Background: an optimization exercise with open tools, aiming at small area, a short achievable clock period and few clock cycles per item. Do not read the settings as production practice.
The RTL was checked by simulation tests, not by an equivalence proof against the original design.
Not every run is shown, and edits may drop behaviour that the tests do not exercise.

[flow/run.sh]
#!/bin/bash
# synth_recipe.tcl (not shown) runs the flow's synth.tcl, then flattens the netlist and writes it again
# the make line also repeats each setting of config.mk as NAME=value (left out here)
make -C /OpenROAD-flow-scripts/flow DESIGN_CONFIG=/design/flow/config.mk WORK_HOME=/design/flow/orfs CLKGATE_MAP_FILE= SYNTH_SCRIPT=/design/flow/synth_recipe.tcl finish
[flow/config.mk]
export PLATFORM = sky130hd
export DESIGN_NAME = fft_insert128
export DESIGN_NICKNAME = fft_insert128
export VERILOG_FILES = /design/flow/design.v
export SDC_FILE = /design/flow/constraint.sdc
export NUM_CORES = 4
export LEC_CHECK = 0
export CAP_MARGIN = 20
export CORE_MARGIN = 2
export CORE_UTILIZATION = 40
export PLACE_DENSITY = 0.6
export SLEW_MARGIN = 20
export SYNTH_MEMORY_MAX_BITS = 32768
[flow/constraint.sdc]
create_clock -name core_clock -period 10.0 [get_ports {clk}]
set_input_delay 2.0000 -clock core_clock [delete_from_list [all_inputs] [get_ports {clk}]]
set_output_delay 2.0000 -clock core_clock [all_outputs]
set_load 0.01 [all_outputs]
[flow/design.v]
module fft_ram_2ports (
  input clk,
  input [29:0] in,
  output [29:0] out
);
reg [30*64-1:0] dl;
assign out = dl[30*64-1 -: 30];
always @(posedge clk) dl <= {dl[30*63-1:0], in};
endmodule
module rom_w(input [5:0] t, output [31:0] w);
function [31:0] wtab; input [5:0] t; begin case (t)
  6'd0: wtab = 32'h7fff0000;
  6'd1: wtab = 32'h7fd8f9b8;
  6'd2: wtab = 32'h7f61f374;
  6'd3: wtab = 32'h7e9ced38;
  6'd4: wtab = 32'h7d89e707;
  6'd5: wtab = 32'h7c29e0e6;
  6'd6: wtab = 32'h7a7cdad8;
  6'd7: wtab = 32'h7884d4e1;
  6'd8: wtab = 32'h7641cf05;
  6'd9: wtab = 32'h73b5c946;
  6'd10: wtab = 32'h70e2c3aa;
  6'd11: wtab = 32'h6dc9be32;
  6'd12: wtab = 32'h6a6db8e4;
  6'd13: wtab = 32'h66cfb3c1;
  6'd14: wtab = 32'h62f1aecd;
  6'd15: wtab = 32'h5ed7aa0b;
  6'd16: wtab = 32'h5a82a57e;
  6'd17: wtab = 32'h55f5a129;
  6'd18: wtab = 32'h51339d0f;
  6'd19: wtab = 32'h4c3f9931;
  6'd20: wtab = 32'h471c9593;
  6'd21: wtab = 32'h41ce9237;
  6'd22: wtab = 32'h3c568f1e;
  6'd23: wtab = 32'h36ba8c4b;
  6'd24: wtab = 32'h30fb89bf;
  6'd25: wtab = 32'h2b1f877c;
  6'd26: wtab = 32'h25288584;
  6'd27: wtab = 32'h1f1a83d7;
  6'd28: wtab = 32'h18f98277;
  6'd29: wtab = 32'h12c88164;
  6'd30: wtab = 32'h0c8c809f;
  6'd31: wtab = 32'h06488028;
  6'd32: wtab = 32'h00008001;
  6'd33: wtab = 32'hf9b88028;
  6'd34: wtab = 32'hf374809f;
  6'd35: wtab = 32'hed388164;
  6'd36: wtab = 32'he7078277;
  6'd37: wtab = 32'he0e683d7;
  6'd38: wtab = 32'hdad88584;
  6'd39: wtab = 32'hd4e1877c;
  6'd40: wtab = 32'hcf0589bf;
  6'd41: wtab = 32'hc9468c4b;
  6'd42: wtab = 32'hc3aa8f1e;
  6'd43: wtab = 32'hbe329237;
  6'd44: wtab = 32'hb8e49593;
  6'd45: wtab = 32'hb3c19931;
  6'd46: wtab = 32'haecd9d0f;
  6'd47: wtab = 32'haa0ba129;
  6'd48: wtab = 32'ha57ea57e;
  6'd49: wtab = 32'ha129aa0b;
  6'd50: wtab = 32'h9d0faecd;
  6'd51: wtab = 32'h9931b3c1;
  6'd52: wtab = 32'h9593b8e4;
  6'd53: wtab = 32'h9237be32;
  6'd54: wtab = 32'h8f1ec3aa;
  6'd55: wtab = 32'h8c4bc946;
  6'd56: wtab = 32'h89bfcf05;
  6'd57: wtab = 32'h877cd4e1;
  6'd58: wtab = 32'h8584dad8;
  6'd59: wtab = 32'h83d7e0e6;
  6'd60: wtab = 32'h8277e707;
  6'd61: wtab = 32'h8164ed38;
  6'd62: wtab = 32'h809ff374;
  6'd63: wtab = 32'h8028f9b8;
  default: wtab = 32'h0; endcase end endfunction
assign w = wtab(t);
endmodule
module mult16x16_cpx #(parameter S = 2) (
  input clk,
  input [6:0] p,           
  input [31:0] in,
  output reg [31:0] out
);
function [15:0] f;
  input signed [15:0] v;
  begin
    f = v - {15'd0, (v > 0)} + {15'd0, (v == -16'sd32768)};
  end
endfunction
function [15:0] g;
  input signed [15:0] v;
  begin
    g = -v - {15'd0, v[15]};
  end
endfunction
function [15:0] sat;
  input signed [32:0] v;
  reg signed [17:0] q;
  begin
    q = v[32:15];
    if (q > 18'sd32767) sat = 16'h7fff;
    else if (q < -18'sd32768) sat = 16'h8000;
    else sat = q[15:0];
  end
endfunction
wire signed [15:0] br = in[31:16], bi = in[15:0];
generate if (S == 2) begin : s2
  always @(posedge clk)
    if (!p[5]) out <= in;
    else if (!p[6]) out <= {f(br), f(bi)};
    else out <= {f(bi), g(br)};
end else begin : s3
  reg [31:0] a1, a2, e1;
  reg [1:0] m1, m2;              
  reg signed [16:0] sum1, dif1;
  reg signed [32:0] k1, k2;
  always @(posedge clk) begin
    a1 <= in;
    e1 <= p[5] ? {f(bi), g(br)} : {f(br), f(bi)};
    m1 <= !p[4] ? 2'd0 : !p[6] ? 2'd1 : p[5] ? 2'd3 : 2'd2;
    sum1 <= br + bi;
    dif1 <= bi - br;
    a2 <= m1 == 2'd0 ? a1 : e1;
    m2 <= m1;
    k1 <= sum1 * 17'sd23170;
    k2 <= dif1 * 17'sd23170;
    if (m2 == 2'd2) out <= {sat(k1), sat(k2)};
    else if (m2 == 2'd3) out <= {sat(k2), sat(-k1)};
    else out <= a2;
  end
end endgenerate
endmodule
module fft_ram_ad #(parameter I = 0, parameter J = 6) (
  input clk,
  input [6:0] p,           
  input [31:0] in,
  output reg [31:0] out
);
localparam L = (1 << J) - (1 << I);
reg [32*L-1:0] bf;
wire [31:0] bo = bf[32*L-1 -: 32];
wire sel = p[J] & ~p[I];
always @(posedge clk) begin
  bf <= {bf[32*L-33:0], sel ? bo : in};
  out <= sel ? in : bo;
end
endmodule
module radix_2 (
  input clk,
  input [6:0] p,           
  input [31:0] in,
  output reg [31:0] out
);
wire [5:0] t = {p[1], p[2], p[3], p[4], p[5], p[6]};
wire [31:0] w;
rom_w rom(.t(t), .w(w));
wire signed [15:0] wim = w[15:0];
function [15:0] sat;
  input signed [32:0] v;
  reg signed [17:0] q;
  begin
    q = v[32:15];
    if (q > 18'sd32767) sat = 16'h7fff;
    else if (q < -18'sd32768) sat = 16'h8000;
    else sat = q[15:0];
  end
endfunction
reg [31:0] a_hold, a_r, a_r2, b_r, bh;
reg signed [15:0] y1a, y2a, y1b, y2b;
reg signed [32:0] pa, pb;
wire ph = p[0];    
wire signed [15:0] br = b_r[31:16], bi = b_r[15:0];
wire signed [15:0] y1 = ph ? y1b : y1a;
wire signed [15:0] y2 = ph ? y2b : y2a;
wire signed [32:0] mac = br * y1 + bi * y2;
wire signed [15:0] tr = sat(pa), ti = sat(pb);
wire signed [15:0] ar = a_r2[31:16], ai = a_r2[15:0];
wire signed [16:0] sr = ar + tr, si = ai + ti, dr = ar - tr, di = ai - ti;
always @(posedge clk) begin
  if (!ph) a_hold <= in;
  if (ph) begin
    b_r <= in; a_r <= a_hold;
    y1a <= w[31:16]; y2a <= -wim;
    y1b <= w[15:0];  y2b <= w[31:16];
    pb <= mac;
    a_r2 <= a_r;
  end else begin
    pa <= mac;
  end
  if (ph) out <= bh;
  else begin
    out <= {sr[16:1], si[16:1]};
    bh <= {dr[16:1], di[16:1]};
  end
end
endmodule
module tw_mult2 #(parameter S = 4) (
  input clk,
  input [6:0] p,           
  input [31:0] in,
  output reg [31:0] out
);
wire [5:0] pr6 = {p[1], p[2], p[3], p[4], p[5], p[6]};    
wire [5:0] t = (pr6 & ((6'd1 << (S - 1)) - 6'd1)) << (7 - S);
wire [31:0] w;
rom_w rom(.t(t), .w(w));
reg [31:0] r1, w1, a2;
reg b1, b2;
reg signed [32:0] pr2, pi2;
wire signed [15:0] br = r1[31:16], bi = r1[15:0];
wire signed [15:0] wr = w1[31:16], wi = w1[15:0];
function [15:0] sat;
  input signed [32:0] v;
  reg signed [17:0] q;
  begin
    q = v[32:15];
    if (q > 18'sd32767) sat = 16'h7fff;
    else if (q < -18'sd32768) sat = 16'h8000;
    else sat = q[15:0];
  end
endfunction
always @(posedge clk) begin
  r1 <= in; w1 <= w; b1 <= p[7-S];
  pr2 <= br * wr - bi * wi;
  pi2 <= br * wi + bi * wr;
  a2 <= r1; b2 <= b1;
  out <= b2 ? {sat(pr2), sat(pi2)} : a2;
end
endmodule
module butterfly2 #(parameter D = 8) (
  input clk,
  input bsel,
  input [31:0] in,
  output reg [31:0] out
);
reg [32*D-1:0] dl;
wire [31:0] a = dl[32*D-1 -: 32];
wire signed [15:0] ar = a[31:16], ai = a[15:0];
wire signed [15:0] tr = in[31:16], ti = in[15:0];
wire signed [16:0] sr = ar + tr;
wire signed [16:0] si = ai + ti;
wire signed [16:0] dr = ar - tr;
wire signed [16:0] di = ai - ti;
wire [31:0] dl_in = bsel ? {dr[16:1], di[16:1]} : in;
always @(posedge clk) begin
  if (D == 1) dl <= dl_in;
  else dl <= {dl[32*D-33:0], dl_in};
  out <= bsel ? {sr[16:1], si[16:1]} : a;
end
endmodule
module fft_128_ctr #(parameter LAST = 321, parameter OUT0 = 194) (
  input clk,
  input rst,
  input ce,
  output reg [9:0] cnt,
  output reg oe_next
);
reg running;
always @(posedge clk or negedge rst)
  if (!rst) begin
    running <= 1'b0;
    cnt <= 10'd0;
  end else if (ce) begin
    running <= 1'b1;
    cnt <= 10'd1;
  end else if (running) begin
    cnt <= cnt + 10'd1;
    if (cnt == LAST) running <= 1'b0;
  end
always @(*) oe_next = running && cnt >= OUT0 && cnt <= LAST;
endmodule
`timescale 1ns / 1ps
module fft_insert128(
  input clk,
  input rst,
  input ce,
  input [31:0] din,
  output reg oe,
  output reg [31:0] dout
);
localparam T2 = 1;              
localparam C2 = T2 + 1;         
localparam T3 = C2 + 33;
localparam C3 = T3 + 3;
localparam T4 = C3 + 17;
localparam C4 = T4 + 3;
localparam T5 = C4 + 9;
localparam C5 = T5 + 3;
localparam T6 = C5 + 5;
localparam C6 = T6 + 3;
localparam T7 = C6 + 3;
localparam R1 = T7 + 5;
localparam R2 = R1 + 64;
localparam R3 = R2 + 31;
localparam RO = R3 + 13;        
localparam LAST = RO + 127;
wire [9:0] cnt;
wire oe_next;
fft_128_ctr #(.LAST(LAST), .OUT0(RO)) ctr (
  .clk(clk), .rst(rst), .ce(ce), .cnt(cnt), .oe_next(oe_next));
function [6:0] pos;
  input [9:0] c;
  input integer t;
  reg [9:0] d;
  begin
    d = c - t;
    pos = d[6:0];
  end
endfunction
reg [31:0] xin;
always @(posedge clk) xin <= din;
wire [29:0] xh = {xin[31:17], xin[15:1]};
wire [29:0] xrep;
fft_ram_2ports replay(.clk(clk), .in(xh), .out(xrep));
wire [6:0] p2 = pos(cnt, T2);
wire [29:0] s1 = p2[6] ? xrep : xh;
wire [31:0] s1w = {s1[29], s1[29:15], s1[14], s1[14:0]};
wire [31:0] t2o, c2o, t3o, c3o, t4o, c4o, t5o, c5o, t6o, c6o, s7o, r1o, r2o, r3o;
wire [6:0] pc2 = pos(cnt, C2), pt3 = pos(cnt, T3), pc3 = pos(cnt, C3);
wire [6:0] pt4 = pos(cnt, T4), pc4 = pos(cnt, C4), pt5 = pos(cnt, T5);
wire [6:0] pc5 = pos(cnt, C5), pt6 = pos(cnt, T6), pc6 = pos(cnt, C6);
wire [6:0] pt7 = pos(cnt, T7), pr1 = pos(cnt, R1), pr2 = pos(cnt, R2);
wire [6:0] pr3 = pos(cnt, R3);
mult16x16_cpx #(.S(2)) tw2 (.clk(clk), .p(p2), .in(s1w), .out(t2o));
butterfly2 #(.D(32)) bf2 (.clk(clk), .bsel(pc2[5]), .in(t2o), .out(c2o));
mult16x16_cpx #(.S(3)) tw3 (.clk(clk), .p(pt3), .in(c2o), .out(t3o));
butterfly2 #(.D(16)) bf3 (.clk(clk), .bsel(pc3[4]), .in(t3o), .out(c3o));
tw_mult2 #(.S(4)) tw4 (.clk(clk), .p(pt4), .in(c3o), .out(t4o));
butterfly2 #(.D(8)) bf4 (.clk(clk), .bsel(pc4[3]), .in(t4o), .out(c4o));
tw_mult2 #(.S(5)) tw5 (.clk(clk), .p(pt5), .in(c4o), .out(t5o));
butterfly2 #(.D(4)) bf5 (.clk(clk), .bsel(pc5[2]), .in(t5o), .out(c5o));
tw_mult2 #(.S(6)) tw6 (.clk(clk), .p(pt6), .in(c5o), .out(t6o));
butterfly2 #(.D(2)) bf6 (.clk(clk), .bsel(pc6[1]), .in(t6o), .out(c6o));
radix_2 st7 (.clk(clk), .p(pt7), .in(c6o), .out(s7o));
fft_ram_ad #(.I(0), .J(6)) sw1 (.clk(clk), .p(pr1), .in(s7o), .out(r1o));
fft_ram_ad #(.I(1), .J(5)) sw2 (.clk(clk), .p(pr2), .in(r1o), .out(r2o));
fft_ram_ad #(.I(2), .J(4)) sw3 (.clk(clk), .p(pr3), .in(r2o), .out(r3o));
always @(posedge clk or negedge rst)
  if (!rst) oe <= 1'b0;
  else oe <= oe_next;
always @(posedge clk) dout <= r3o;
endmodule
==> reports/results.ini, run 1 <==
[setup_path]
end_kind = register
cp_data_required_time_ns = 10.95
cp-endpoint = tw4.pr2[32]$_DFF_P_
crit_cells = 30
worst_path_max_delay_cell = dfxtp_1
rr_worst_depth = 30
worstReg2RegStart = tw4.w1[5]$_DFF_P_
cp_num_buf_inv = 4
cp-startpoint = tw4.w1[5]$_DFF_P_
r2r_setup_slack_ns = 0.51
max_stage_delay_ns = 0.87
rr_endpoint = tw4.pr2[32]$_DFF_P_
critPathMaxFanout = 18
cp-start-kind = register
crit_top_cell = fa_1
crit_arrival_ns = 10.44
crit_family = adder cells
timing_worst_setup_path_type = reg -> reg

[global_routing]
grt_max_degree = 115
grt_first_pass_wirelength_um = 1210000
busiest_layer = met2
grt_pass1_vias = 217783
met2_usage_pct = 28.3
grt_use_met1_pct = 21.4
gr-usage-met3_pct = 2.46
antenna_found_initial = 51
overflow = 0

[synth]
synth_compound_area_share_pct = 5.41
syn_area_mm2 = 0.363
ys_seq_area_share_pct = 48.1
muxShareOfSynthArea_pct = 0.873
synth_warnings = 18
synth_area_per_cell_um2 = 11.5
async_flop_share_pct = 0.140
synth_top_area_share_pct = 46.0
synth_common_cells = dfxtp_1, inv_1, fa_1, nand2_1, ha_1
synth_flop_cell = dfxtp_1
synthTopCellsByArea = dfxtp_1, fa_1, ha_1
synth_top_family_by_area = adder cells
synth.distinct_cells = 98
yosys.area_share.adder_pct = 28.4
synth_top_area_cell = dfxtp_1
synthCells = 31527
synth_edf_count = 243
ys_ff_latch = 8602
synthSimpleGateAreaFrac_pct = 8.29
synth_most_common_cell = dfxtp_1
synth_xor_xnor_area_share_pct = 2.48

[sta]
setup_viol = 0
min_period_ns = 9.49
fin_skew_ns = 0.141
max_slew.worst_pin.slew_ns = 1.18
hold_violations = 0
hold_slack_ns = 0.208
slew_viol_final = 0
timing.fmax_mhz = 105
rsz0062_at_grt = no
setup_ws_ns = 0.509
setup_tns_ns = 0
relSlewSlack_pct = 20.6
fin_crit_sh_pct = 94.9

[floorplan]
num_io_pins = 68
dieArea_mm2 = 0.915
num_rows = 349
die_h_um = 957
die_x_um = 957
coreArea_mm2 = 0.904
start_util_pct = 40.2

[cts]
htreeDepth = 6
cts.repair.resized = 0
cts_setup_buffers = 0
cts_buffer_depth = 5
cts_tree = built
cts_made_buffers = 804
clk_pin_slew_worst_paths_ns = 0.07
cts.sinks = 8602
cts_root_buffer = clkbuf_16
clk_latency_ns = 1.15
holdBufCountCts = 0

[place]
dp.cells = 42952
placed_cell_area_mm2 = 0.378
dp_slack_ns = 0.720
hpwl_um = 568000
io_buffers = 65
gp_routability_congestion = 0.878

[min_path]
hold-path-cell-count = 0
hold_start = sw2.bf[723]$_DFF_P_
min_path_type = reg -> reg
hold_end = sw2.bf[755]$_DFF_P_

[detailed_routing]
maxUsedRoutingLayer = met5
drc = 0
vias = 204852
drt-vias-per-instance = 4.61
drt-total-wl_um = 753000
first_iter_violations = 10509
ant_nets = 0
first_pass_iters = 6

[status]
outcome = complete, no violations

[layout]
layoutNonFillerInstCount = 44461
fin_util_pct = 44.9
area_growth_pct = 11.7
nets = 37844
stdcell_area_mm2 = 0.405
layout-drive-gt1-share_pct = 6.39

[run]
maxCapViolCount = 0

Testbench counts for the RTL of run 1, summed over its fixed seeds: cycles 15,544, frames 48.
==> run 1: cell usage in the layout, fill, tap and decap left out, drive strengths merged, types with 243 or more instances in the layout <==
cell and instances:
dfxtp 8347, inv 5266, fa 3770, nand2 2633, ha 2215, and2 1308, nor2 1107, clkbuf 1107
a21oi 888, xnor2 790, o21ai 779, buf 375, nor2b 272, a21o 270, edfxtp 243
==> run 1: cell families after synthesis <==
group,Yosys count
AOI/OAI and AO/OA,3102
xor gates and xnor gates,1026
adders and majority gates,5986
buffers and inverters,6185
DFF,8602
muxes,285
and+or+nand+nor,6341
==> run 1: layout make-up <==
type,instances,area (um^2)
clock buffers,1107,23100
multi-input cells,16740,165000
repair buffers,440,3590
well taps,11934,14900
flip-flops and latches,8602,175000
clock inverters,318,3770
inverters,5236,19700
diodes,84,210
fillers,82547,498000
==> run 1: state kept, by name, summed over array words and instances, names as in the netlist, 128 cells and up <==
name,cells
bf2.dl,1024
bf3.dl,512
bf4.dl,256
bf5.dl,128
replay.dl,1920
sw1.bf,2016
sw2.bf,960
sw3.bf,384
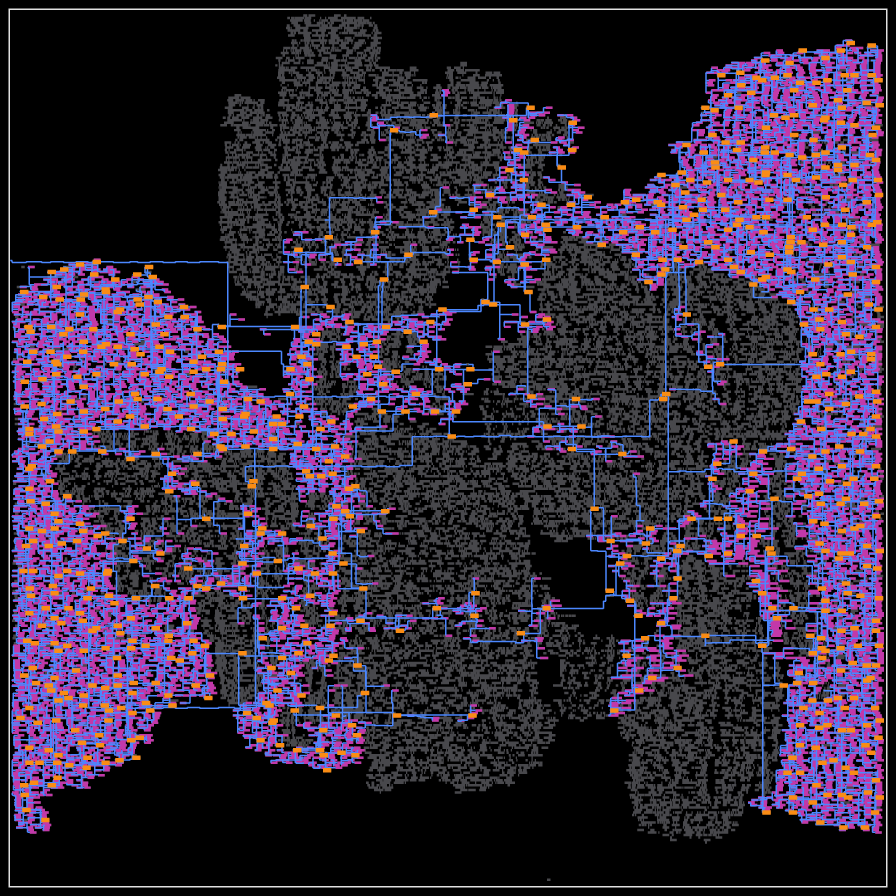
Run 1: clock network drawn from the DEF
Key: orange = cells driving clock nets [count 804]; magenta = flip-flops [count 8602]; blue = clock wires [length 88.5 mm]
There are 805 routed clock nets. Position of the flops: all over the die.

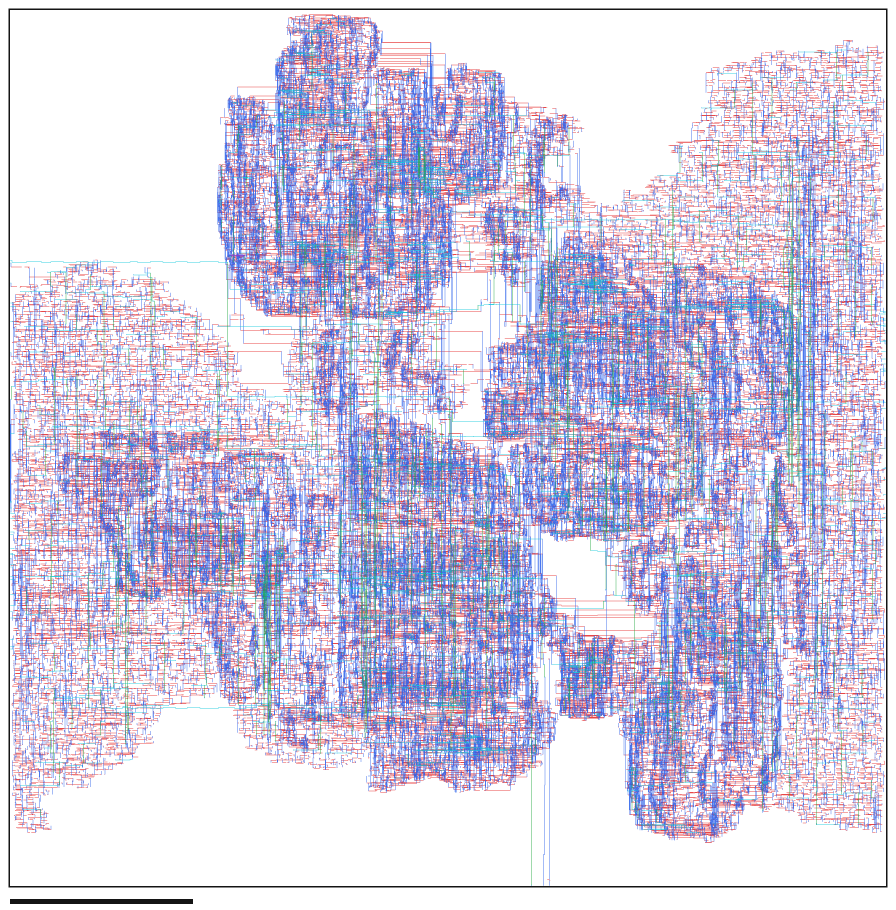
Run 1: routed metal, one colour a layer
Scale bar: 200 um.
Key: purple = met5 [wire length 14.7 um]; green = met4 [wire length 29.5 mm]; red = met1 [wire length 329 mm]; blue = met2 [wire length 360 mm]; cyan = met3 [wire length 33.6 mm]

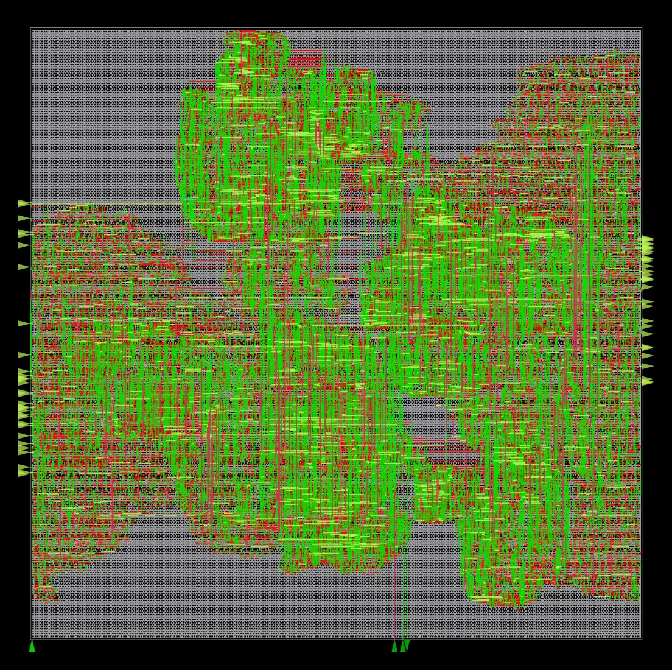
Run 1: routing view
met2 routed WL: 360000 um
Routed WL per cell: 16.9 um
gr usage total: 16.6%
DR WL met3: 33600 um
Metal-1 WL: 329000 um

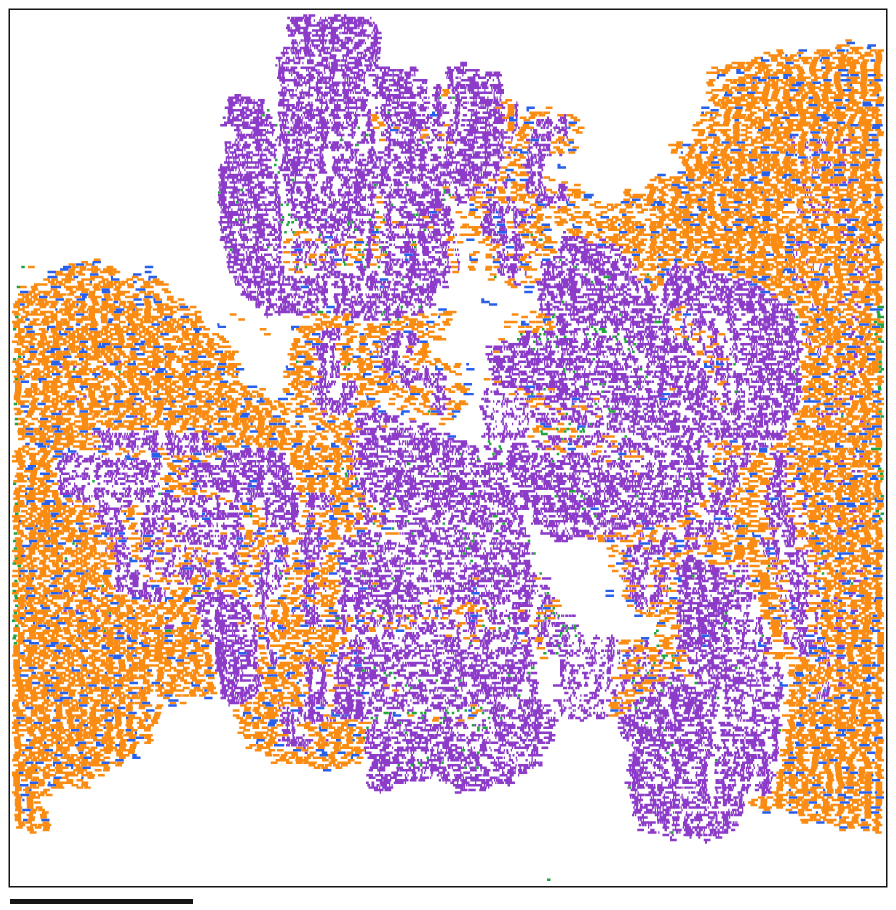
Run 1: placement by cell class
Scale bar: 200 um.
Key: blue = clock drivers and dummy loads [cells 1425]; purple = all other logic [cells 21976]; orange = flip-flops [cells 8602]; green = other buffers and delay cells [cells 440]

Run 1, PDN straps and rails:
Pins as bars on the die edge. Tap cells in grey.
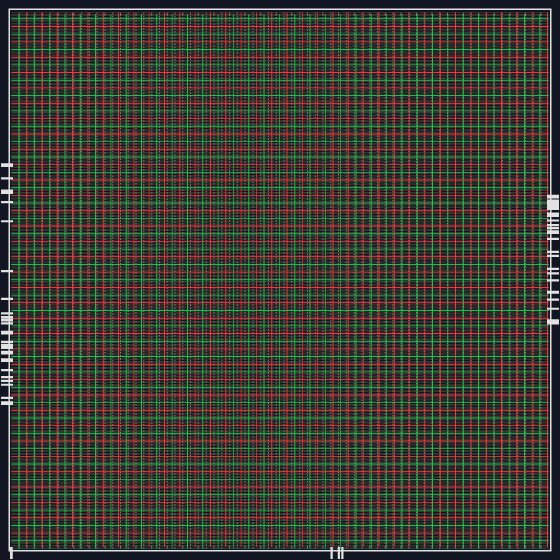

## Run 2: what changed since run 1
--- a/flow/design.v
+++ b/flow/design.v
@@ -155,7 +155,7 @@
 wire [5:0] t = {p[1], p[2], p[3], p[4], p[5], p[6]};
 wire [31:0] w;
 rom_w rom(.t(t), .w(w));
-wire signed [15:0] wim = w[15:0];
+wire signed [15:0] wre = w[31:16], wim = w[15:0];
 function [15:0] sat;
   input signed [32:0] v;
   reg signed [17:0] q;
@@ -167,13 +167,16 @@
   end
 endfunction
 reg [31:0] a_hold, a_r, a_r2, b_r, bh;
-reg signed [15:0] y1a, y2a, y1b, y2b;
+reg signed [15:0] y1, y2, ws_r, ws_i;
+reg signed [25:0] lo;
+reg signed [24:0] hi;
 reg signed [32:0] pa, pb;
 wire ph = p[0];    
 wire signed [15:0] br = b_r[31:16], bi = b_r[15:0];
-wire signed [15:0] y1 = ph ? y1b : y1a;
-wire signed [15:0] y2 = ph ? y2b : y2a;
-wire signed [32:0] mac = br * y1 + bi * y2;
+wire signed [8:0] y1l = {1'b0, y1[7:0]}, y2l = {1'b0, y2[7:0]};
+wire signed [7:0] y1h = y1[15:8], y2h = y2[15:8];
+wire signed [32:0] hs = {hi, 8'd0};
+wire signed [32:0] mac = hs + lo;
 wire signed [15:0] tr = sat(pa), ti = sat(pb);
 wire signed [15:0] ar = a_r2[31:16], ai = a_r2[15:0];
 wire signed [16:0] sr = ar + tr, si = ai + ti, dr = ar - tr, di = ai - ti;
@@ -181,35 +184,39 @@
   if (!ph) a_hold <= in;
   if (ph) begin
     b_r <= in; a_r <= a_hold;
-    y1a <= w[31:16]; y2a <= -wim;
-    y1b <= w[15:0];  y2b <= w[31:16];
-    pb <= mac;
-    a_r2 <= a_r;
+    ws_r <= wre; ws_i <= wim;
+    y1 <= wre; y2 <= -wim;
   end else begin
-    pa <= mac;
+    y1 <= ws_i; y2 <= ws_r;
   end
-  if (ph) out <= bh;
-  else begin
+  lo <= br * y1l + bi * y2l;
+  hi <= br * y1h + bi * y2h;
+  if (ph) begin
+    pa <= mac;
+    a_r2 <= a_r;
+  end else
+    pb <= mac;
+  if (ph) begin
     out <= {sr[16:1], si[16:1]};
     bh <= {dr[16:1], di[16:1]};
-  end
+  end else
+    out <= bh;
 end
 endmodule
 module tw_mult2 #(parameter S = 4) (
   input clk,
   input [6:0] p,           
   input [31:0] in,
-  output reg [31:0] out
+  output [31:0] out
 );
+localparam DB = 7 - S;
+localparam D = 1 << DB;
+localparam L = D + 4;
 wire [5:0] pr6 = {p[1], p[2], p[3], p[4], p[5], p[6]};    
 wire [5:0] t = (pr6 & ((6'd1 << (S - 1)) - 6'd1)) << (7 - S);
 wire [31:0] w;
 rom_w rom(.t(t), .w(w));
-reg [31:0] r1, w1, a2;
-reg b1, b2;
-reg signed [32:0] pr2, pi2;
-wire signed [15:0] br = r1[31:16], bi = r1[15:0];
-wire signed [15:0] wr = w1[31:16], wi = w1[15:0];
+wire signed [15:0] wre = w[31:16], wim = w[15:0];
 function [15:0] sat;
   input signed [32:0] v;
   reg signed [17:0] q;
@@ -220,12 +227,41 @@
     else sat = q[15:0];
   end
 endfunction
+wire [DB:0] r = {~p[DB], p[DB-1:0]};
+wire [DB-1:0] k = r[DB:1];                  
+wire [DB-1:0] kw = r[DB:1] - 2'd2;          
+reg [32*L-1:0] line;
+assign out = line[32*L-1 -: 32];
+wire [31:0] bsrc = (k == 0) ? in : line[32*(k-1) +: 32];
+reg [31:0] b_r;
+reg signed [15:0] y1, y2, ws_r, ws_i, ws_n;
+reg signed [25:0] lo;
+reg signed [24:0] hi;
+reg signed [32:0] pa, pb;
+wire signed [15:0] br = b_r[31:16], bi = b_r[15:0];
+wire signed [8:0] y1l = {1'b0, y1[7:0]}, y2l = {1'b0, y2[7:0]};
+wire signed [7:0] y1h = y1[15:8], y2h = y2[15:8];
+wire signed [32:0] hs = {hi, 8'd0};
+wire signed [32:0] mac = hs + lo;
+wire [31:0] res = {sat(pa), sat(pb)};
+integer m;
 always @(posedge clk) begin
-  r1 <= in; w1 <= w; b1 <= p[7-S];
-  pr2 <= br * wr - bi * wi;
-  pi2 <= br * wi + bi * wr;
-  a2 <= r1; b2 <= b1;
-  out <= b2 ? {sat(pr2), sat(pi2)} : a2;
+  if (!r[0]) b_r <= bsrc;
+  if (r == 0) begin
+    ws_r <= wre; ws_i <= wim; ws_n <= -wim;
+    y1 <= wre; y2 <= -wim;
+  end else if (r[0]) begin
+    y1 <= ws_i; y2 <= ws_r;
+  end else begin
+    y1 <= ws_r; y2 <= ws_n;
+  end
+  lo <= br * y1l + bi * y2l;
+  hi <= br * y1h + bi * y2h;
+  if (r[0]) pb <= mac;
+  else pa <= mac;
+  line[31:0] <= in;
+  for (m = 1; m < L; m = m + 1)
+    line[32*m +: 32] <= (!r[0] && m == kw + 4) ? res : line[32*(m-1) +: 32];
 end
 endmodule
 module butterfly2 #(parameter D = 8) (
@@ -261,12 +297,15 @@
   if (!rst) begin
     running <= 1'b0;
     cnt <= 10'd0;
-  end else if (ce) begin
+  end else if (ce && !running) begin
     running <= 1'b1;
     cnt <= 10'd1;
   end else if (running) begin
     cnt <= cnt + 10'd1;
-    if (cnt == LAST) running <= 1'b0;
+    if (cnt == LAST) begin
+      running <= 1'b0;
+      cnt <= 10'd0;
+    end
   end
 always @(*) oe_next = running && cnt >= OUT0 && cnt <= LAST;
 endmodule
@@ -284,13 +323,13 @@
 localparam T3 = C2 + 33;
 localparam C3 = T3 + 3;
 localparam T4 = C3 + 17;
-localparam C4 = T4 + 3;
+localparam C4 = T4 + 12;
 localparam T5 = C4 + 9;
-localparam C5 = T5 + 3;
+localparam C5 = T5 + 8;
 localparam T6 = C5 + 5;
-localparam C6 = T6 + 3;
+localparam C6 = T6 + 6;
 localparam T7 = C6 + 3;
-localparam R1 = T7 + 5;
+localparam R1 = T7 + 6;
 localparam R2 = R1 + 64;
 localparam R3 = R2 + 31;
 localparam RO = R3 + 13;        
@@ -313,15 +352,19 @@
 wire [29:0] xh = {xin[31:17], xin[15:1]};
 wire [29:0] xrep;
 fft_ram_2ports replay(.clk(clk), .in(xh), .out(xrep));
-wire [6:0] p2 = pos(cnt, T2);
+reg [6:0] p2;
 wire [29:0] s1 = p2[6] ? xrep : xh;
 wire [31:0] s1w = {s1[29], s1[29:15], s1[14], s1[14:0]};
 wire [31:0] t2o, c2o, t3o, c3o, t4o, c4o, t5o, c5o, t6o, c6o, s7o, r1o, r2o, r3o;
-wire [6:0] pc2 = pos(cnt, C2), pt3 = pos(cnt, T3), pc3 = pos(cnt, C3);
-wire [6:0] pt4 = pos(cnt, T4), pc4 = pos(cnt, C4), pt5 = pos(cnt, T5);
-wire [6:0] pc5 = pos(cnt, C5), pt6 = pos(cnt, T6), pc6 = pos(cnt, C6);
-wire [6:0] pt7 = pos(cnt, T7), pr1 = pos(cnt, R1), pr2 = pos(cnt, R2);
-wire [6:0] pr3 = pos(cnt, R3);
+reg [6:0] pc2, pt3, pc3, pt4, pc4, pt5, pc5, pt6, pc6, pt7, pr1, pr2, pr3;
+always @(posedge clk) begin
+  p2 <= pos(cnt, T2 - 1);
+  pc2 <= pos(cnt, C2 - 1); pt3 <= pos(cnt, T3 - 1); pc3 <= pos(cnt, C3 - 1);
+  pt4 <= pos(cnt, T4 - 1); pc4 <= pos(cnt, C4 - 1); pt5 <= pos(cnt, T5 - 1);
+  pc5 <= pos(cnt, C5 - 1); pt6 <= pos(cnt, T6 - 1); pc6 <= pos(cnt, C6 - 1);
+  pt7 <= pos(cnt, T7 - 1); pr1 <= pos(cnt, R1 - 1); pr2 <= pos(cnt, R2 - 1);
+  pr3 <= pos(cnt, R3 - 1);
+end
 mult16x16_cpx #(.S(2)) tw2 (.clk(clk), .p(p2), .in(s1w), .out(t2o));
 butterfly2 #(.D(32)) bf2 (.clk(clk), .bsel(pc2[5]), .in(t2o), .out(c2o));
 mult16x16_cpx #(.S(3)) tw3 (.clk(clk), .p(pt3), .in(c2o), .out(t3o));
--- a/flow/config.mk
+++ b/flow/config.mk
@@ -9,5 +9,6 @@
 export CORE_MARGIN = 2
 export CORE_UTILIZATION = 40
 export PLACE_DENSITY = 0.6
+export SETUP_SLACK_MARGIN = 4.5
 export SLEW_MARGIN = 20
 export SYNTH_MEMORY_MAX_BITS = 32768
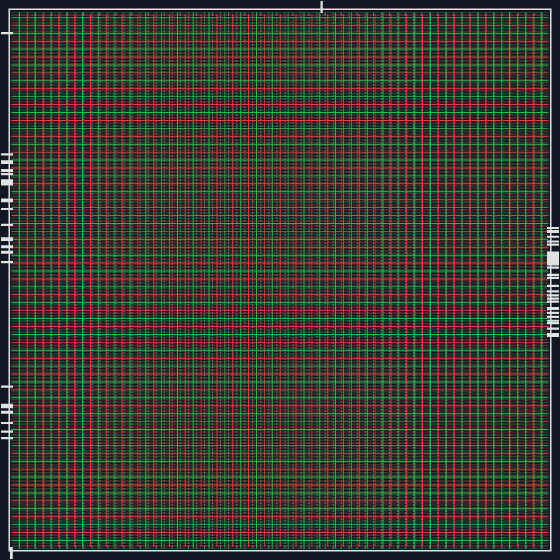
Run 2: PDN straps and rails
Pins as bars on the die edge. Tap cells in grey.
Key: red = VDD; green = VSS
68 signal pins sit on the boundary. 67 straps on met5.

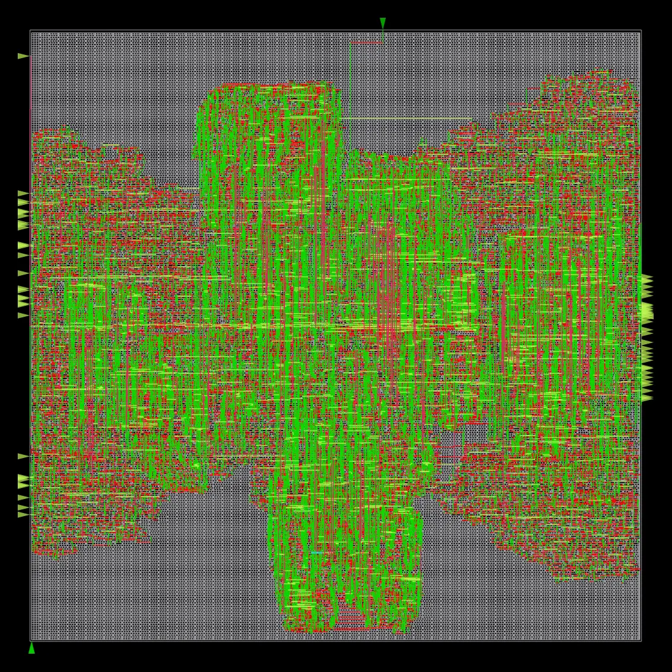
Run 2: routing view
met2 routed WL: 320000 um
Metal-1 WL: 303000 um
gr usage total: 15.5%
Routed WL per cell: 16.3 um
via count: 190655

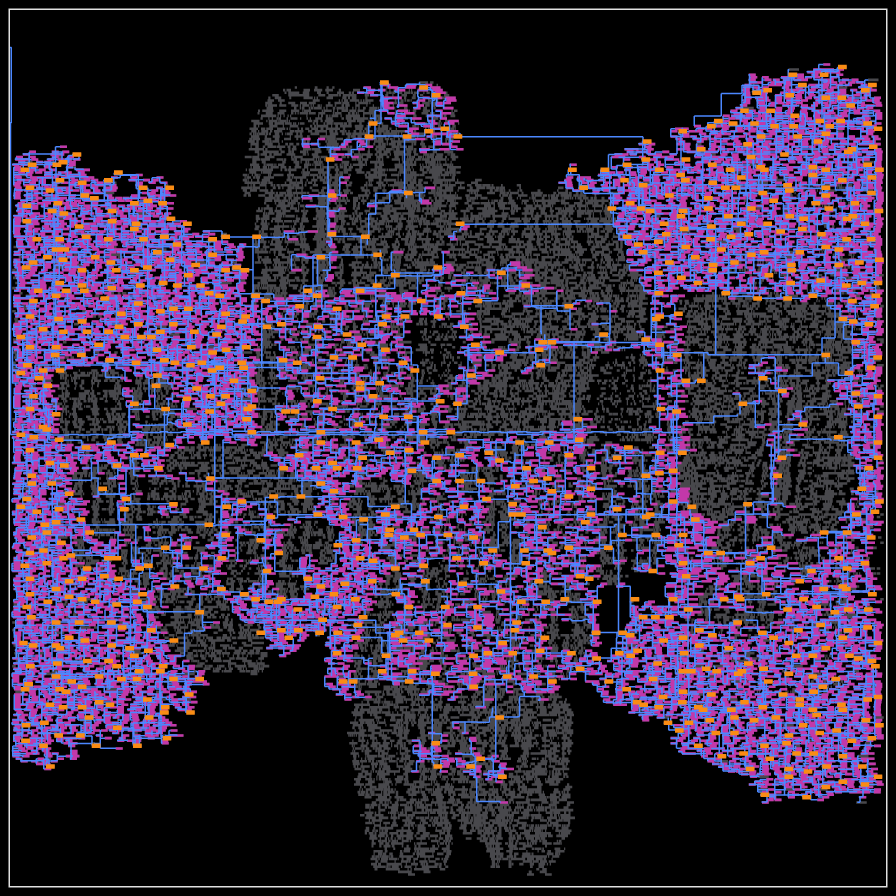
Run 2: clock network drawn from the DEF
Key: magenta = flip-flops [count 9695]; blue = clock wires [length 98.4 mm]; orange = cells driving clock nets [count 852]
There are 853 routed clock nets.
clk_skew: 0.129 ns

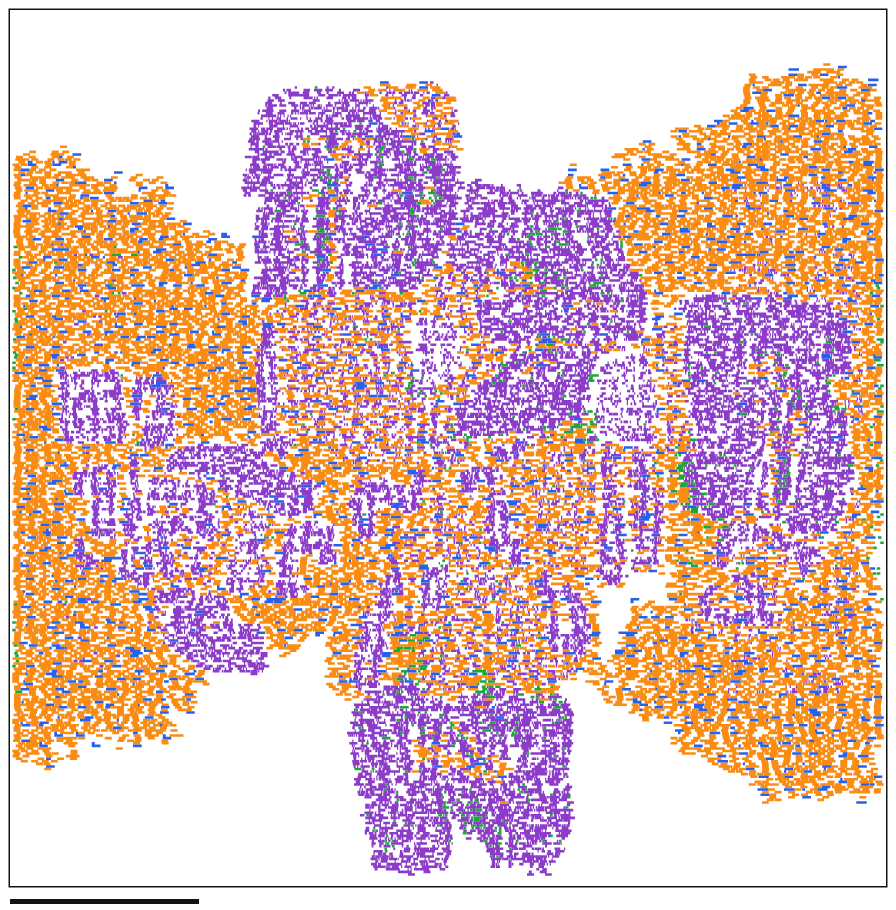
Run 2: placement by cell class
Scale bar: 200 um.
Key: purple = all other logic [cells 18187]; green = other buffers and delay cells [cells 787]; orange = flip-flops [cells 9695]; blue = clock drivers and dummy loads [cells 1588]
fin area: 0.396 mm^2
core area: 0.848 mm^2
row count: 338
Util after Layout: 46.7%
sequential share of cell area: 50.6%

==> reports/results.ini, run 2 <==
[setup_path]
r2r_setup_slack_ns = 3.56
cp_num_buf_inv = 5
crit_family = adder cells
crit_cells = 31
rr_endpoint = tw4.lo[22]$_DFF_P_
max_stage_delay_ns = 0.56
cp-startpoint = tw4.b_r[19]$_DFFE_PN_
crit_arrival_ns = 7.48
cp-endpoint = tw4.lo[22]$_DFF_P_
cp-start-kind = register
timing_worst_setup_path_type = reg -> reg
crit_top_cell = ha_4
critPathMaxFanout = 4
worstReg2RegStart = tw4.b_r[19]$_DFFE_PN_

[synth]
ys_seq_area_share_pct = 58.7
async_flop_share_pct = 0.124
synth_edf_count = 561
synth_top_area_share_pct = 53.6
synth.distinct_cells = 93
synth_area_per_cell_um2 = 11.9
synth_warnings = 18
synth_compound_area_share_pct = 6.07
synth_top_area_cell = dfxtp_1
yosys.area_share.adder_pct = 17.5
synthCells = 28692
synthTopCellsByArea = dfxtp_1, fa_1, ha_1
synth_top_family_by_area = adder cells

[global_routing]
overflow = 0
grt_first_pass_wirelength_um = 1070000
grt_pass1_vias = 193529

[floorplan]
die_h_um = 927
num_io_pins = 68
die_x_um = 927

[cts]
clk_pin_slew_worst_paths_ns = 0.06
cts_made_buffers = 852
htreeDepth = 6
clk_latency_ns = 1.18
holdBufCountCts = 0
cts_buffer_depth = 4
cts.sinks = 9695
cts_root_buffer = clkbuf_16

[place]
hpwl_um = 470000
io_buffers = 65
placed_cell_area_mm2 = 0.354
dp.cells = 39299
dp_slack_ns = 2.83

[detailed_routing]
ant_nets = 0
drt-total-wl_um = 679000
first_pass_iters = 5
drt-vias-per-instance = 4.59
first_iter_violations = 9971
drc = 0

[sta]
max_slew.worst_pin.slew_ns = 1.04
hold_slack_ns = 0.235
setup_ws_ns = 3.56
rsz0062_at_grt = yes
min_period_ns = 6.44
setup_viol = 0
fin_crit_sh_pct = 64.4
setup_tns_ns = 0

[run]
maxCapViolCount = 0

[layout]
area_growth_pct = 16.2
layout-drive-gt1-share_pct = 11.8
nets = 33232
layoutNonFillerInstCount = 41574
final_cell_mix = dfxtp_1, inv_1, nand2_1
largest_reg_flops = 2016
largest-register = sw1.bf
final_common_cell = dfxtp_1

[min_path]
hold_end = sw3.bf[241]$_DFF_P_
min_path_type = reg -> reg
hold_start = sw3.bf[209]$_DFF_P_
hold-path-cell-count = 0

[status]
outcome = complete, no violations

Testbench counts for the RTL of run 2, summed over its fixed seeds: cycles 16,408, frames 48.
-- run 2: layer usage --
metal / track usage, % / routed length (um) / share of wire [%]
met5: 0 / 13 / 0.0019
met1: 20.2 / 303000 / 45
met2: 26.2 / 320000 / 47
met3: 1.92 / 25700 / 3.8
met4: 6.21 / 30700 / 4.5
-- run 2: repair_timing --
action	CTS	global route
buffers inserted	463	117
cloned	5	3
setup endpoints to repair	121	127
hold endpoints to repair	0	0
pin swaps	361	324
gates resized for setup	750	408
-- run 2: worst reg2reg max path: cells and delay by family (launching register included) --
family                     cells  cell delay (ns)
adders and majority gates      7             2.39
AOI/OAI and AO/OA             10             1.84
and+or+nand+nor                7             0.88
buffers and inverters          5             0.49
DFF                            1             0.46
xor gates and xnor gates       2             0.28
-- run 2: layout make-up --
| type | count | area, um^2 |
|---|---|---|
| Antenna cell | 97 | 243 |
| Tap cell | 11220 | 14000 |
| Fill cell | 75504 | 452000 |
| Inverter | 3325 | 12500 |
| Sequential cell | 9695 | 200000 |
| Timing Repair Buffer | 787 | 7470 |
| Multi-Input combinational cell | 14862 | 131000 |
| Clock inverter | 435 | 6220 |
| Clock buffer | 1153 | 24400 |
Run 2, worst path highlighted:
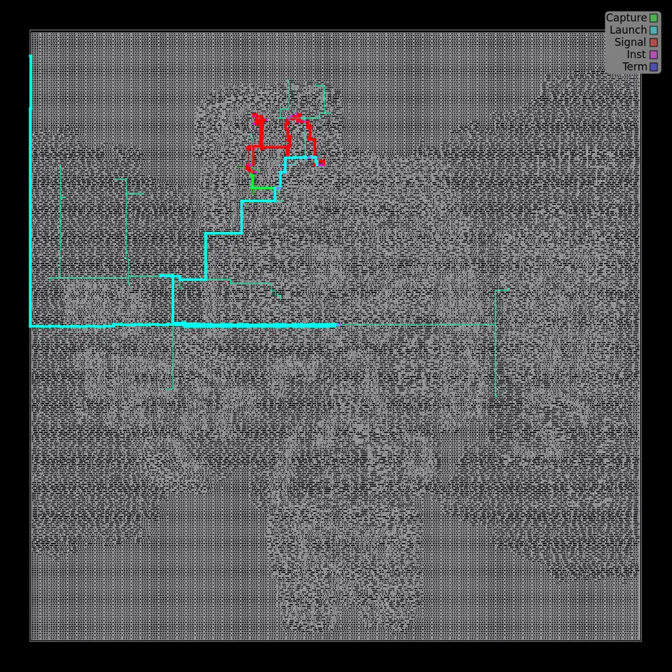

==> run 3: a larger rewrite; changed files in full <==
==> flow/design.v <==
module fft_ram_2ports (
  input clk,
  input [29:0] in,
  output [29:0] out
);
reg [30*64-1:0] dl;
assign out = dl[30*64-1 -: 30];
always @(posedge clk) dl <= {dl[30*63-1:0], in};
endmodule
module rom_w(input [5:0] t, output [31:0] w);
function [31:0] wtab; input [5:0] t; begin case (t)
  6'd0: wtab = 32'h7fff0000;
  6'd1: wtab = 32'h7fd88648;
  6'd2: wtab = 32'h7f618c8c;
  6'd3: wtab = 32'h7e9c92c8;
  6'd4: wtab = 32'h7d8998f9;
  6'd5: wtab = 32'h7c299f1a;
  6'd6: wtab = 32'h7a7ca528;
  6'd7: wtab = 32'h7884ab1f;
  6'd8: wtab = 32'h7641b0fb;
  6'd9: wtab = 32'h73b5b6ba;
  6'd10: wtab = 32'h70e2bc56;
  6'd11: wtab = 32'h6dc9c1ce;
  6'd12: wtab = 32'h6a6dc71c;
  6'd13: wtab = 32'h66cfcc3f;
  6'd14: wtab = 32'h62f1d133;
  6'd15: wtab = 32'h5ed7d5f5;
  6'd16: wtab = 32'h5a82da82;
  6'd17: wtab = 32'h55f5ded7;
  6'd18: wtab = 32'h5133e2f1;
  6'd19: wtab = 32'h4c3fe6cf;
  6'd20: wtab = 32'h471cea6d;
  6'd21: wtab = 32'h41ceedc9;
  6'd22: wtab = 32'h3c56f0e2;
  6'd23: wtab = 32'h36baf3b5;
  6'd24: wtab = 32'h30fbf641;
  6'd25: wtab = 32'h2b1ff884;
  6'd26: wtab = 32'h2528fa7c;
  6'd27: wtab = 32'h1f1afc29;
  6'd28: wtab = 32'h18f9fd89;
  6'd29: wtab = 32'h12c8fe9c;
  6'd30: wtab = 32'h0c8cff61;
  6'd31: wtab = 32'h0648ffd8;
  6'd32: wtab = 32'h0000ffff;
  6'd33: wtab = 32'h8648ffd8;
  6'd34: wtab = 32'h8c8cff61;
  6'd35: wtab = 32'h92c8fe9c;
  6'd36: wtab = 32'h98f9fd89;
  6'd37: wtab = 32'h9f1afc29;
  6'd38: wtab = 32'ha528fa7c;
  6'd39: wtab = 32'hab1ff884;
  6'd40: wtab = 32'hb0fbf641;
  6'd41: wtab = 32'hb6baf3b5;
  6'd42: wtab = 32'hbc56f0e2;
  6'd43: wtab = 32'hc1ceedc9;
  6'd44: wtab = 32'hc71cea6d;
  6'd45: wtab = 32'hcc3fe6cf;
  6'd46: wtab = 32'hd133e2f1;
  6'd47: wtab = 32'hd5f5ded7;
  6'd48: wtab = 32'hda82da82;
  6'd49: wtab = 32'hded7d5f5;
  6'd50: wtab = 32'he2f1d133;
  6'd51: wtab = 32'he6cfcc3f;
  6'd52: wtab = 32'hea6dc71c;
  6'd53: wtab = 32'hedc9c1ce;
  6'd54: wtab = 32'hf0e2bc56;
  6'd55: wtab = 32'hf3b5b6ba;
  6'd56: wtab = 32'hf641b0fb;
  6'd57: wtab = 32'hf884ab1f;
  6'd58: wtab = 32'hfa7ca528;
  6'd59: wtab = 32'hfc299f1a;
  6'd60: wtab = 32'hfd8998f9;
  6'd61: wtab = 32'hfe9c92c8;
  6'd62: wtab = 32'hff618c8c;
  6'd63: wtab = 32'hffd88648;
  default: wtab = 32'h0; endcase end endfunction
assign w = wtab(t);
endmodule
module mult16x16_cpx #(parameter S = 2) (
  input clk,
  input [6:0] p,           
  input [31:0] in,
  input [31:0] ine,        
  input [31:0] ino,        
  output reg [31:0] out
);
function [15:0] f;
  input [15:0] v;
  integer i;
  begin
    if (!v[15] && v[14:0] != 15'd0)
      for (i = 0; i < 16; i = i + 1) f[i] = v[i] ^ ((v & ((16'd1 << i) - 16'd1)) == 16'd0);
    else if (v == 16'h8000) f = 16'h8001;
    else f = v;
  end
endfunction
function [15:0] g;
  input [15:0] v;
  integer i;
  begin
    if (v[15]) g = ~v;
    else for (i = 0; i < 16; i = i + 1) g[i] = ~v[i] ^ ((v & ((16'd1 << i) - 16'd1)) == 16'd0);
  end
endfunction
function [15:0] sat;
  input [32:0] v;
  begin
    if (v[32:30] == 3'b000 || v[32:30] == 3'b111) sat = v[30:15];
    else sat = v[32] ? 16'h8000 : 16'h7fff;
  end
endfunction
wire [15:0] br = in[31:16], bi = in[15:0];
generate if (S == 2) begin : s2
  wire [31:0] te = {f(ine[31:16]), f(ine[15:0])};
  wire [31:0] to = {f(ino[15:0]), g(ino[31:16])};
  always @(posedge clk)
    if (!p[5]) out <= in;
    else if (!p[6]) out <= te;
    else out <= to;
end else begin : s3
  reg [31:0] a1, a2, a3;
  reg m3;
  reg [32:0] ku3, kv3;
  reg [1:0] m1, m2;              
  reg w32;
  reg signed [17:0] u1, v1;
  reg [32:0] us, uc, vs, vc;
  wire signed [15:0] sbr = br, sbi = bi;
  wire signed [17:0] sm = sbr + sbi, df = sbi - sbr;
  wire signed [17:0] nsm = -sm;
  wire [32:0] ue = {{15{u1[17]}}, u1};
  wire [32:0] ve = {{15{v1[17]}}, v1};
  wire [32:0] ua = ue << 14, ub = ue << 13, ucn = ~(ue << 11), ud = ue << 9, uf = ue << 7, ug = ue << 1;
  wire [32:0] va = ve << 14, vb = ve << 13, vcn = ~(ve << 11), vd = ve << 9, vf = ve << 7, vg = ve << 1;
  wire [32:0] one = 33'd1;
  wire [32:0] ux1 = ua ^ ub ^ ucn, uy1 = ((ua & ub) | (ua & ucn) | (ub & ucn)) << 1;
  wire [32:0] ux2 = ud ^ uf ^ ug, uy2 = ((ud & uf) | (ud & ug) | (uf & ug)) << 1;
  wire [32:0] ux3 = ux1 ^ uy1 ^ ux2, uy3 = ((ux1 & uy1) | (ux1 & ux2) | (uy1 & ux2)) << 1;
  wire [32:0] ux4 = ux3 ^ uy3 ^ uy2, uy4 = ((ux3 & uy3) | (ux3 & uy2) | (uy3 & uy2)) << 1;
  wire [32:0] ux5 = ux4 ^ uy4 ^ one, uy5 = ((ux4 & uy4) | (ux4 & one) | (uy4 & one)) << 1;
  wire [32:0] vx1 = va ^ vb ^ vcn, vy1 = ((va & vb) | (va & vcn) | (vb & vcn)) << 1;
  wire [32:0] vx2 = vd ^ vf ^ vg, vy2 = ((vd & vf) | (vd & vg) | (vf & vg)) << 1;
  wire [32:0] vx3 = vx1 ^ vy1 ^ vx2, vy3 = ((vx1 & vy1) | (vx1 & vx2) | (vy1 & vx2)) << 1;
  wire [32:0] vx4 = vx3 ^ vy3 ^ vy2, vy4 = ((vx3 & vy3) | (vx3 & vy2) | (vy3 & vy2)) << 1;
  wire [32:0] vx5 = vx4 ^ vy4 ^ one, vy5 = ((vx4 & vy4) | (vx4 & one) | (vy4 & one)) << 1;
  wire [32:0] ku = us + uc, kv = vs + vc;
  wire [15:0] ar1 = a1[31:16], ai1 = a1[15:0];
  always @(posedge clk) begin
    a1 <= in;
    m1 <= !p[4] ? 2'd0 : !p[6] ? 2'd1 : p[5] ? 2'd3 : 2'd2;
    w32 <= p[5];
    u1 <= p[5] ? df : sm;
    v1 <= p[5] ? nsm : df;
    if (m1 == 2'd0) a2 <= a1;
    else if (!w32) a2 <= {f(ar1), f(ai1)};
    else a2 <= {f(ai1), g(ar1)};
    m2 <= m1;
    us <= ux5; uc <= uy5; vs <= vx5; vc <= vy5;
    a3 <= a2; m3 <= m2[1];
    ku3 <= ku; kv3 <= kv;
    if (m3) out <= {sat(ku3), sat(kv3)};
    else out <= a3;
  end
end endgenerate
endmodule
module macc2 (
  input clk,
  input [15:0] x1, input [23:0] d1,
  input [15:0] x2, input [23:0] d2,
  output [32:0] mac
);
wire [16:0] xe1 = {x1[15], x1};
wire [16:0] pp1_0 = (({17{d1[1]}} & xe1) | ({17{d1[0]}} & {x1, 1'b0})) ^ {17{d1[2]}};
wire [16:0] pp1_1 = (({17{d1[4]}} & xe1) | ({17{d1[3]}} & {x1, 1'b0})) ^ {17{d1[5]}};
wire [16:0] pp1_2 = (({17{d1[7]}} & xe1) | ({17{d1[6]}} & {x1, 1'b0})) ^ {17{d1[8]}};
wire [16:0] pp1_3 = (({17{d1[10]}} & xe1) | ({17{d1[9]}} & {x1, 1'b0})) ^ {17{d1[11]}};
wire [16:0] pp1_4 = (({17{d1[13]}} & xe1) | ({17{d1[12]}} & {x1, 1'b0})) ^ {17{d1[14]}};
wire [16:0] pp1_5 = (({17{d1[16]}} & xe1) | ({17{d1[15]}} & {x1, 1'b0})) ^ {17{d1[17]}};
wire [16:0] pp1_6 = (({17{d1[19]}} & xe1) | ({17{d1[18]}} & {x1, 1'b0})) ^ {17{d1[20]}};
wire [16:0] pp1_7 = (({17{d1[22]}} & xe1) | ({17{d1[21]}} & {x1, 1'b0})) ^ {17{d1[23]}};
wire [16:0] xe2 = {x2[15], x2};
wire [16:0] pp2_0 = (({17{d2[1]}} & xe2) | ({17{d2[0]}} & {x2, 1'b0})) ^ {17{d2[2]}};
wire [16:0] pp2_1 = (({17{d2[4]}} & xe2) | ({17{d2[3]}} & {x2, 1'b0})) ^ {17{d2[5]}};
wire [16:0] pp2_2 = (({17{d2[7]}} & xe2) | ({17{d2[6]}} & {x2, 1'b0})) ^ {17{d2[8]}};
wire [16:0] pp2_3 = (({17{d2[10]}} & xe2) | ({17{d2[9]}} & {x2, 1'b0})) ^ {17{d2[11]}};
wire [16:0] pp2_4 = (({17{d2[13]}} & xe2) | ({17{d2[12]}} & {x2, 1'b0})) ^ {17{d2[14]}};
wire [16:0] pp2_5 = (({17{d2[16]}} & xe2) | ({17{d2[15]}} & {x2, 1'b0})) ^ {17{d2[17]}};
wire [16:0] pp2_6 = (({17{d2[19]}} & xe2) | ({17{d2[18]}} & {x2, 1'b0})) ^ {17{d2[20]}};
wire [16:0] pp2_7 = (({17{d2[22]}} & xe2) | ({17{d2[21]}} & {x2, 1'b0})) ^ {17{d2[23]}};
wire [32:0] tar1 = {1'b0, 1'b0, 1'b0, 1'b0, 1'b0, 1'b0, 1'b0, 1'b0, 1'b0, 1'b0, 1'b0, 1'b0, 1'b0, 1'b0, 1'b0, 1'b0, ~pp1_0[16], pp1_0[15], pp1_0[14], pp1_0[13], pp1_0[12], pp1_0[11], pp1_0[10], pp1_0[9], pp1_0[8], pp1_0[7], pp1_0[6], pp1_0[5], pp1_0[4], pp1_0[3], pp1_0[2], pp1_0[1], pp1_0[0]};
wire [32:0] tar2 = {1'b0, 1'b0, 1'b0, 1'b0, 1'b0, 1'b0, 1'b0, 1'b0, 1'b0, 1'b0, 1'b0, 1'b0, 1'b0, 1'b0, ~pp1_1[16], pp1_1[15], pp1_1[14], pp1_1[13], pp1_1[12], pp1_1[11], pp1_1[10], pp1_1[9], pp1_1[8], pp1_1[7], pp1_1[6], pp1_1[5], pp1_1[4], pp1_1[3], pp1_1[2], pp1_1[1], pp1_1[0], 1'b0, d1[2]};
wire [32:0] tar3 = {1'b0, 1'b0, 1'b0, 1'b0, 1'b0, 1'b0, 1'b0, 1'b0, 1'b0, 1'b0, 1'b0, 1'b0, ~pp1_2[16], pp1_2[15], pp1_2[14], pp1_2[13], pp1_2[12], pp1_2[11], pp1_2[10], pp1_2[9], pp1_2[8], pp1_2[7], pp1_2[6], pp1_2[5], pp1_2[4], pp1_2[3], pp1_2[2], pp1_2[1], pp1_2[0], 1'b0, d1[5], 1'b0, 1'b0};
wire [32:0] tar4 = {1'b0, 1'b0, 1'b0, 1'b0, 1'b0, 1'b0, 1'b0, 1'b0, 1'b0, 1'b0, ~pp1_3[16], pp1_3[15], pp1_3[14], pp1_3[13], pp1_3[12], pp1_3[11], pp1_3[10], pp1_3[9], pp1_3[8], pp1_3[7], pp1_3[6], pp1_3[5], pp1_3[4], pp1_3[3], pp1_3[2], pp1_3[1], pp1_3[0], 1'b0, d1[8], 1'b0, 1'b0, 1'b0, 1'b0};
wire [32:0] tar5 = {1'b0, 1'b0, 1'b0, 1'b0, 1'b0, 1'b0, 1'b0, 1'b0, ~pp1_4[16], pp1_4[15], pp1_4[14], pp1_4[13], pp1_4[12], pp1_4[11], pp1_4[10], pp1_4[9], pp1_4[8], pp1_4[7], pp1_4[6], pp1_4[5], pp1_4[4], pp1_4[3], pp1_4[2], pp1_4[1], pp1_4[0], 1'b0, d1[11], 1'b0, 1'b0, 1'b0, 1'b0, 1'b0, 1'b0};
wire [32:0] tar6 = {1'b0, 1'b0, 1'b0, 1'b0, 1'b0, 1'b0, ~pp1_5[16], pp1_5[15], pp1_5[14], pp1_5[13], pp1_5[12], pp1_5[11], pp1_5[10], pp1_5[9], pp1_5[8], pp1_5[7], pp1_5[6], pp1_5[5], pp1_5[4], pp1_5[3], pp1_5[2], pp1_5[1], pp1_5[0], 1'b0, d1[14], 1'b0, 1'b0, 1'b0, 1'b0, 1'b0, 1'b0, 1'b0, 1'b0};
wire [32:0] tar7 = {1'b0, 1'b0, 1'b0, 1'b0, ~pp1_6[16], pp1_6[15], pp1_6[14], pp1_6[13], pp1_6[12], pp1_6[11], pp1_6[10], pp1_6[9], pp1_6[8], pp1_6[7], pp1_6[6], pp1_6[5], pp1_6[4], pp1_6[3], pp1_6[2], pp1_6[1], pp1_6[0], 1'b0, d1[17], 1'b0, 1'b0, 1'b0, 1'b0, 1'b0, 1'b0, 1'b0, 1'b0, 1'b0, 1'b0};
wire [32:0] tar8 = {1'b0, 1'b0, ~pp1_7[16], pp1_7[15], pp1_7[14], pp1_7[13], pp1_7[12], pp1_7[11], pp1_7[10], pp1_7[9], pp1_7[8], pp1_7[7], pp1_7[6], pp1_7[5], pp1_7[4], pp1_7[3], pp1_7[2], pp1_7[1], pp1_7[0], 1'b0, d1[20], 1'b0, 1'b0, 1'b0, 1'b0, 1'b0, 1'b0, 1'b0, 1'b0, 1'b0, 1'b0, 1'b0, 1'b0};
wire [32:0] tar9 = {1'b0, 1'b0, 1'b0, 1'b0, 1'b0, 1'b0, 1'b0, 1'b0, 1'b0, 1'b0, 1'b0, 1'b0, 1'b0, 1'b0, 1'b0, 1'b0, 1'b0, 1'b0, d1[23], 1'b0, 1'b0, 1'b0, 1'b0, 1'b0, 1'b0, 1'b0, 1'b0, 1'b0, 1'b0, 1'b0, 1'b0, 1'b0, 1'b0};
wire [32:0] tas10 = tar1 ^ tar2 ^ tar3;
wire [32:0] tac11 = ((tar1 & tar2) | (tar1 & tar3) | (tar2 & tar3)) << 1;
wire [32:0] tas12 = tar4 ^ tar5 ^ tar6;
wire [32:0] tac13 = ((tar4 & tar5) | (tar4 & tar6) | (tar5 & tar6)) << 1;
wire [32:0] tas14 = tar7 ^ tar8 ^ tar9;
wire [32:0] tac15 = ((tar7 & tar8) | (tar7 & tar9) | (tar8 & tar9)) << 1;
wire [32:0] tas16 = tas10 ^ tac11 ^ tas12;
wire [32:0] tac17 = ((tas10 & tac11) | (tas10 & tas12) | (tac11 & tas12)) << 1;
wire [32:0] tas18 = tac13 ^ tas14 ^ tac15;
wire [32:0] tac19 = ((tac13 & tas14) | (tac13 & tac15) | (tas14 & tac15)) << 1;
wire [32:0] tas20 = tas16 ^ tac17 ^ tas18;
wire [32:0] tac21 = ((tas16 & tac17) | (tas16 & tas18) | (tac17 & tas18)) << 1;
wire [32:0] tas22 = tas20 ^ tac21 ^ tac19;
wire [32:0] tac23 = ((tas20 & tac21) | (tas20 & tac19) | (tac21 & tac19)) << 1;
wire [32:0] tbr24 = {1'b0, 1'b0, 1'b0, 1'b0, 1'b0, 1'b0, 1'b0, 1'b0, 1'b0, 1'b0, 1'b0, 1'b0, 1'b0, 1'b0, 1'b0, 1'b0, ~pp2_0[16], pp2_0[15], pp2_0[14], pp2_0[13], pp2_0[12], pp2_0[11], pp2_0[10], pp2_0[9], pp2_0[8], pp2_0[7], pp2_0[6], pp2_0[5], pp2_0[4], pp2_0[3], pp2_0[2], pp2_0[1], pp2_0[0]};
wire [32:0] tbr25 = {1'b0, 1'b0, 1'b0, 1'b0, 1'b0, 1'b0, 1'b0, 1'b0, 1'b0, 1'b0, 1'b0, 1'b0, 1'b0, 1'b0, ~pp2_1[16], pp2_1[15], pp2_1[14], pp2_1[13], pp2_1[12], pp2_1[11], pp2_1[10], pp2_1[9], pp2_1[8], pp2_1[7], pp2_1[6], pp2_1[5], pp2_1[4], pp2_1[3], pp2_1[2], pp2_1[1], pp2_1[0], 1'b0, d2[2]};
wire [32:0] tbr26 = {1'b0, 1'b0, 1'b0, 1'b0, 1'b0, 1'b0, 1'b0, 1'b0, 1'b0, 1'b0, 1'b0, 1'b0, ~pp2_2[16], pp2_2[15], pp2_2[14], pp2_2[13], pp2_2[12], pp2_2[11], pp2_2[10], pp2_2[9], pp2_2[8], pp2_2[7], pp2_2[6], pp2_2[5], pp2_2[4], pp2_2[3], pp2_2[2], pp2_2[1], pp2_2[0], 1'b0, d2[5], 1'b0, 1'b0};
wire [32:0] tbr27 = {1'b0, 1'b0, 1'b0, 1'b0, 1'b0, 1'b0, 1'b0, 1'b0, 1'b0, 1'b0, ~pp2_3[16], pp2_3[15], pp2_3[14], pp2_3[13], pp2_3[12], pp2_3[11], pp2_3[10], pp2_3[9], pp2_3[8], pp2_3[7], pp2_3[6], pp2_3[5], pp2_3[4], pp2_3[3], pp2_3[2], pp2_3[1], pp2_3[0], 1'b0, d2[8], 1'b0, 1'b0, 1'b0, 1'b0};
wire [32:0] tbr28 = {1'b0, 1'b0, 1'b0, 1'b0, 1'b0, 1'b0, 1'b0, 1'b0, ~pp2_4[16], pp2_4[15], pp2_4[14], pp2_4[13], pp2_4[12], pp2_4[11], pp2_4[10], pp2_4[9], pp2_4[8], pp2_4[7], pp2_4[6], pp2_4[5], pp2_4[4], pp2_4[3], pp2_4[2], pp2_4[1], pp2_4[0], 1'b0, d2[11], 1'b0, 1'b0, 1'b0, 1'b0, 1'b0, 1'b0};
wire [32:0] tbr29 = {1'b0, 1'b0, 1'b0, 1'b0, 1'b0, 1'b0, ~pp2_5[16], pp2_5[15], pp2_5[14], pp2_5[13], pp2_5[12], pp2_5[11], pp2_5[10], pp2_5[9], pp2_5[8], pp2_5[7], pp2_5[6], pp2_5[5], pp2_5[4], pp2_5[3], pp2_5[2], pp2_5[1], pp2_5[0], 1'b0, d2[14], 1'b0, 1'b0, 1'b0, 1'b0, 1'b0, 1'b0, 1'b0, 1'b0};
wire [32:0] tbr30 = {1'b0, 1'b0, 1'b0, 1'b0, ~pp2_6[16], pp2_6[15], pp2_6[14], pp2_6[13], pp2_6[12], pp2_6[11], pp2_6[10], pp2_6[9], pp2_6[8], pp2_6[7], pp2_6[6], pp2_6[5], pp2_6[4], pp2_6[3], pp2_6[2], pp2_6[1], pp2_6[0], 1'b0, d2[17], 1'b0, 1'b0, 1'b0, 1'b0, 1'b0, 1'b0, 1'b0, 1'b0, 1'b0, 1'b0};
wire [32:0] tbr31 = {1'b0, 1'b0, ~pp2_7[16], pp2_7[15], pp2_7[14], pp2_7[13], pp2_7[12], pp2_7[11], pp2_7[10], pp2_7[9], pp2_7[8], pp2_7[7], pp2_7[6], pp2_7[5], pp2_7[4], pp2_7[3], pp2_7[2], pp2_7[1], pp2_7[0], 1'b0, d2[20], 1'b0, 1'b0, 1'b0, 1'b0, 1'b0, 1'b0, 1'b0, 1'b0, 1'b0, 1'b0, 1'b0, 1'b0};
wire [32:0] tbr32 = {1'b0, 1'b0, 1'b0, 1'b0, 1'b0, 1'b0, 1'b0, 1'b0, 1'b0, 1'b0, 1'b0, 1'b0, 1'b0, 1'b0, 1'b0, 1'b0, 1'b0, 1'b0, d2[23], 1'b0, 1'b0, 1'b0, 1'b0, 1'b0, 1'b0, 1'b0, 1'b0, 1'b0, 1'b0, 1'b0, 1'b0, 1'b0, 1'b0};
wire [32:0] tbs33 = tbr24 ^ tbr25 ^ tbr26;
wire [32:0] tbc34 = ((tbr24 & tbr25) | (tbr24 & tbr26) | (tbr25 & tbr26)) << 1;
wire [32:0] tbs35 = tbr27 ^ tbr28 ^ tbr29;
wire [32:0] tbc36 = ((tbr27 & tbr28) | (tbr27 & tbr29) | (tbr28 & tbr29)) << 1;
wire [32:0] tbs37 = tbr30 ^ tbr31 ^ tbr32;
wire [32:0] tbc38 = ((tbr30 & tbr31) | (tbr30 & tbr32) | (tbr31 & tbr32)) << 1;
wire [32:0] tbs39 = tbs33 ^ tbc34 ^ tbs35;
wire [32:0] tbc40 = ((tbs33 & tbc34) | (tbs33 & tbs35) | (tbc34 & tbs35)) << 1;
wire [32:0] tbs41 = tbc36 ^ tbs37 ^ tbc38;
wire [32:0] tbc42 = ((tbc36 & tbs37) | (tbc36 & tbc38) | (tbs37 & tbc38)) << 1;
wire [32:0] tbs43 = tbs39 ^ tbc40 ^ tbs41;
wire [32:0] tbc44 = ((tbs39 & tbc40) | (tbs39 & tbs41) | (tbc40 & tbs41)) << 1;
wire [32:0] tbs45 = tbs43 ^ tbc44 ^ tbc42;
wire [32:0] tbc46 = ((tbs43 & tbc44) | (tbs43 & tbc42) | (tbc44 & tbc42)) << 1;
reg [32:0] q0, q1, q2, q3;
always @(posedge clk) begin
  q0 <= tas22;
  q1 <= tac23;
  q2 <= tbs45;
  q3 <= tbc46;
end
wire [32:0] mr47 = q0;
wire [32:0] mr48 = q1;
wire [32:0] mr49 = q2;
wire [32:0] mr50 = q3;
wire [32:0] mr51 = 33'h155560000;
wire [32:0] ms52 = mr47 ^ mr48 ^ mr49;
wire [32:0] mc53 = ((mr47 & mr48) | (mr47 & mr49) | (mr48 & mr49)) << 1;
wire [32:0] ms54 = ms52 ^ mc53 ^ mr50;
wire [32:0] mc55 = ((ms52 & mc53) | (ms52 & mr50) | (mc53 & mr50)) << 1;
wire [32:0] ms56 = ms54 ^ mc55 ^ mr51;
wire [32:0] mc57 = ((ms54 & mc55) | (ms54 & mr51) | (mc55 & mr51)) << 1;
reg [32:0] z1, z2;
always @(posedge clk) begin
  z1 <= ms56; z2 <= mc57;
end
assign mac = z1 + z2;
endmodule
module booth_enc (input s, input [14:0] m, output [23:0] d);
wire [17:0] e = {2'b00, m, 1'b0};
genvar j;
generate for (j = 0; j < 8; j = j + 1) begin : g
  wire b0 = e[2*j], b1 = e[2*j+1], b2 = e[2*j+2];
  wire one = b1 ^ b0;
  wire two = (b2 & ~b1 & ~b0) | (~b2 & b1 & b0);
  wire ng = b2 & ~(b1 & b0);
  assign d[3*j+2 -: 3] = {(one | two) & (ng ^ s), one, two};
end endgenerate
endmodule
module fft_ram_ad #(parameter I = 0, parameter J = 6) (
  input clk,
  input [6:0] p,           
  input [31:0] in,
  output [31:0] out
);
localparam L = (1 << J) - (1 << I);
reg [32*L-1:0] bf;
wire [31:0] bo = bf[32*L-1 -: 32];
wire sel = p[J] & ~p[I];
assign out = sel ? in : bo;
always @(posedge clk) begin
  bf <= {bf[32*L-33:0], sel ? bo : in};
end
endmodule
module radix_2 (
  input clk,
  input [6:0] p,           
  input [31:0] in,
  output reg [31:0] out
);
function [15:0] sat;
  input [32:0] v;
  begin
    if (v[32:30] == 3'b000 || v[32:30] == 3'b111) sat = v[30:15];
    else sat = v[32] ? 16'h8000 : 16'h7fff;
  end
endfunction
wire [6:0] pn = p + 7'd1;
wire [5:0] t = {pn[1], pn[2], pn[3], pn[4], pn[5], pn[6]};
wire [31:0] wn;
rom_w rom(.t(t), .w(wn));
reg [31:0] w;            
reg ph;                  
always @(posedge clk) begin
  w <= wn;
  ph <= pn[0];
end
reg [31:0] a_hold, a_r, a_r2, a_r3, b_r, bh;
reg [15:0] xa, xb;       
reg wsr, wsi;
reg [14:0] wmr, wmi;
reg [23:0] y1d, y2d;     
reg n1s, n2s;
reg [14:0] n1m, n2m;     
wire [23:0] n1d, n2d;
booth_enc be1(.s(n1s), .m(n1m), .d(n1d));
booth_enc be2(.s(n2s), .m(n2m), .d(n2d));
reg [32:0] pa, pb;
wire [32:0] mac;
macc2 mc(.clk(clk), .x1(xa), .d1(y1d), .x2(xb), .d2(y2d), .mac(mac));
wire signed [15:0] tr = sat(pa), ti = sat(pb);
wire signed [15:0] ar = a_r3[31:16], ai = a_r3[15:0];
wire signed [16:0] sr = ar + tr, si = ai + ti, dr = ar - tr, di = ai - ti;
always @(*)
  if (ph) begin
    n1s = w[31]; n1m = w[30:16]; n2s = ~w[15]; n2m = w[14:0];
  end else begin
    n1s = wsi; n1m = wmi; n2s = wsr; n2m = wmr;
  end
always @(posedge clk) begin
  if (!ph) a_hold <= in;
  if (ph) begin
    xa <= in[31:16]; xb <= in[15:0];
    wsr <= w[31]; wmr <= w[30:16]; wsi <= w[15]; wmi <= w[14:0];
  end else begin
    xa <= b_r[31:16]; xb <= b_r[15:0];
  end
  y1d <= n1d; y2d <= n2d;
  if (ph) begin
    b_r <= in; a_r <= a_hold;
    a_r2 <= a_r; a_r3 <= a_r2;
    pb <= mac;
  end else
    pa <= mac;
  if (!ph) begin
    out <= {sr[16:1], si[16:1]};
    bh <= {dr[16:1], di[16:1]};
  end else
    out <= bh;
end
endmodule
module tw_mult2 #(parameter S = 4) (
  input clk,
  input [6:0] p,           
  input [31:0] in,
  output [31:0] out
);
localparam DB = 7 - S;
localparam D = 1 << DB;
localparam L = D + 5;
function [15:0] sat;
  input [32:0] v;
  begin
    if (v[32:30] == 3'b000 || v[32:30] == 3'b111) sat = v[30:15];
    else sat = v[32] ? 16'h8000 : 16'h7fff;
  end
endfunction
wire [6:0] pn = p + 7'd1;
wire [DB:0] rn = {~pn[DB], pn[DB-1:0]};
wire [DB-1:0] kn = rn[DB:1];                
wire [DB-1:0] kwn = rn[DB:1] - 2'd2;        
wire [5:0] pr6 = {pn[1], pn[2], pn[3], pn[4], pn[5], pn[6]};
wire [5:0] t = (pr6 & ((6'd1 << (S - 1)) - 6'd1)) << (7 - S);
wire [31:0] wn;
rom_w rom(.t(t), .w(wn));
reg r0, rodd;                  
reg [D-1:0] rsel;              
reg [L-1:0] wsel;              
reg [31:0] w;                  
integer m;
always @(posedge clk) begin
  r0 <= rn == 0;
  rodd <= rn[0];
  for (m = 0; m < D; m = m + 1) rsel[m] <= !rn[0] && kn == m;
  for (m = 0; m < L; m = m + 1) wsel[m] <= rn[0] && m == kwn + 5;
  w <= wn;
end
reg [32*L-1:0] line;
assign out = line[32*L-1 -: 32];
reg [31:0] bsrc;
always @(*) begin
  bsrc = in;
  for (m = 1; m < D; m = m + 1)
    if (rsel[m]) bsrc = line[32*(m-1) +: 32];
end
reg [31:0] b_r;
reg [15:0] xa, xb;       
reg wsr, wsi;
reg [14:0] wmr, wmi;
reg [23:0] y1d, y2d;     
reg n1s, n2s;
reg [14:0] n1m, n2m;     
wire [23:0] n1d, n2d;
booth_enc be1(.s(n1s), .m(n1m), .d(n1d));
booth_enc be2(.s(n2s), .m(n2m), .d(n2d));
reg [32:0] pa, pb;
wire [32:0] mac;
macc2 mc(.clk(clk), .x1(xa), .d1(y1d), .x2(xb), .d2(y2d), .mac(mac));
wire [31:0] res = {sat(pa), sat(pb)};
always @(*)
  if (r0) begin
    n1s = w[31]; n1m = w[30:16]; n2s = ~w[15]; n2m = w[14:0];
  end else if (rodd) begin
    n1s = wsi; n1m = wmi; n2s = wsr; n2m = wmr;
  end else begin
    n1s = wsr; n1m = wmr; n2s = ~wsi; n2m = wmi;
  end
always @(posedge clk) begin
  if (!rodd) b_r <= bsrc;
  if (r0) begin
    xa <= bsrc[31:16]; xb <= bsrc[15:0];
    wsr <= w[31]; wmr <= w[30:16]; wsi <= w[15]; wmi <= w[14:0];
  end else if (rodd) begin
    xa <= b_r[31:16]; xb <= b_r[15:0];
  end else begin
    xa <= bsrc[31:16]; xb <= bsrc[15:0];
  end
  y1d <= n1d; y2d <= n2d;
  if (rodd) pa <= mac;
  else pb <= mac;
  line[31:0] <= in;
  for (m = 1; m < L; m = m + 1)
    line[32*m +: 32] <= wsel[m] ? res : line[32*(m-1) +: 32];
end
endmodule
module butterfly2 #(parameter D = 8, parameter R = 1) (
  input clk,
  input bsel,
  input [31:0] in,
  output [31:0] out
);
reg [32*D-1:0] dl;
wire [31:0] a = dl[32*D-1 -: 32];
wire signed [15:0] ar = a[31:16], ai = a[15:0];
wire signed [15:0] tr = in[31:16], ti = in[15:0];
wire signed [16:0] sr = ar + tr;
wire signed [16:0] si = ai + ti;
wire signed [16:0] dr = ar - tr;
wire signed [16:0] di = ai - ti;
wire [31:0] dl_in = bsel ? {dr[16:1], di[16:1]} : in;
wire [31:0] o = bsel ? {sr[16:1], si[16:1]} : a;
reg [31:0] o_r;
assign out = R ? o_r : o;
always @(posedge clk) begin
  if (D == 1) dl <= dl_in;
  else dl <= {dl[32*D-33:0], dl_in};
  o_r <= o;
end
endmodule
module fft_128_ctr #(parameter LAST = 321, parameter OUT0 = 194) (
  input clk,
  input rst,
  input ce,
  output reg [9:0] cnt,
  output reg oe
);
reg running;
always @(posedge clk or negedge rst)
  if (!rst) begin
    running <= 1'b0;
    cnt <= 10'd0;
  end else if (ce && !running) begin
    running <= 1'b1;
    cnt <= 10'd1;
  end else if (running) begin
    cnt <= cnt + 10'd1;
    if (cnt == LAST) begin
      running <= 1'b0;
      cnt <= 10'd0;
    end
  end
always @(posedge clk or negedge rst)
  if (!rst) oe <= 1'b0;
  else if (!running) oe <= 1'b0;
  else if (cnt == OUT0) oe <= 1'b1;
endmodule
`timescale 1ns / 1ps
module fft_insert128(
  input clk,
  input rst,
  input ce,
  input [31:0] din,
  output oe,
  output reg [31:0] dout
);
localparam T2 = 1;              
localparam C2 = T2 + 1;         
localparam T3 = C2 + 33;
localparam C3 = T3 + 4;
localparam T4 = C3 + 16;
localparam C4 = T4 + 13;
localparam T5 = C4 + 8;
localparam C5 = T5 + 9;
localparam T6 = C5 + 4;
localparam C6 = T6 + 7;
localparam T7 = C6 + 2;
localparam R1 = T7 + 7;
localparam R2 = R1 + 63;
localparam R3 = R2 + 30;
localparam RO = R3 + 12;        
localparam LAST = RO + 127;
wire [9:0] cnt;
fft_128_ctr #(.LAST(LAST), .OUT0(RO)) ctr (
  .clk(clk), .rst(rst), .ce(ce), .cnt(cnt), .oe(oe));
function [6:0] pos;
  input [9:0] c;
  input integer t;
  reg [9:0] d;
  begin
    d = c - t;
    pos = d[6:0];
  end
endfunction
reg [31:0] xin;
always @(posedge clk) xin <= din;
wire [29:0] xh = {xin[31:17], xin[15:1]};
wire [29:0] xrep;
fft_ram_2ports replay(.clk(clk), .in(xh), .out(xrep));
reg [6:0] p2;
wire [29:0] s1 = p2[6] ? xrep : xh;
wire [31:0] s1w = {s1[29], s1[29:15], s1[14], s1[14:0]};
wire [31:0] xhw = {xh[29], xh[29:15], xh[14], xh[14:0]};
wire [31:0] xrw = {xrep[29], xrep[29:15], xrep[14], xrep[14:0]};
wire [31:0] t2o, c2o, t3o, c3o, t4o, c4o, t5o, c5o, t6o, c6o, s7o, r1o, r2o, r3o;
reg [6:0] pc2, pt3, pc3, pt4, pc4, pt5, pc5, pt6, pc6, pt7, pr1, pr2, pr3;
always @(posedge clk) begin
  p2 <= pos(cnt, T2 - 1);
  pc2 <= pos(cnt, C2 - 1); pt3 <= pos(cnt, T3 - 1); pc3 <= pos(cnt, C3 - 1);
  pt4 <= pos(cnt, T4 - 1); pc4 <= pos(cnt, C4 - 1); pt5 <= pos(cnt, T5 - 1);
  pc5 <= pos(cnt, C5 - 1); pt6 <= pos(cnt, T6 - 1); pc6 <= pos(cnt, C6 - 1);
  pt7 <= pos(cnt, T7 - 1); pr1 <= pos(cnt, R1 - 1); pr2 <= pos(cnt, R2 - 1);
  pr3 <= pos(cnt, R3 - 1);
end
mult16x16_cpx #(.S(2)) tw2 (.clk(clk), .p(p2), .in(s1w), .ine(xhw), .ino(xrw), .out(t2o));
butterfly2 #(.D(32)) bf2 (.clk(clk), .bsel(pc2[5]), .in(t2o), .out(c2o));
mult16x16_cpx #(.S(3)) tw3 (.clk(clk), .p(pt3), .in(c2o), .ine(32'd0), .ino(32'd0), .out(t3o));
butterfly2 #(.D(16), .R(0)) bf3 (.clk(clk), .bsel(pc3[4]), .in(t3o), .out(c3o));
tw_mult2 #(.S(4)) tw4 (.clk(clk), .p(pt4), .in(c3o), .out(t4o));
butterfly2 #(.D(8), .R(0)) bf4 (.clk(clk), .bsel(pc4[3]), .in(t4o), .out(c4o));
tw_mult2 #(.S(5)) tw5 (.clk(clk), .p(pt5), .in(c4o), .out(t5o));
butterfly2 #(.D(4), .R(0)) bf5 (.clk(clk), .bsel(pc5[2]), .in(t5o), .out(c5o));
tw_mult2 #(.S(6)) tw6 (.clk(clk), .p(pt6), .in(c5o), .out(t6o));
butterfly2 #(.D(2), .R(0)) bf6 (.clk(clk), .bsel(pc6[1]), .in(t6o), .out(c6o));
radix_2 st7 (.clk(clk), .p(pt7), .in(c6o), .out(s7o));
fft_ram_ad #(.I(0), .J(6)) sw1 (.clk(clk), .p(pr1), .in(s7o), .out(r1o));
fft_ram_ad #(.I(1), .J(5)) sw2 (.clk(clk), .p(pr2), .in(r1o), .out(r2o));
fft_ram_ad #(.I(2), .J(4)) sw3 (.clk(clk), .p(pr3), .in(r2o), .out(r3o));
always @(posedge clk) dout <= r3o;
endmodule
==> flow/config.mk <==
export PLATFORM = sky130hd
export DESIGN_NAME = fft_insert128
export DESIGN_NICKNAME = fft_insert128
export VERILOG_FILES = /design/flow/design.v
export SDC_FILE = /design/flow/constraint.sdc
export NUM_CORES = 4
export LEC_CHECK = 0
export CAP_MARGIN = 20
export CORE_MARGIN = 2
export CORE_UTILIZATION = 55
export CTS_CLUSTER_DIAMETER = 120
export CTS_CLUSTER_SIZE = 24
export PLACE_DENSITY = 0.65
export SETUP_SLACK_MARGIN = 5
export SLEW_MARGIN = 20
export SYNTH_MEMORY_MAX_BITS = 32768
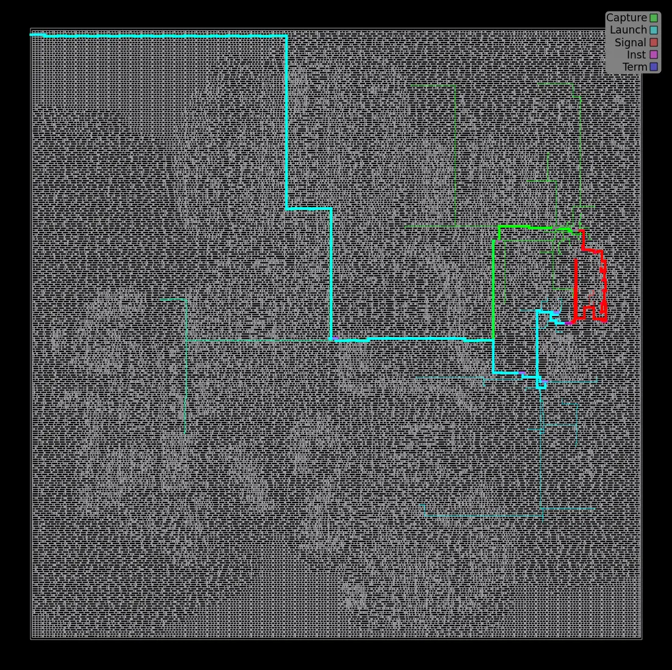
Run 3: worst path highlighted
Sum Neg Setup Slack: 0 ns
fin cells: 32230
post-route minimum period: 4.66 ns
Util after Layout: 58.7%

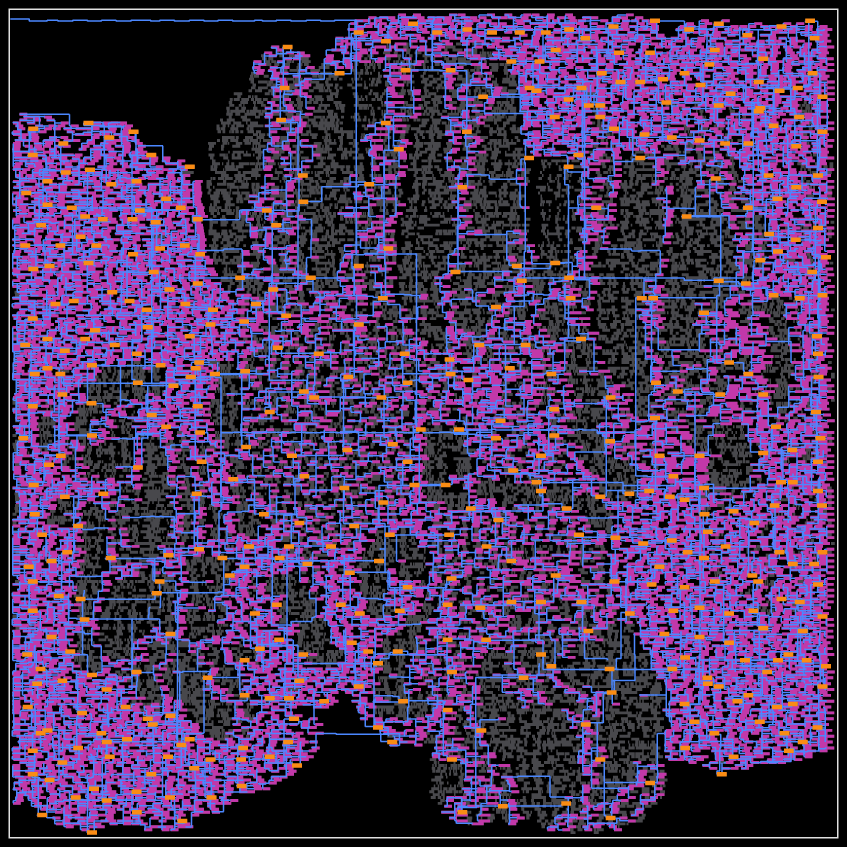
Run 3: clock network drawn from the DEF
Key: orange = cells driving clock nets [count 476]; magenta = flip-flops [count 10434]; blue = clock wires [length 91.5 mm]
Position of the flops: all over the die.
clk_skew: 0.105 ns
clock latency on the worst-skew pair: 1.08 ns

==> reports/results.ini, run 3 <==
[layout]
reg.largest.list = sw1.bf (2016), replay.dl (1920), bf2.dl (1024)
final_cell_mix = dfxtp_1, inv_1, ha_1
stdcell_area_mm2 = 0.344
nets = 26735
area_growth_pct = 6.44
register_area_mm2 = 0.214
layout-drive-gt1-share_pct = 6.45

[setup_path]
worst_path_max_delay_cell = a21oi_1
crit_cells = 15
cp_data_required_time_ns = 10.92
worstReg2RegStart = st7.pb[32]$_DFFE_PP_
cp-endpoint = st7.out[13]$_DFF_P_
cp-start-kind = register
cp-startpoint = st7.pb[32]$_DFFE_PP_
max_stage_delay_ns = 0.74
r2r_setup_slack_ns = 5.34
crit_family = compound AO/OA/AOI/OAI gates
critPathMaxFanout = 13
end_kind = register

[sta]
relSlewSlack_pct = 15.1
setup_viol = 0
timing.fmax_mhz = 215
max_slew.worst_pin.slew_ns = 1.26
setup_ws_ns = 5.34
rsz0062_at_grt = no

[floorplan]
num_rows = 281
num_io_pins = 68
coreArea_mm2 = 0.585
dieArea_mm2 = 0.593
start_util_pct = 55.2

[place]
gp_routability_congestion = 0.858
dp.cells = 31594
placed_cell_area_mm2 = 0.330
hpwl_um = 400000
dp_slack_ns = 5.40

[synth]
syn_area_mm2 = 0.323
synth_common_cells = dfxtp_1, inv_1, ha_1, nor2_1, xnor2_1
async_flop_share_pct = 0.115
synth_most_common_cell = dfxtp_1
ys_ff_latch = 10434
synth_flop_cell = dfxtp_1
synth_top_area_share_pct = 61.2
synth_area_per_cell_um2 = 13.1
synthTopCellsByArea = dfxtp_1, fa_1, ha_1
synth_top_area_cell = dfxtp_1
synth.distinct_cells = 103
synth_warnings = 19

[detailed_routing]
vias = 161872
first_iter_violations = 9766
first_pass_iters = 6
drt-total-wl_um = 578000
route.met2.wl_um = 277000
routed-wl-met3_um = 20700
detail_route.wl_per_cell_um = 17.9
drc = 0
maxUsedRoutingLayer = met5
drt-met1-wl_um = 260000

[min_path]
hold-path-cell-count = 0
min_path_type = reg -> reg
hold_end = sw2.bf[329]$_DFF_P_
hold_start = sw2.bf[297]$_DFF_P_

[cts]
cts_tree = built
cts_root_buffer = clkbuf_16
cts_setup_buffers = 0
cts_buffer_depth = 4
cts.sinks = 10434
htreeDepth = 5
cts.repair.resized = 0

[global_routing]
met2_usage_pct = 33.0
grt.total_usage_pct = 19.3
overflow = 0
grt_use_met1_pct = 25.5
grt_first_pass_wirelength_um = 914000

[status]
outcome = complete, no violations

[run]
maxCapViolCount = 0

Testbench counts for the RTL of run 3, summed over its fixed seeds: cycles 16,312, frames 48.
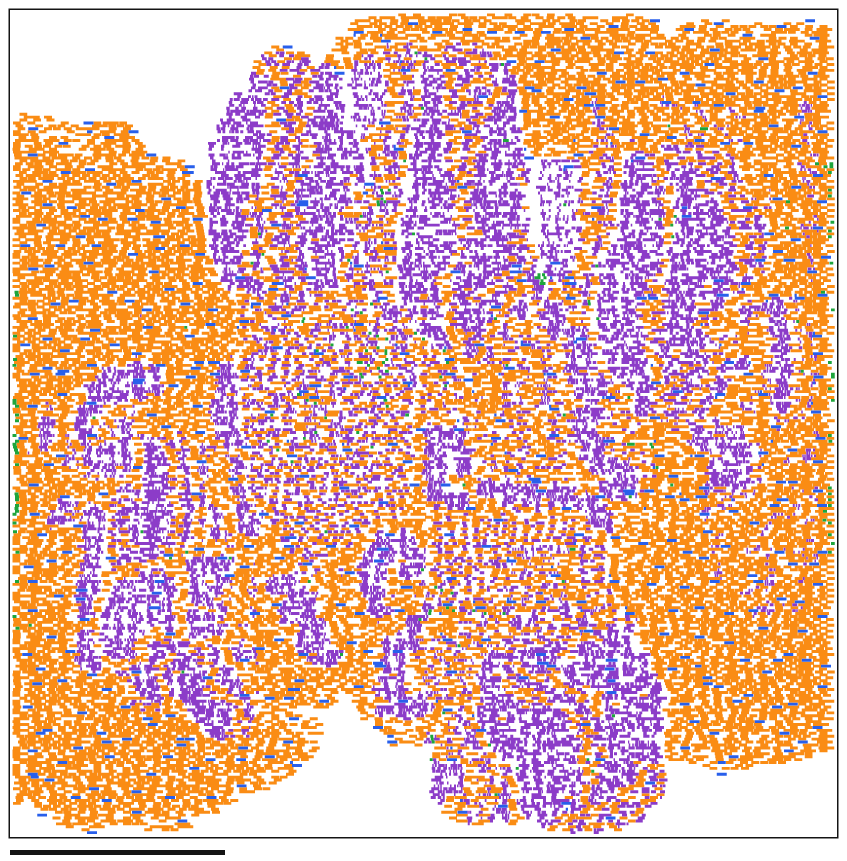
Run 3: placement by cell class
Scale bar: 200 um.
Key: purple = all other logic [cells 13184]; green = other buffers and delay cells [cells 197]; blue = clock drivers and dummy loads [cells 602]; orange = flip-flops [cells 10434]

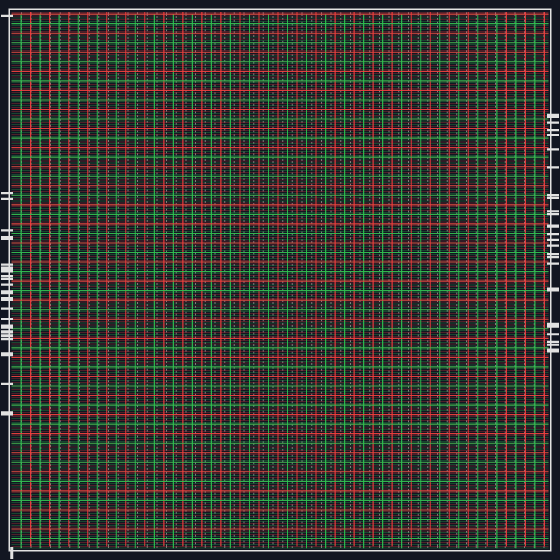
Run 3: PDN straps and rails
Pins as bars on the die edge. Tap cells in grey.
Key: red = VDD; green = VSS
56 straps on met4. The core has 281 rows. 68 signal pins sit on the boundary.
die width: 770 um

-- run 3: cell types whose count changed in the layout (fill, tap and decap cells not counted), sizes merged, moves of 592 or more --
cell / previous run / this run
and2: 1333 / 30
clkbuf: 1157 / 565
nand2: 2409 / 1055
inv: 3358 / 1658
a22oi: 6 / 949
dfxtp: 9122 / 9877
fa: 1796 / 996
-- run 3: final cells by class --
| cell class | instances | share of cell area [%] |
|---|---|---|
| diodes | 31 | 0.0226 |
| clock buffers | 565 | 3.57 |
| clock inverters | 37 | 0.271 |
| inverters | 1659 | 1.81 |
| multi-input cells | 11525 | 28.6 |
| flip-flops and latches | 10434 | 62.4 |
| well taps | 7782 | 2.83 |
| repair buffers | 197 | 0.489 |
-- run 3: cells by family (layout without fill, tap and decap cells) --
group / count (synthesis) / after routing / synth area share [%]
AOI/OAI and AO/OA: 3357 / 3357 / 6.74
xor gates and xnor gates: 1588 / 1588 / 4.31
adders and majority gates: 2407 / 2407 / 11.6
buffers and inverters: 2750 / 2458 / 3.20
DFF: 10434 / 10434 / 66.4
muxes: 1044 / 1044 / 3.55
other: 1 / 36 / 0.00116
and+or+nand+nor: 3124 / 3124 / 4.16
Run 3, routed metal, one colour a layer:
Scale bar: 200 um.
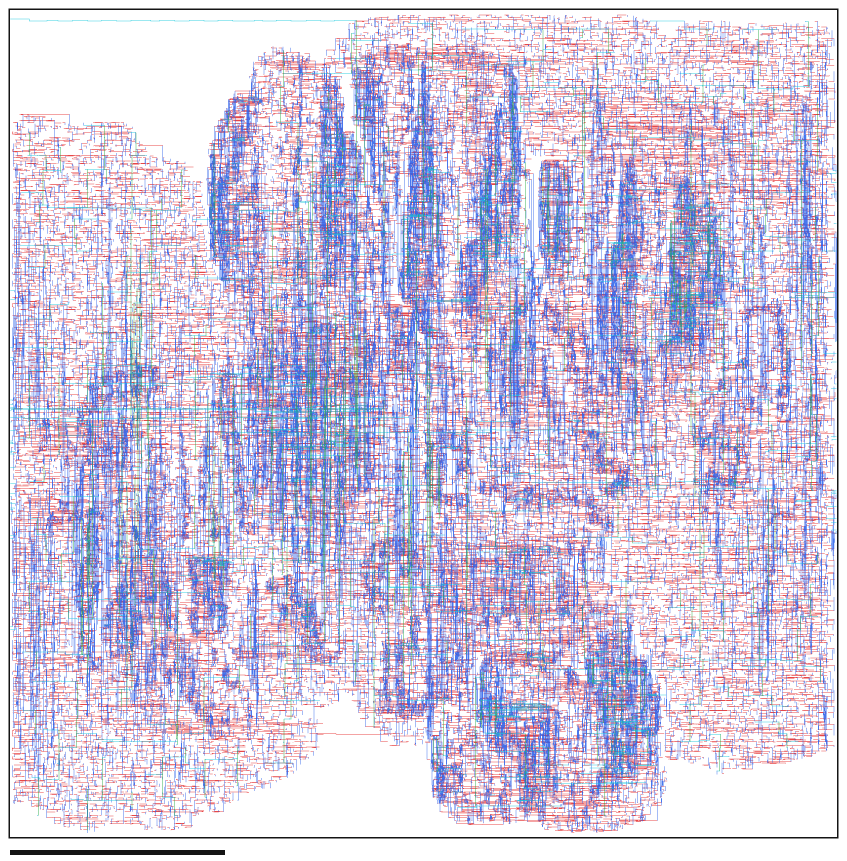

## Run 4: what changed since run 3
--- a/flow/design.v
+++ b/flow/design.v
@@ -319,7 +319,7 @@
 reg [32:0] pa, pb;
 wire [32:0] mac;
 macc2 mc(.clk(clk), .x1(xa), .d1(y1d), .x2(xb), .d2(y2d), .mac(mac));
-wire signed [15:0] tr = sat(pa), ti = sat(pb);
+reg signed [15:0] tr, ti;
 wire signed [15:0] ar = a_r3[31:16], ai = a_r3[15:0];
 wire signed [16:0] sr = ar + tr, si = ai + ti, dr = ar - tr, di = ai - ti;
 always @(*)
@@ -341,9 +341,12 @@
     b_r <= in; a_r <= a_hold;
     a_r2 <= a_r; a_r3 <= a_r2;
     pb <= mac;
-  end else
+    tr <= sat(pa);
+  end else begin
     pa <= mac;
-  if (!ph) begin
+    ti <= sat(pb);
+  end
+  if (ph) begin
     out <= {sr[16:1], si[16:1]};
     bh <= {dr[16:1], di[16:1]};
   end else
@@ -407,7 +410,7 @@
 reg [32:0] pa, pb;
 wire [32:0] mac;
 macc2 mc(.clk(clk), .x1(xa), .d1(y1d), .x2(xb), .d2(y2d), .mac(mac));
-wire [31:0] res = {sat(pa), sat(pb)};
+wire [31:0] res = {sat(pb), sat(pa)};    
 always @(*)
   if (r0) begin
     n1s = w[31]; n1m = w[30:16]; n2s = ~w[15]; n2m = w[14:0];
@@ -427,8 +430,8 @@
     xa <= bsrc[31:16]; xb <= bsrc[15:0];
   end
   y1d <= n1d; y2d <= n2d;
-  if (rodd) pa <= mac;
-  else pb <= mac;
+  pa <= mac;
+  pb <= pa;
   line[31:0] <= in;
   for (m = 1; m < L; m = m + 1)
     line[32*m +: 32] <= wsel[m] ? res : line[32*(m-1) +: 32];
@@ -480,9 +483,8 @@
       cnt <= 10'd0;
     end
   end
-always @(posedge clk or negedge rst)
-  if (!rst) oe <= 1'b0;
-  else if (!running) oe <= 1'b0;
+always @(posedge clk)
+  if (!running) oe <= 1'b0;
   else if (cnt == OUT0) oe <= 1'b1;
 endmodule
 `timescale 1ns / 1ps
@@ -505,7 +507,7 @@
 localparam T6 = C5 + 4;
 localparam C6 = T6 + 7;
 localparam T7 = C6 + 2;
-localparam R1 = T7 + 7;
+localparam R1 = T7 + 8;
 localparam R2 = R1 + 63;
 localparam R3 = R2 + 30;
 localparam RO = R3 + 12;        
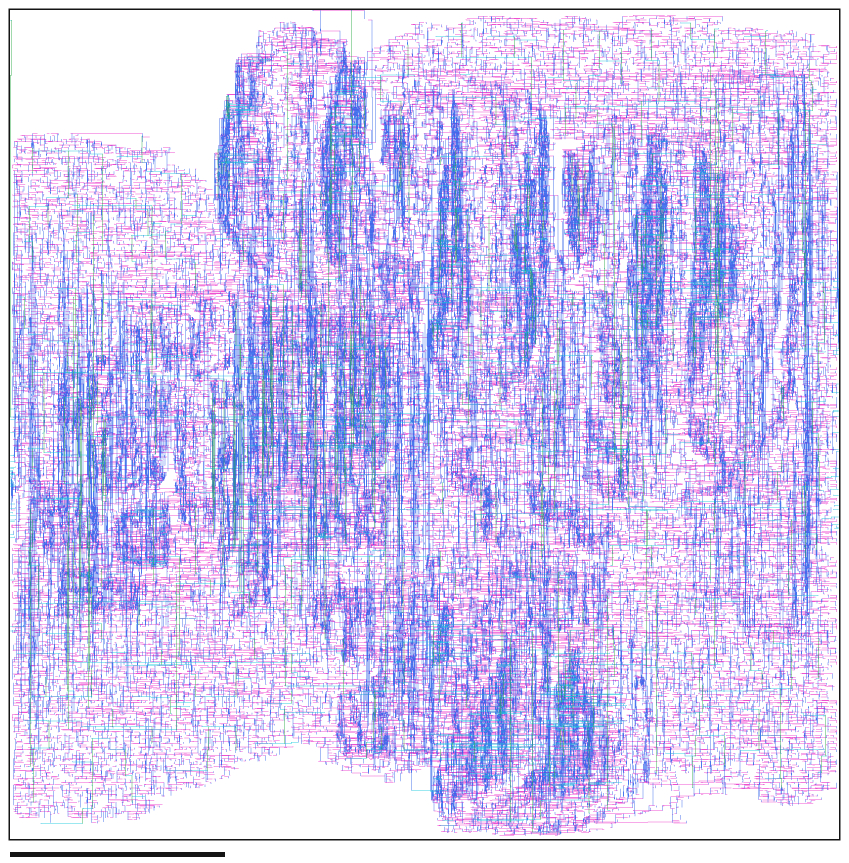
Run 4: routed metal, one colour a layer
Scale bar: 200 um.
Key: green = met4 [wire length 20.9 mm]; cyan = met3 [wire length 21.5 mm]; magenta = met1 [wire length 265 mm]; blue = met2 [wire length 282 mm]

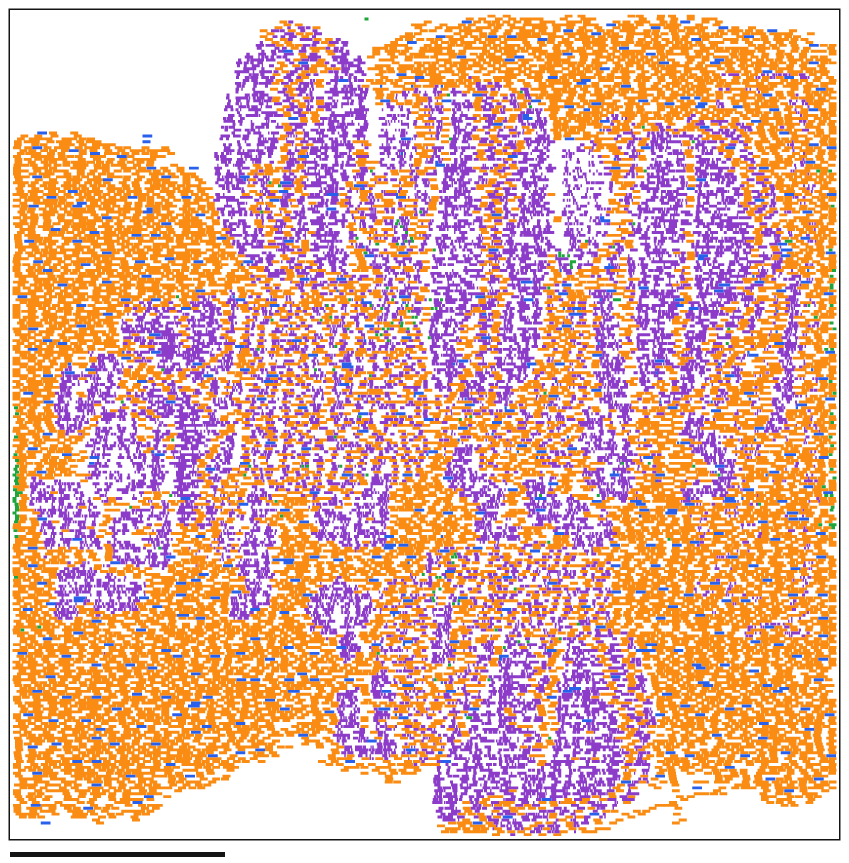
Run 4: placement by cell class
Scale bar: 200 um.
Key: green = other buffers and delay cells [cells 193]; blue = clock drivers and dummy loads [cells 595]; orange = flip-flops [cells 10464]; purple = all other logic [cells 13251]

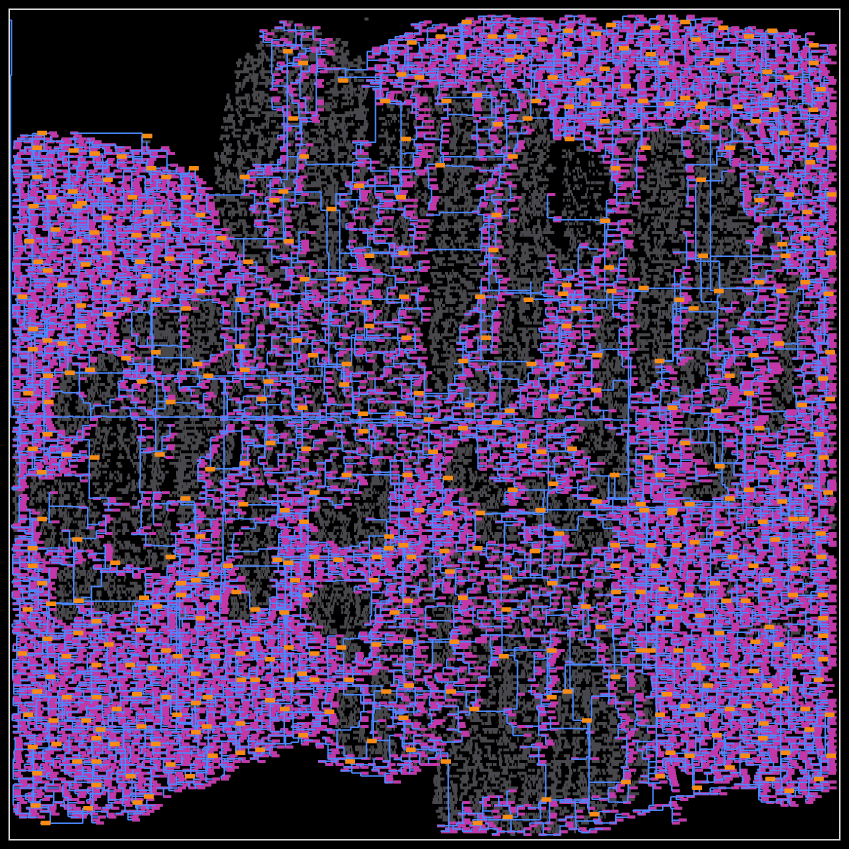
Run 4: clock network drawn from the DEF
Key: blue = clock wires [length 91.5 mm]; orange = cells driving clock nets [count 478]; magenta = flip-flops [count 10464]
Position of the flops: all over the die.

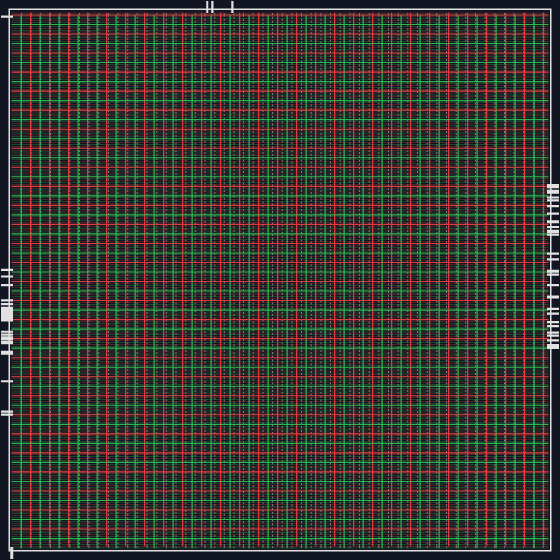
Run 4: PDN straps and rails
Pins as bars on the die edge. Tap cells in grey.
Key: green = VSS; red = VDD
The core has 281 rows. 282 met1 rails follow the rows. 56 straps on met4. 68 signal pins sit on the boundary.

==> reports/results.ini, run 4 <==
[layout]
largest-register = sw1.bf
reg.largest.list = sw1.bf (2016), replay.dl (1920), bf2.dl (1024)
fin_util_pct = 58.8
layout-drive-gt1-share_pct = 6.35
final_cell_mix = dfxtp_1, inv_1, ha_1
area_growth_pct = 6.38
fillers = 46593
stdcell_area_mm2 = 0.345
nets = 26830
final_common_cell = dfxtp_1
largest_reg_flops = 2016
layoutNonFillerInstCount = 32324

[synth]
synth_flop_cell = dfxtp_1
ys_seq_area_share_pct = 66.1
synth_top_area_cell = dfxtp_1
synth_compound_area_share_pct = 6.84
syn_area_mm2 = 0.324
synth.distinct_cells = 104
muxShareOfSynthArea_pct = 3.63
synthSimpleGateAreaFrac_pct = 4.22
synth_xor_xnor_area_share_pct = 4.39
synth_top_area_share_pct = 61.7
synth_warnings = 19
synth_top_family_by_area = adder cells
synth_most_common_cell = dfxtp_1
synth_common_cells = dfxtp_1, inv_1, ha_1, nor2_1, xnor2_1
synthCells = 24824
synthTopCellsByArea = dfxtp_1, fa_1, ha_1
ys_ff_latch = 10464
synth_area_per_cell_um2 = 13.0
yosys.area_share.adder_pct = 11.6
synth_edf_count = 469
async_flop_share_pct = 0.105

[floorplan]
coreArea_mm2 = 0.586
die_h_um = 771
die_x_um = 771
start_util_pct = 55.3
num_rows = 281
num_io_pins = 68
dieArea_mm2 = 0.595

[cts]
clk_latency_ns = 1.12
holdBufCountCts = 0
clk_pin_slew_worst_paths_ns = 0.10
cts_root_buffer = clkbuf_16
cts.sinks = 10464
cts_tree = built
cts_made_buffers = 478
cts_buffer_depth = 4
cts_setup_buffers = 0
cts.repair.resized = 0
htreeDepth = 5

[sta]
relSlewSlack_pct = 21.2
hold_violations = 0
fin_crit_sh_pct = 42.4
hold_slack_ns = 0.257
fin_skew_ns = 0.115
min_period_ns = 4.24
setup_tns_ns = 0
max_slew.worst_pin.slew_ns = 1.18
setup_ws_ns = 5.76
timing.fmax_mhz = 236
slew_viol_final = 0
setup_viol = 0
rsz0062_at_grt = no

[setup_path]
cp_num_buf_inv = 3
critPathMaxFanout = 15
end_kind = register
cp-endpoint = tw3.s3.a2[17]$_DFF_P_
crit_chain = inv_1, ha_1, nor3b_1, and4b_1, nor2b_1, nand2b_1, or3_1, nor2_1, inv_1, ha_1, nor2b_1, buf_4, a22oi_1, a21oi_1, o21ai_0
max_stage_delay_ns = 0.53
rr_endpoint = tw3.s3.a2[17]$_DFF_P_
cp-start-kind = register
rr_worst_depth = 15
worst_path_max_delay_cell = nor3b_1
cp_data_required_time_ns = 10.95
worstReg2RegStart = tw3.s3.a1[16]$_DFF_P_
crit_arrival_ns = 5.19
r2r_setup_slack_ns = 5.76
crit_family = simple AND/OR/NAND/NOR gates
timing_worst_setup_path_type = reg -> reg
crit_cells = 15
cp-startpoint = tw3.s3.a1[16]$_DFF_P_

[min_path]
hold_start = bf4.dl[181]$_DFF_P_
hold_end = bf4.dl[213]$_DFF_P_
hold-path-cell-count = 0
min_path_type = reg -> reg

[run]
maxCapViolCount = 0

[detailed_routing]
drt-vias-per-instance = 5.02
drc = 0
first_pass_iters = 9
first_iter_violations = 8772
detail_route.wl_per_cell_um = 18.2
ant_nets = 0
drt-total-wl_um = 589000
vias = 162417

[place]
dp.cells = 31688
placed_cell_area_mm2 = 0.331
io_buffers = 65
gp_routability_congestion = 0.857
hpwl_um = 413000
dp_slack_ns = 5.83

[status]
outcome = complete, no violations

[global_routing]
grt_pass1_vias = 161080
grt_first_pass_wirelength_um = 920000
grt.total_usage_pct = 19.6
antenna_found_initial = 27
overflow = 0
grt_max_degree = 99

Testbench counts for the RTL of run 4, summed over its fixed seeds: cycles 16,360, frames 48.
==> run 4: cell types whose count changed in the layout (fill, tap and decap cells not counted), moves of 20 or more <==
cell | before | now
dfxtp_1 | 9846 | 9951
edfxtp_1 | 545 | 469
mux2i_1 | 252 | 300
nor2_1 | 1297 | 1251
o21ai_1 | 58 | 18
nor2b_1 | 73 | 104
o31ai_1 | 114 | 83
nand2_1 | 1054 | 1024
a21oi_1 | 788 | 817
inv_1 | 1637 | 1609
a31oi_1 | 73 | 94
xor2_1 | 495 | 516
o211ai_1 | 81 | 101
==> run 4: routing by layer <==
metal / up-vias / global-route usage [%] / part of all wire, %
met5: - / 0 / 0
met4: 0 / 6.70 / 3.5
met3: 971 / 2.03 / 3.7
met2: 2910 / 33.5 / 48
met1: 78372 / 26.0 / 45
li1: 80164 / - / -
==> run 4: layout make-up <==
cell class,count,area [um^2],area share [%]
clock buffer,555,12300,3.56
sequential,10464,214000,62.2
timing repair buffer,193,1640,0.477
antenna,39,97.6,0.0283
inverter,1625,6100,1.77
multi-input combinational,11626,99500,28.9
clock inverter,40,912,0.265
tap,7782,9740,2.83

-- re-timing with driven ports --
No port has a modelled driver above. Below, the same layouts with a new extraction and two added sets of constraints.
Step 1 sets driving cells, clkbuf_16 on the clock port and buf_2 on the other inputs (assumed; they add their load-dependent delay and slew).
Step 2 also shifts input and output timing later by t, the mid clock arrival at the registers, as if the neighbouring blocks saw the same clock.
Slacks: ideal / step 1 / step 2; pairs: ideal / step 1.
run | t, ns | setup WS [ns] | worst setup path after step 2 | clock arrival spread, ns
run 1 | 1.188 | 0.509 / 0.509 / 0.509 | register to register | 0.191 / 0.191
run 2 | 1.281 | 3.561 / 3.561 / 3.561 | register to register | 0.187 / 0.187
run 3 | 1.168 | 5.343 / 5.343 / 5.343 | register to register | 0.112 / 0.112
run 4 | 1.188 | 5.762 / 5.669 / 5.762 | register to register | 0.126 / 0.126
After both steps setup and hold are still met in every run listed.
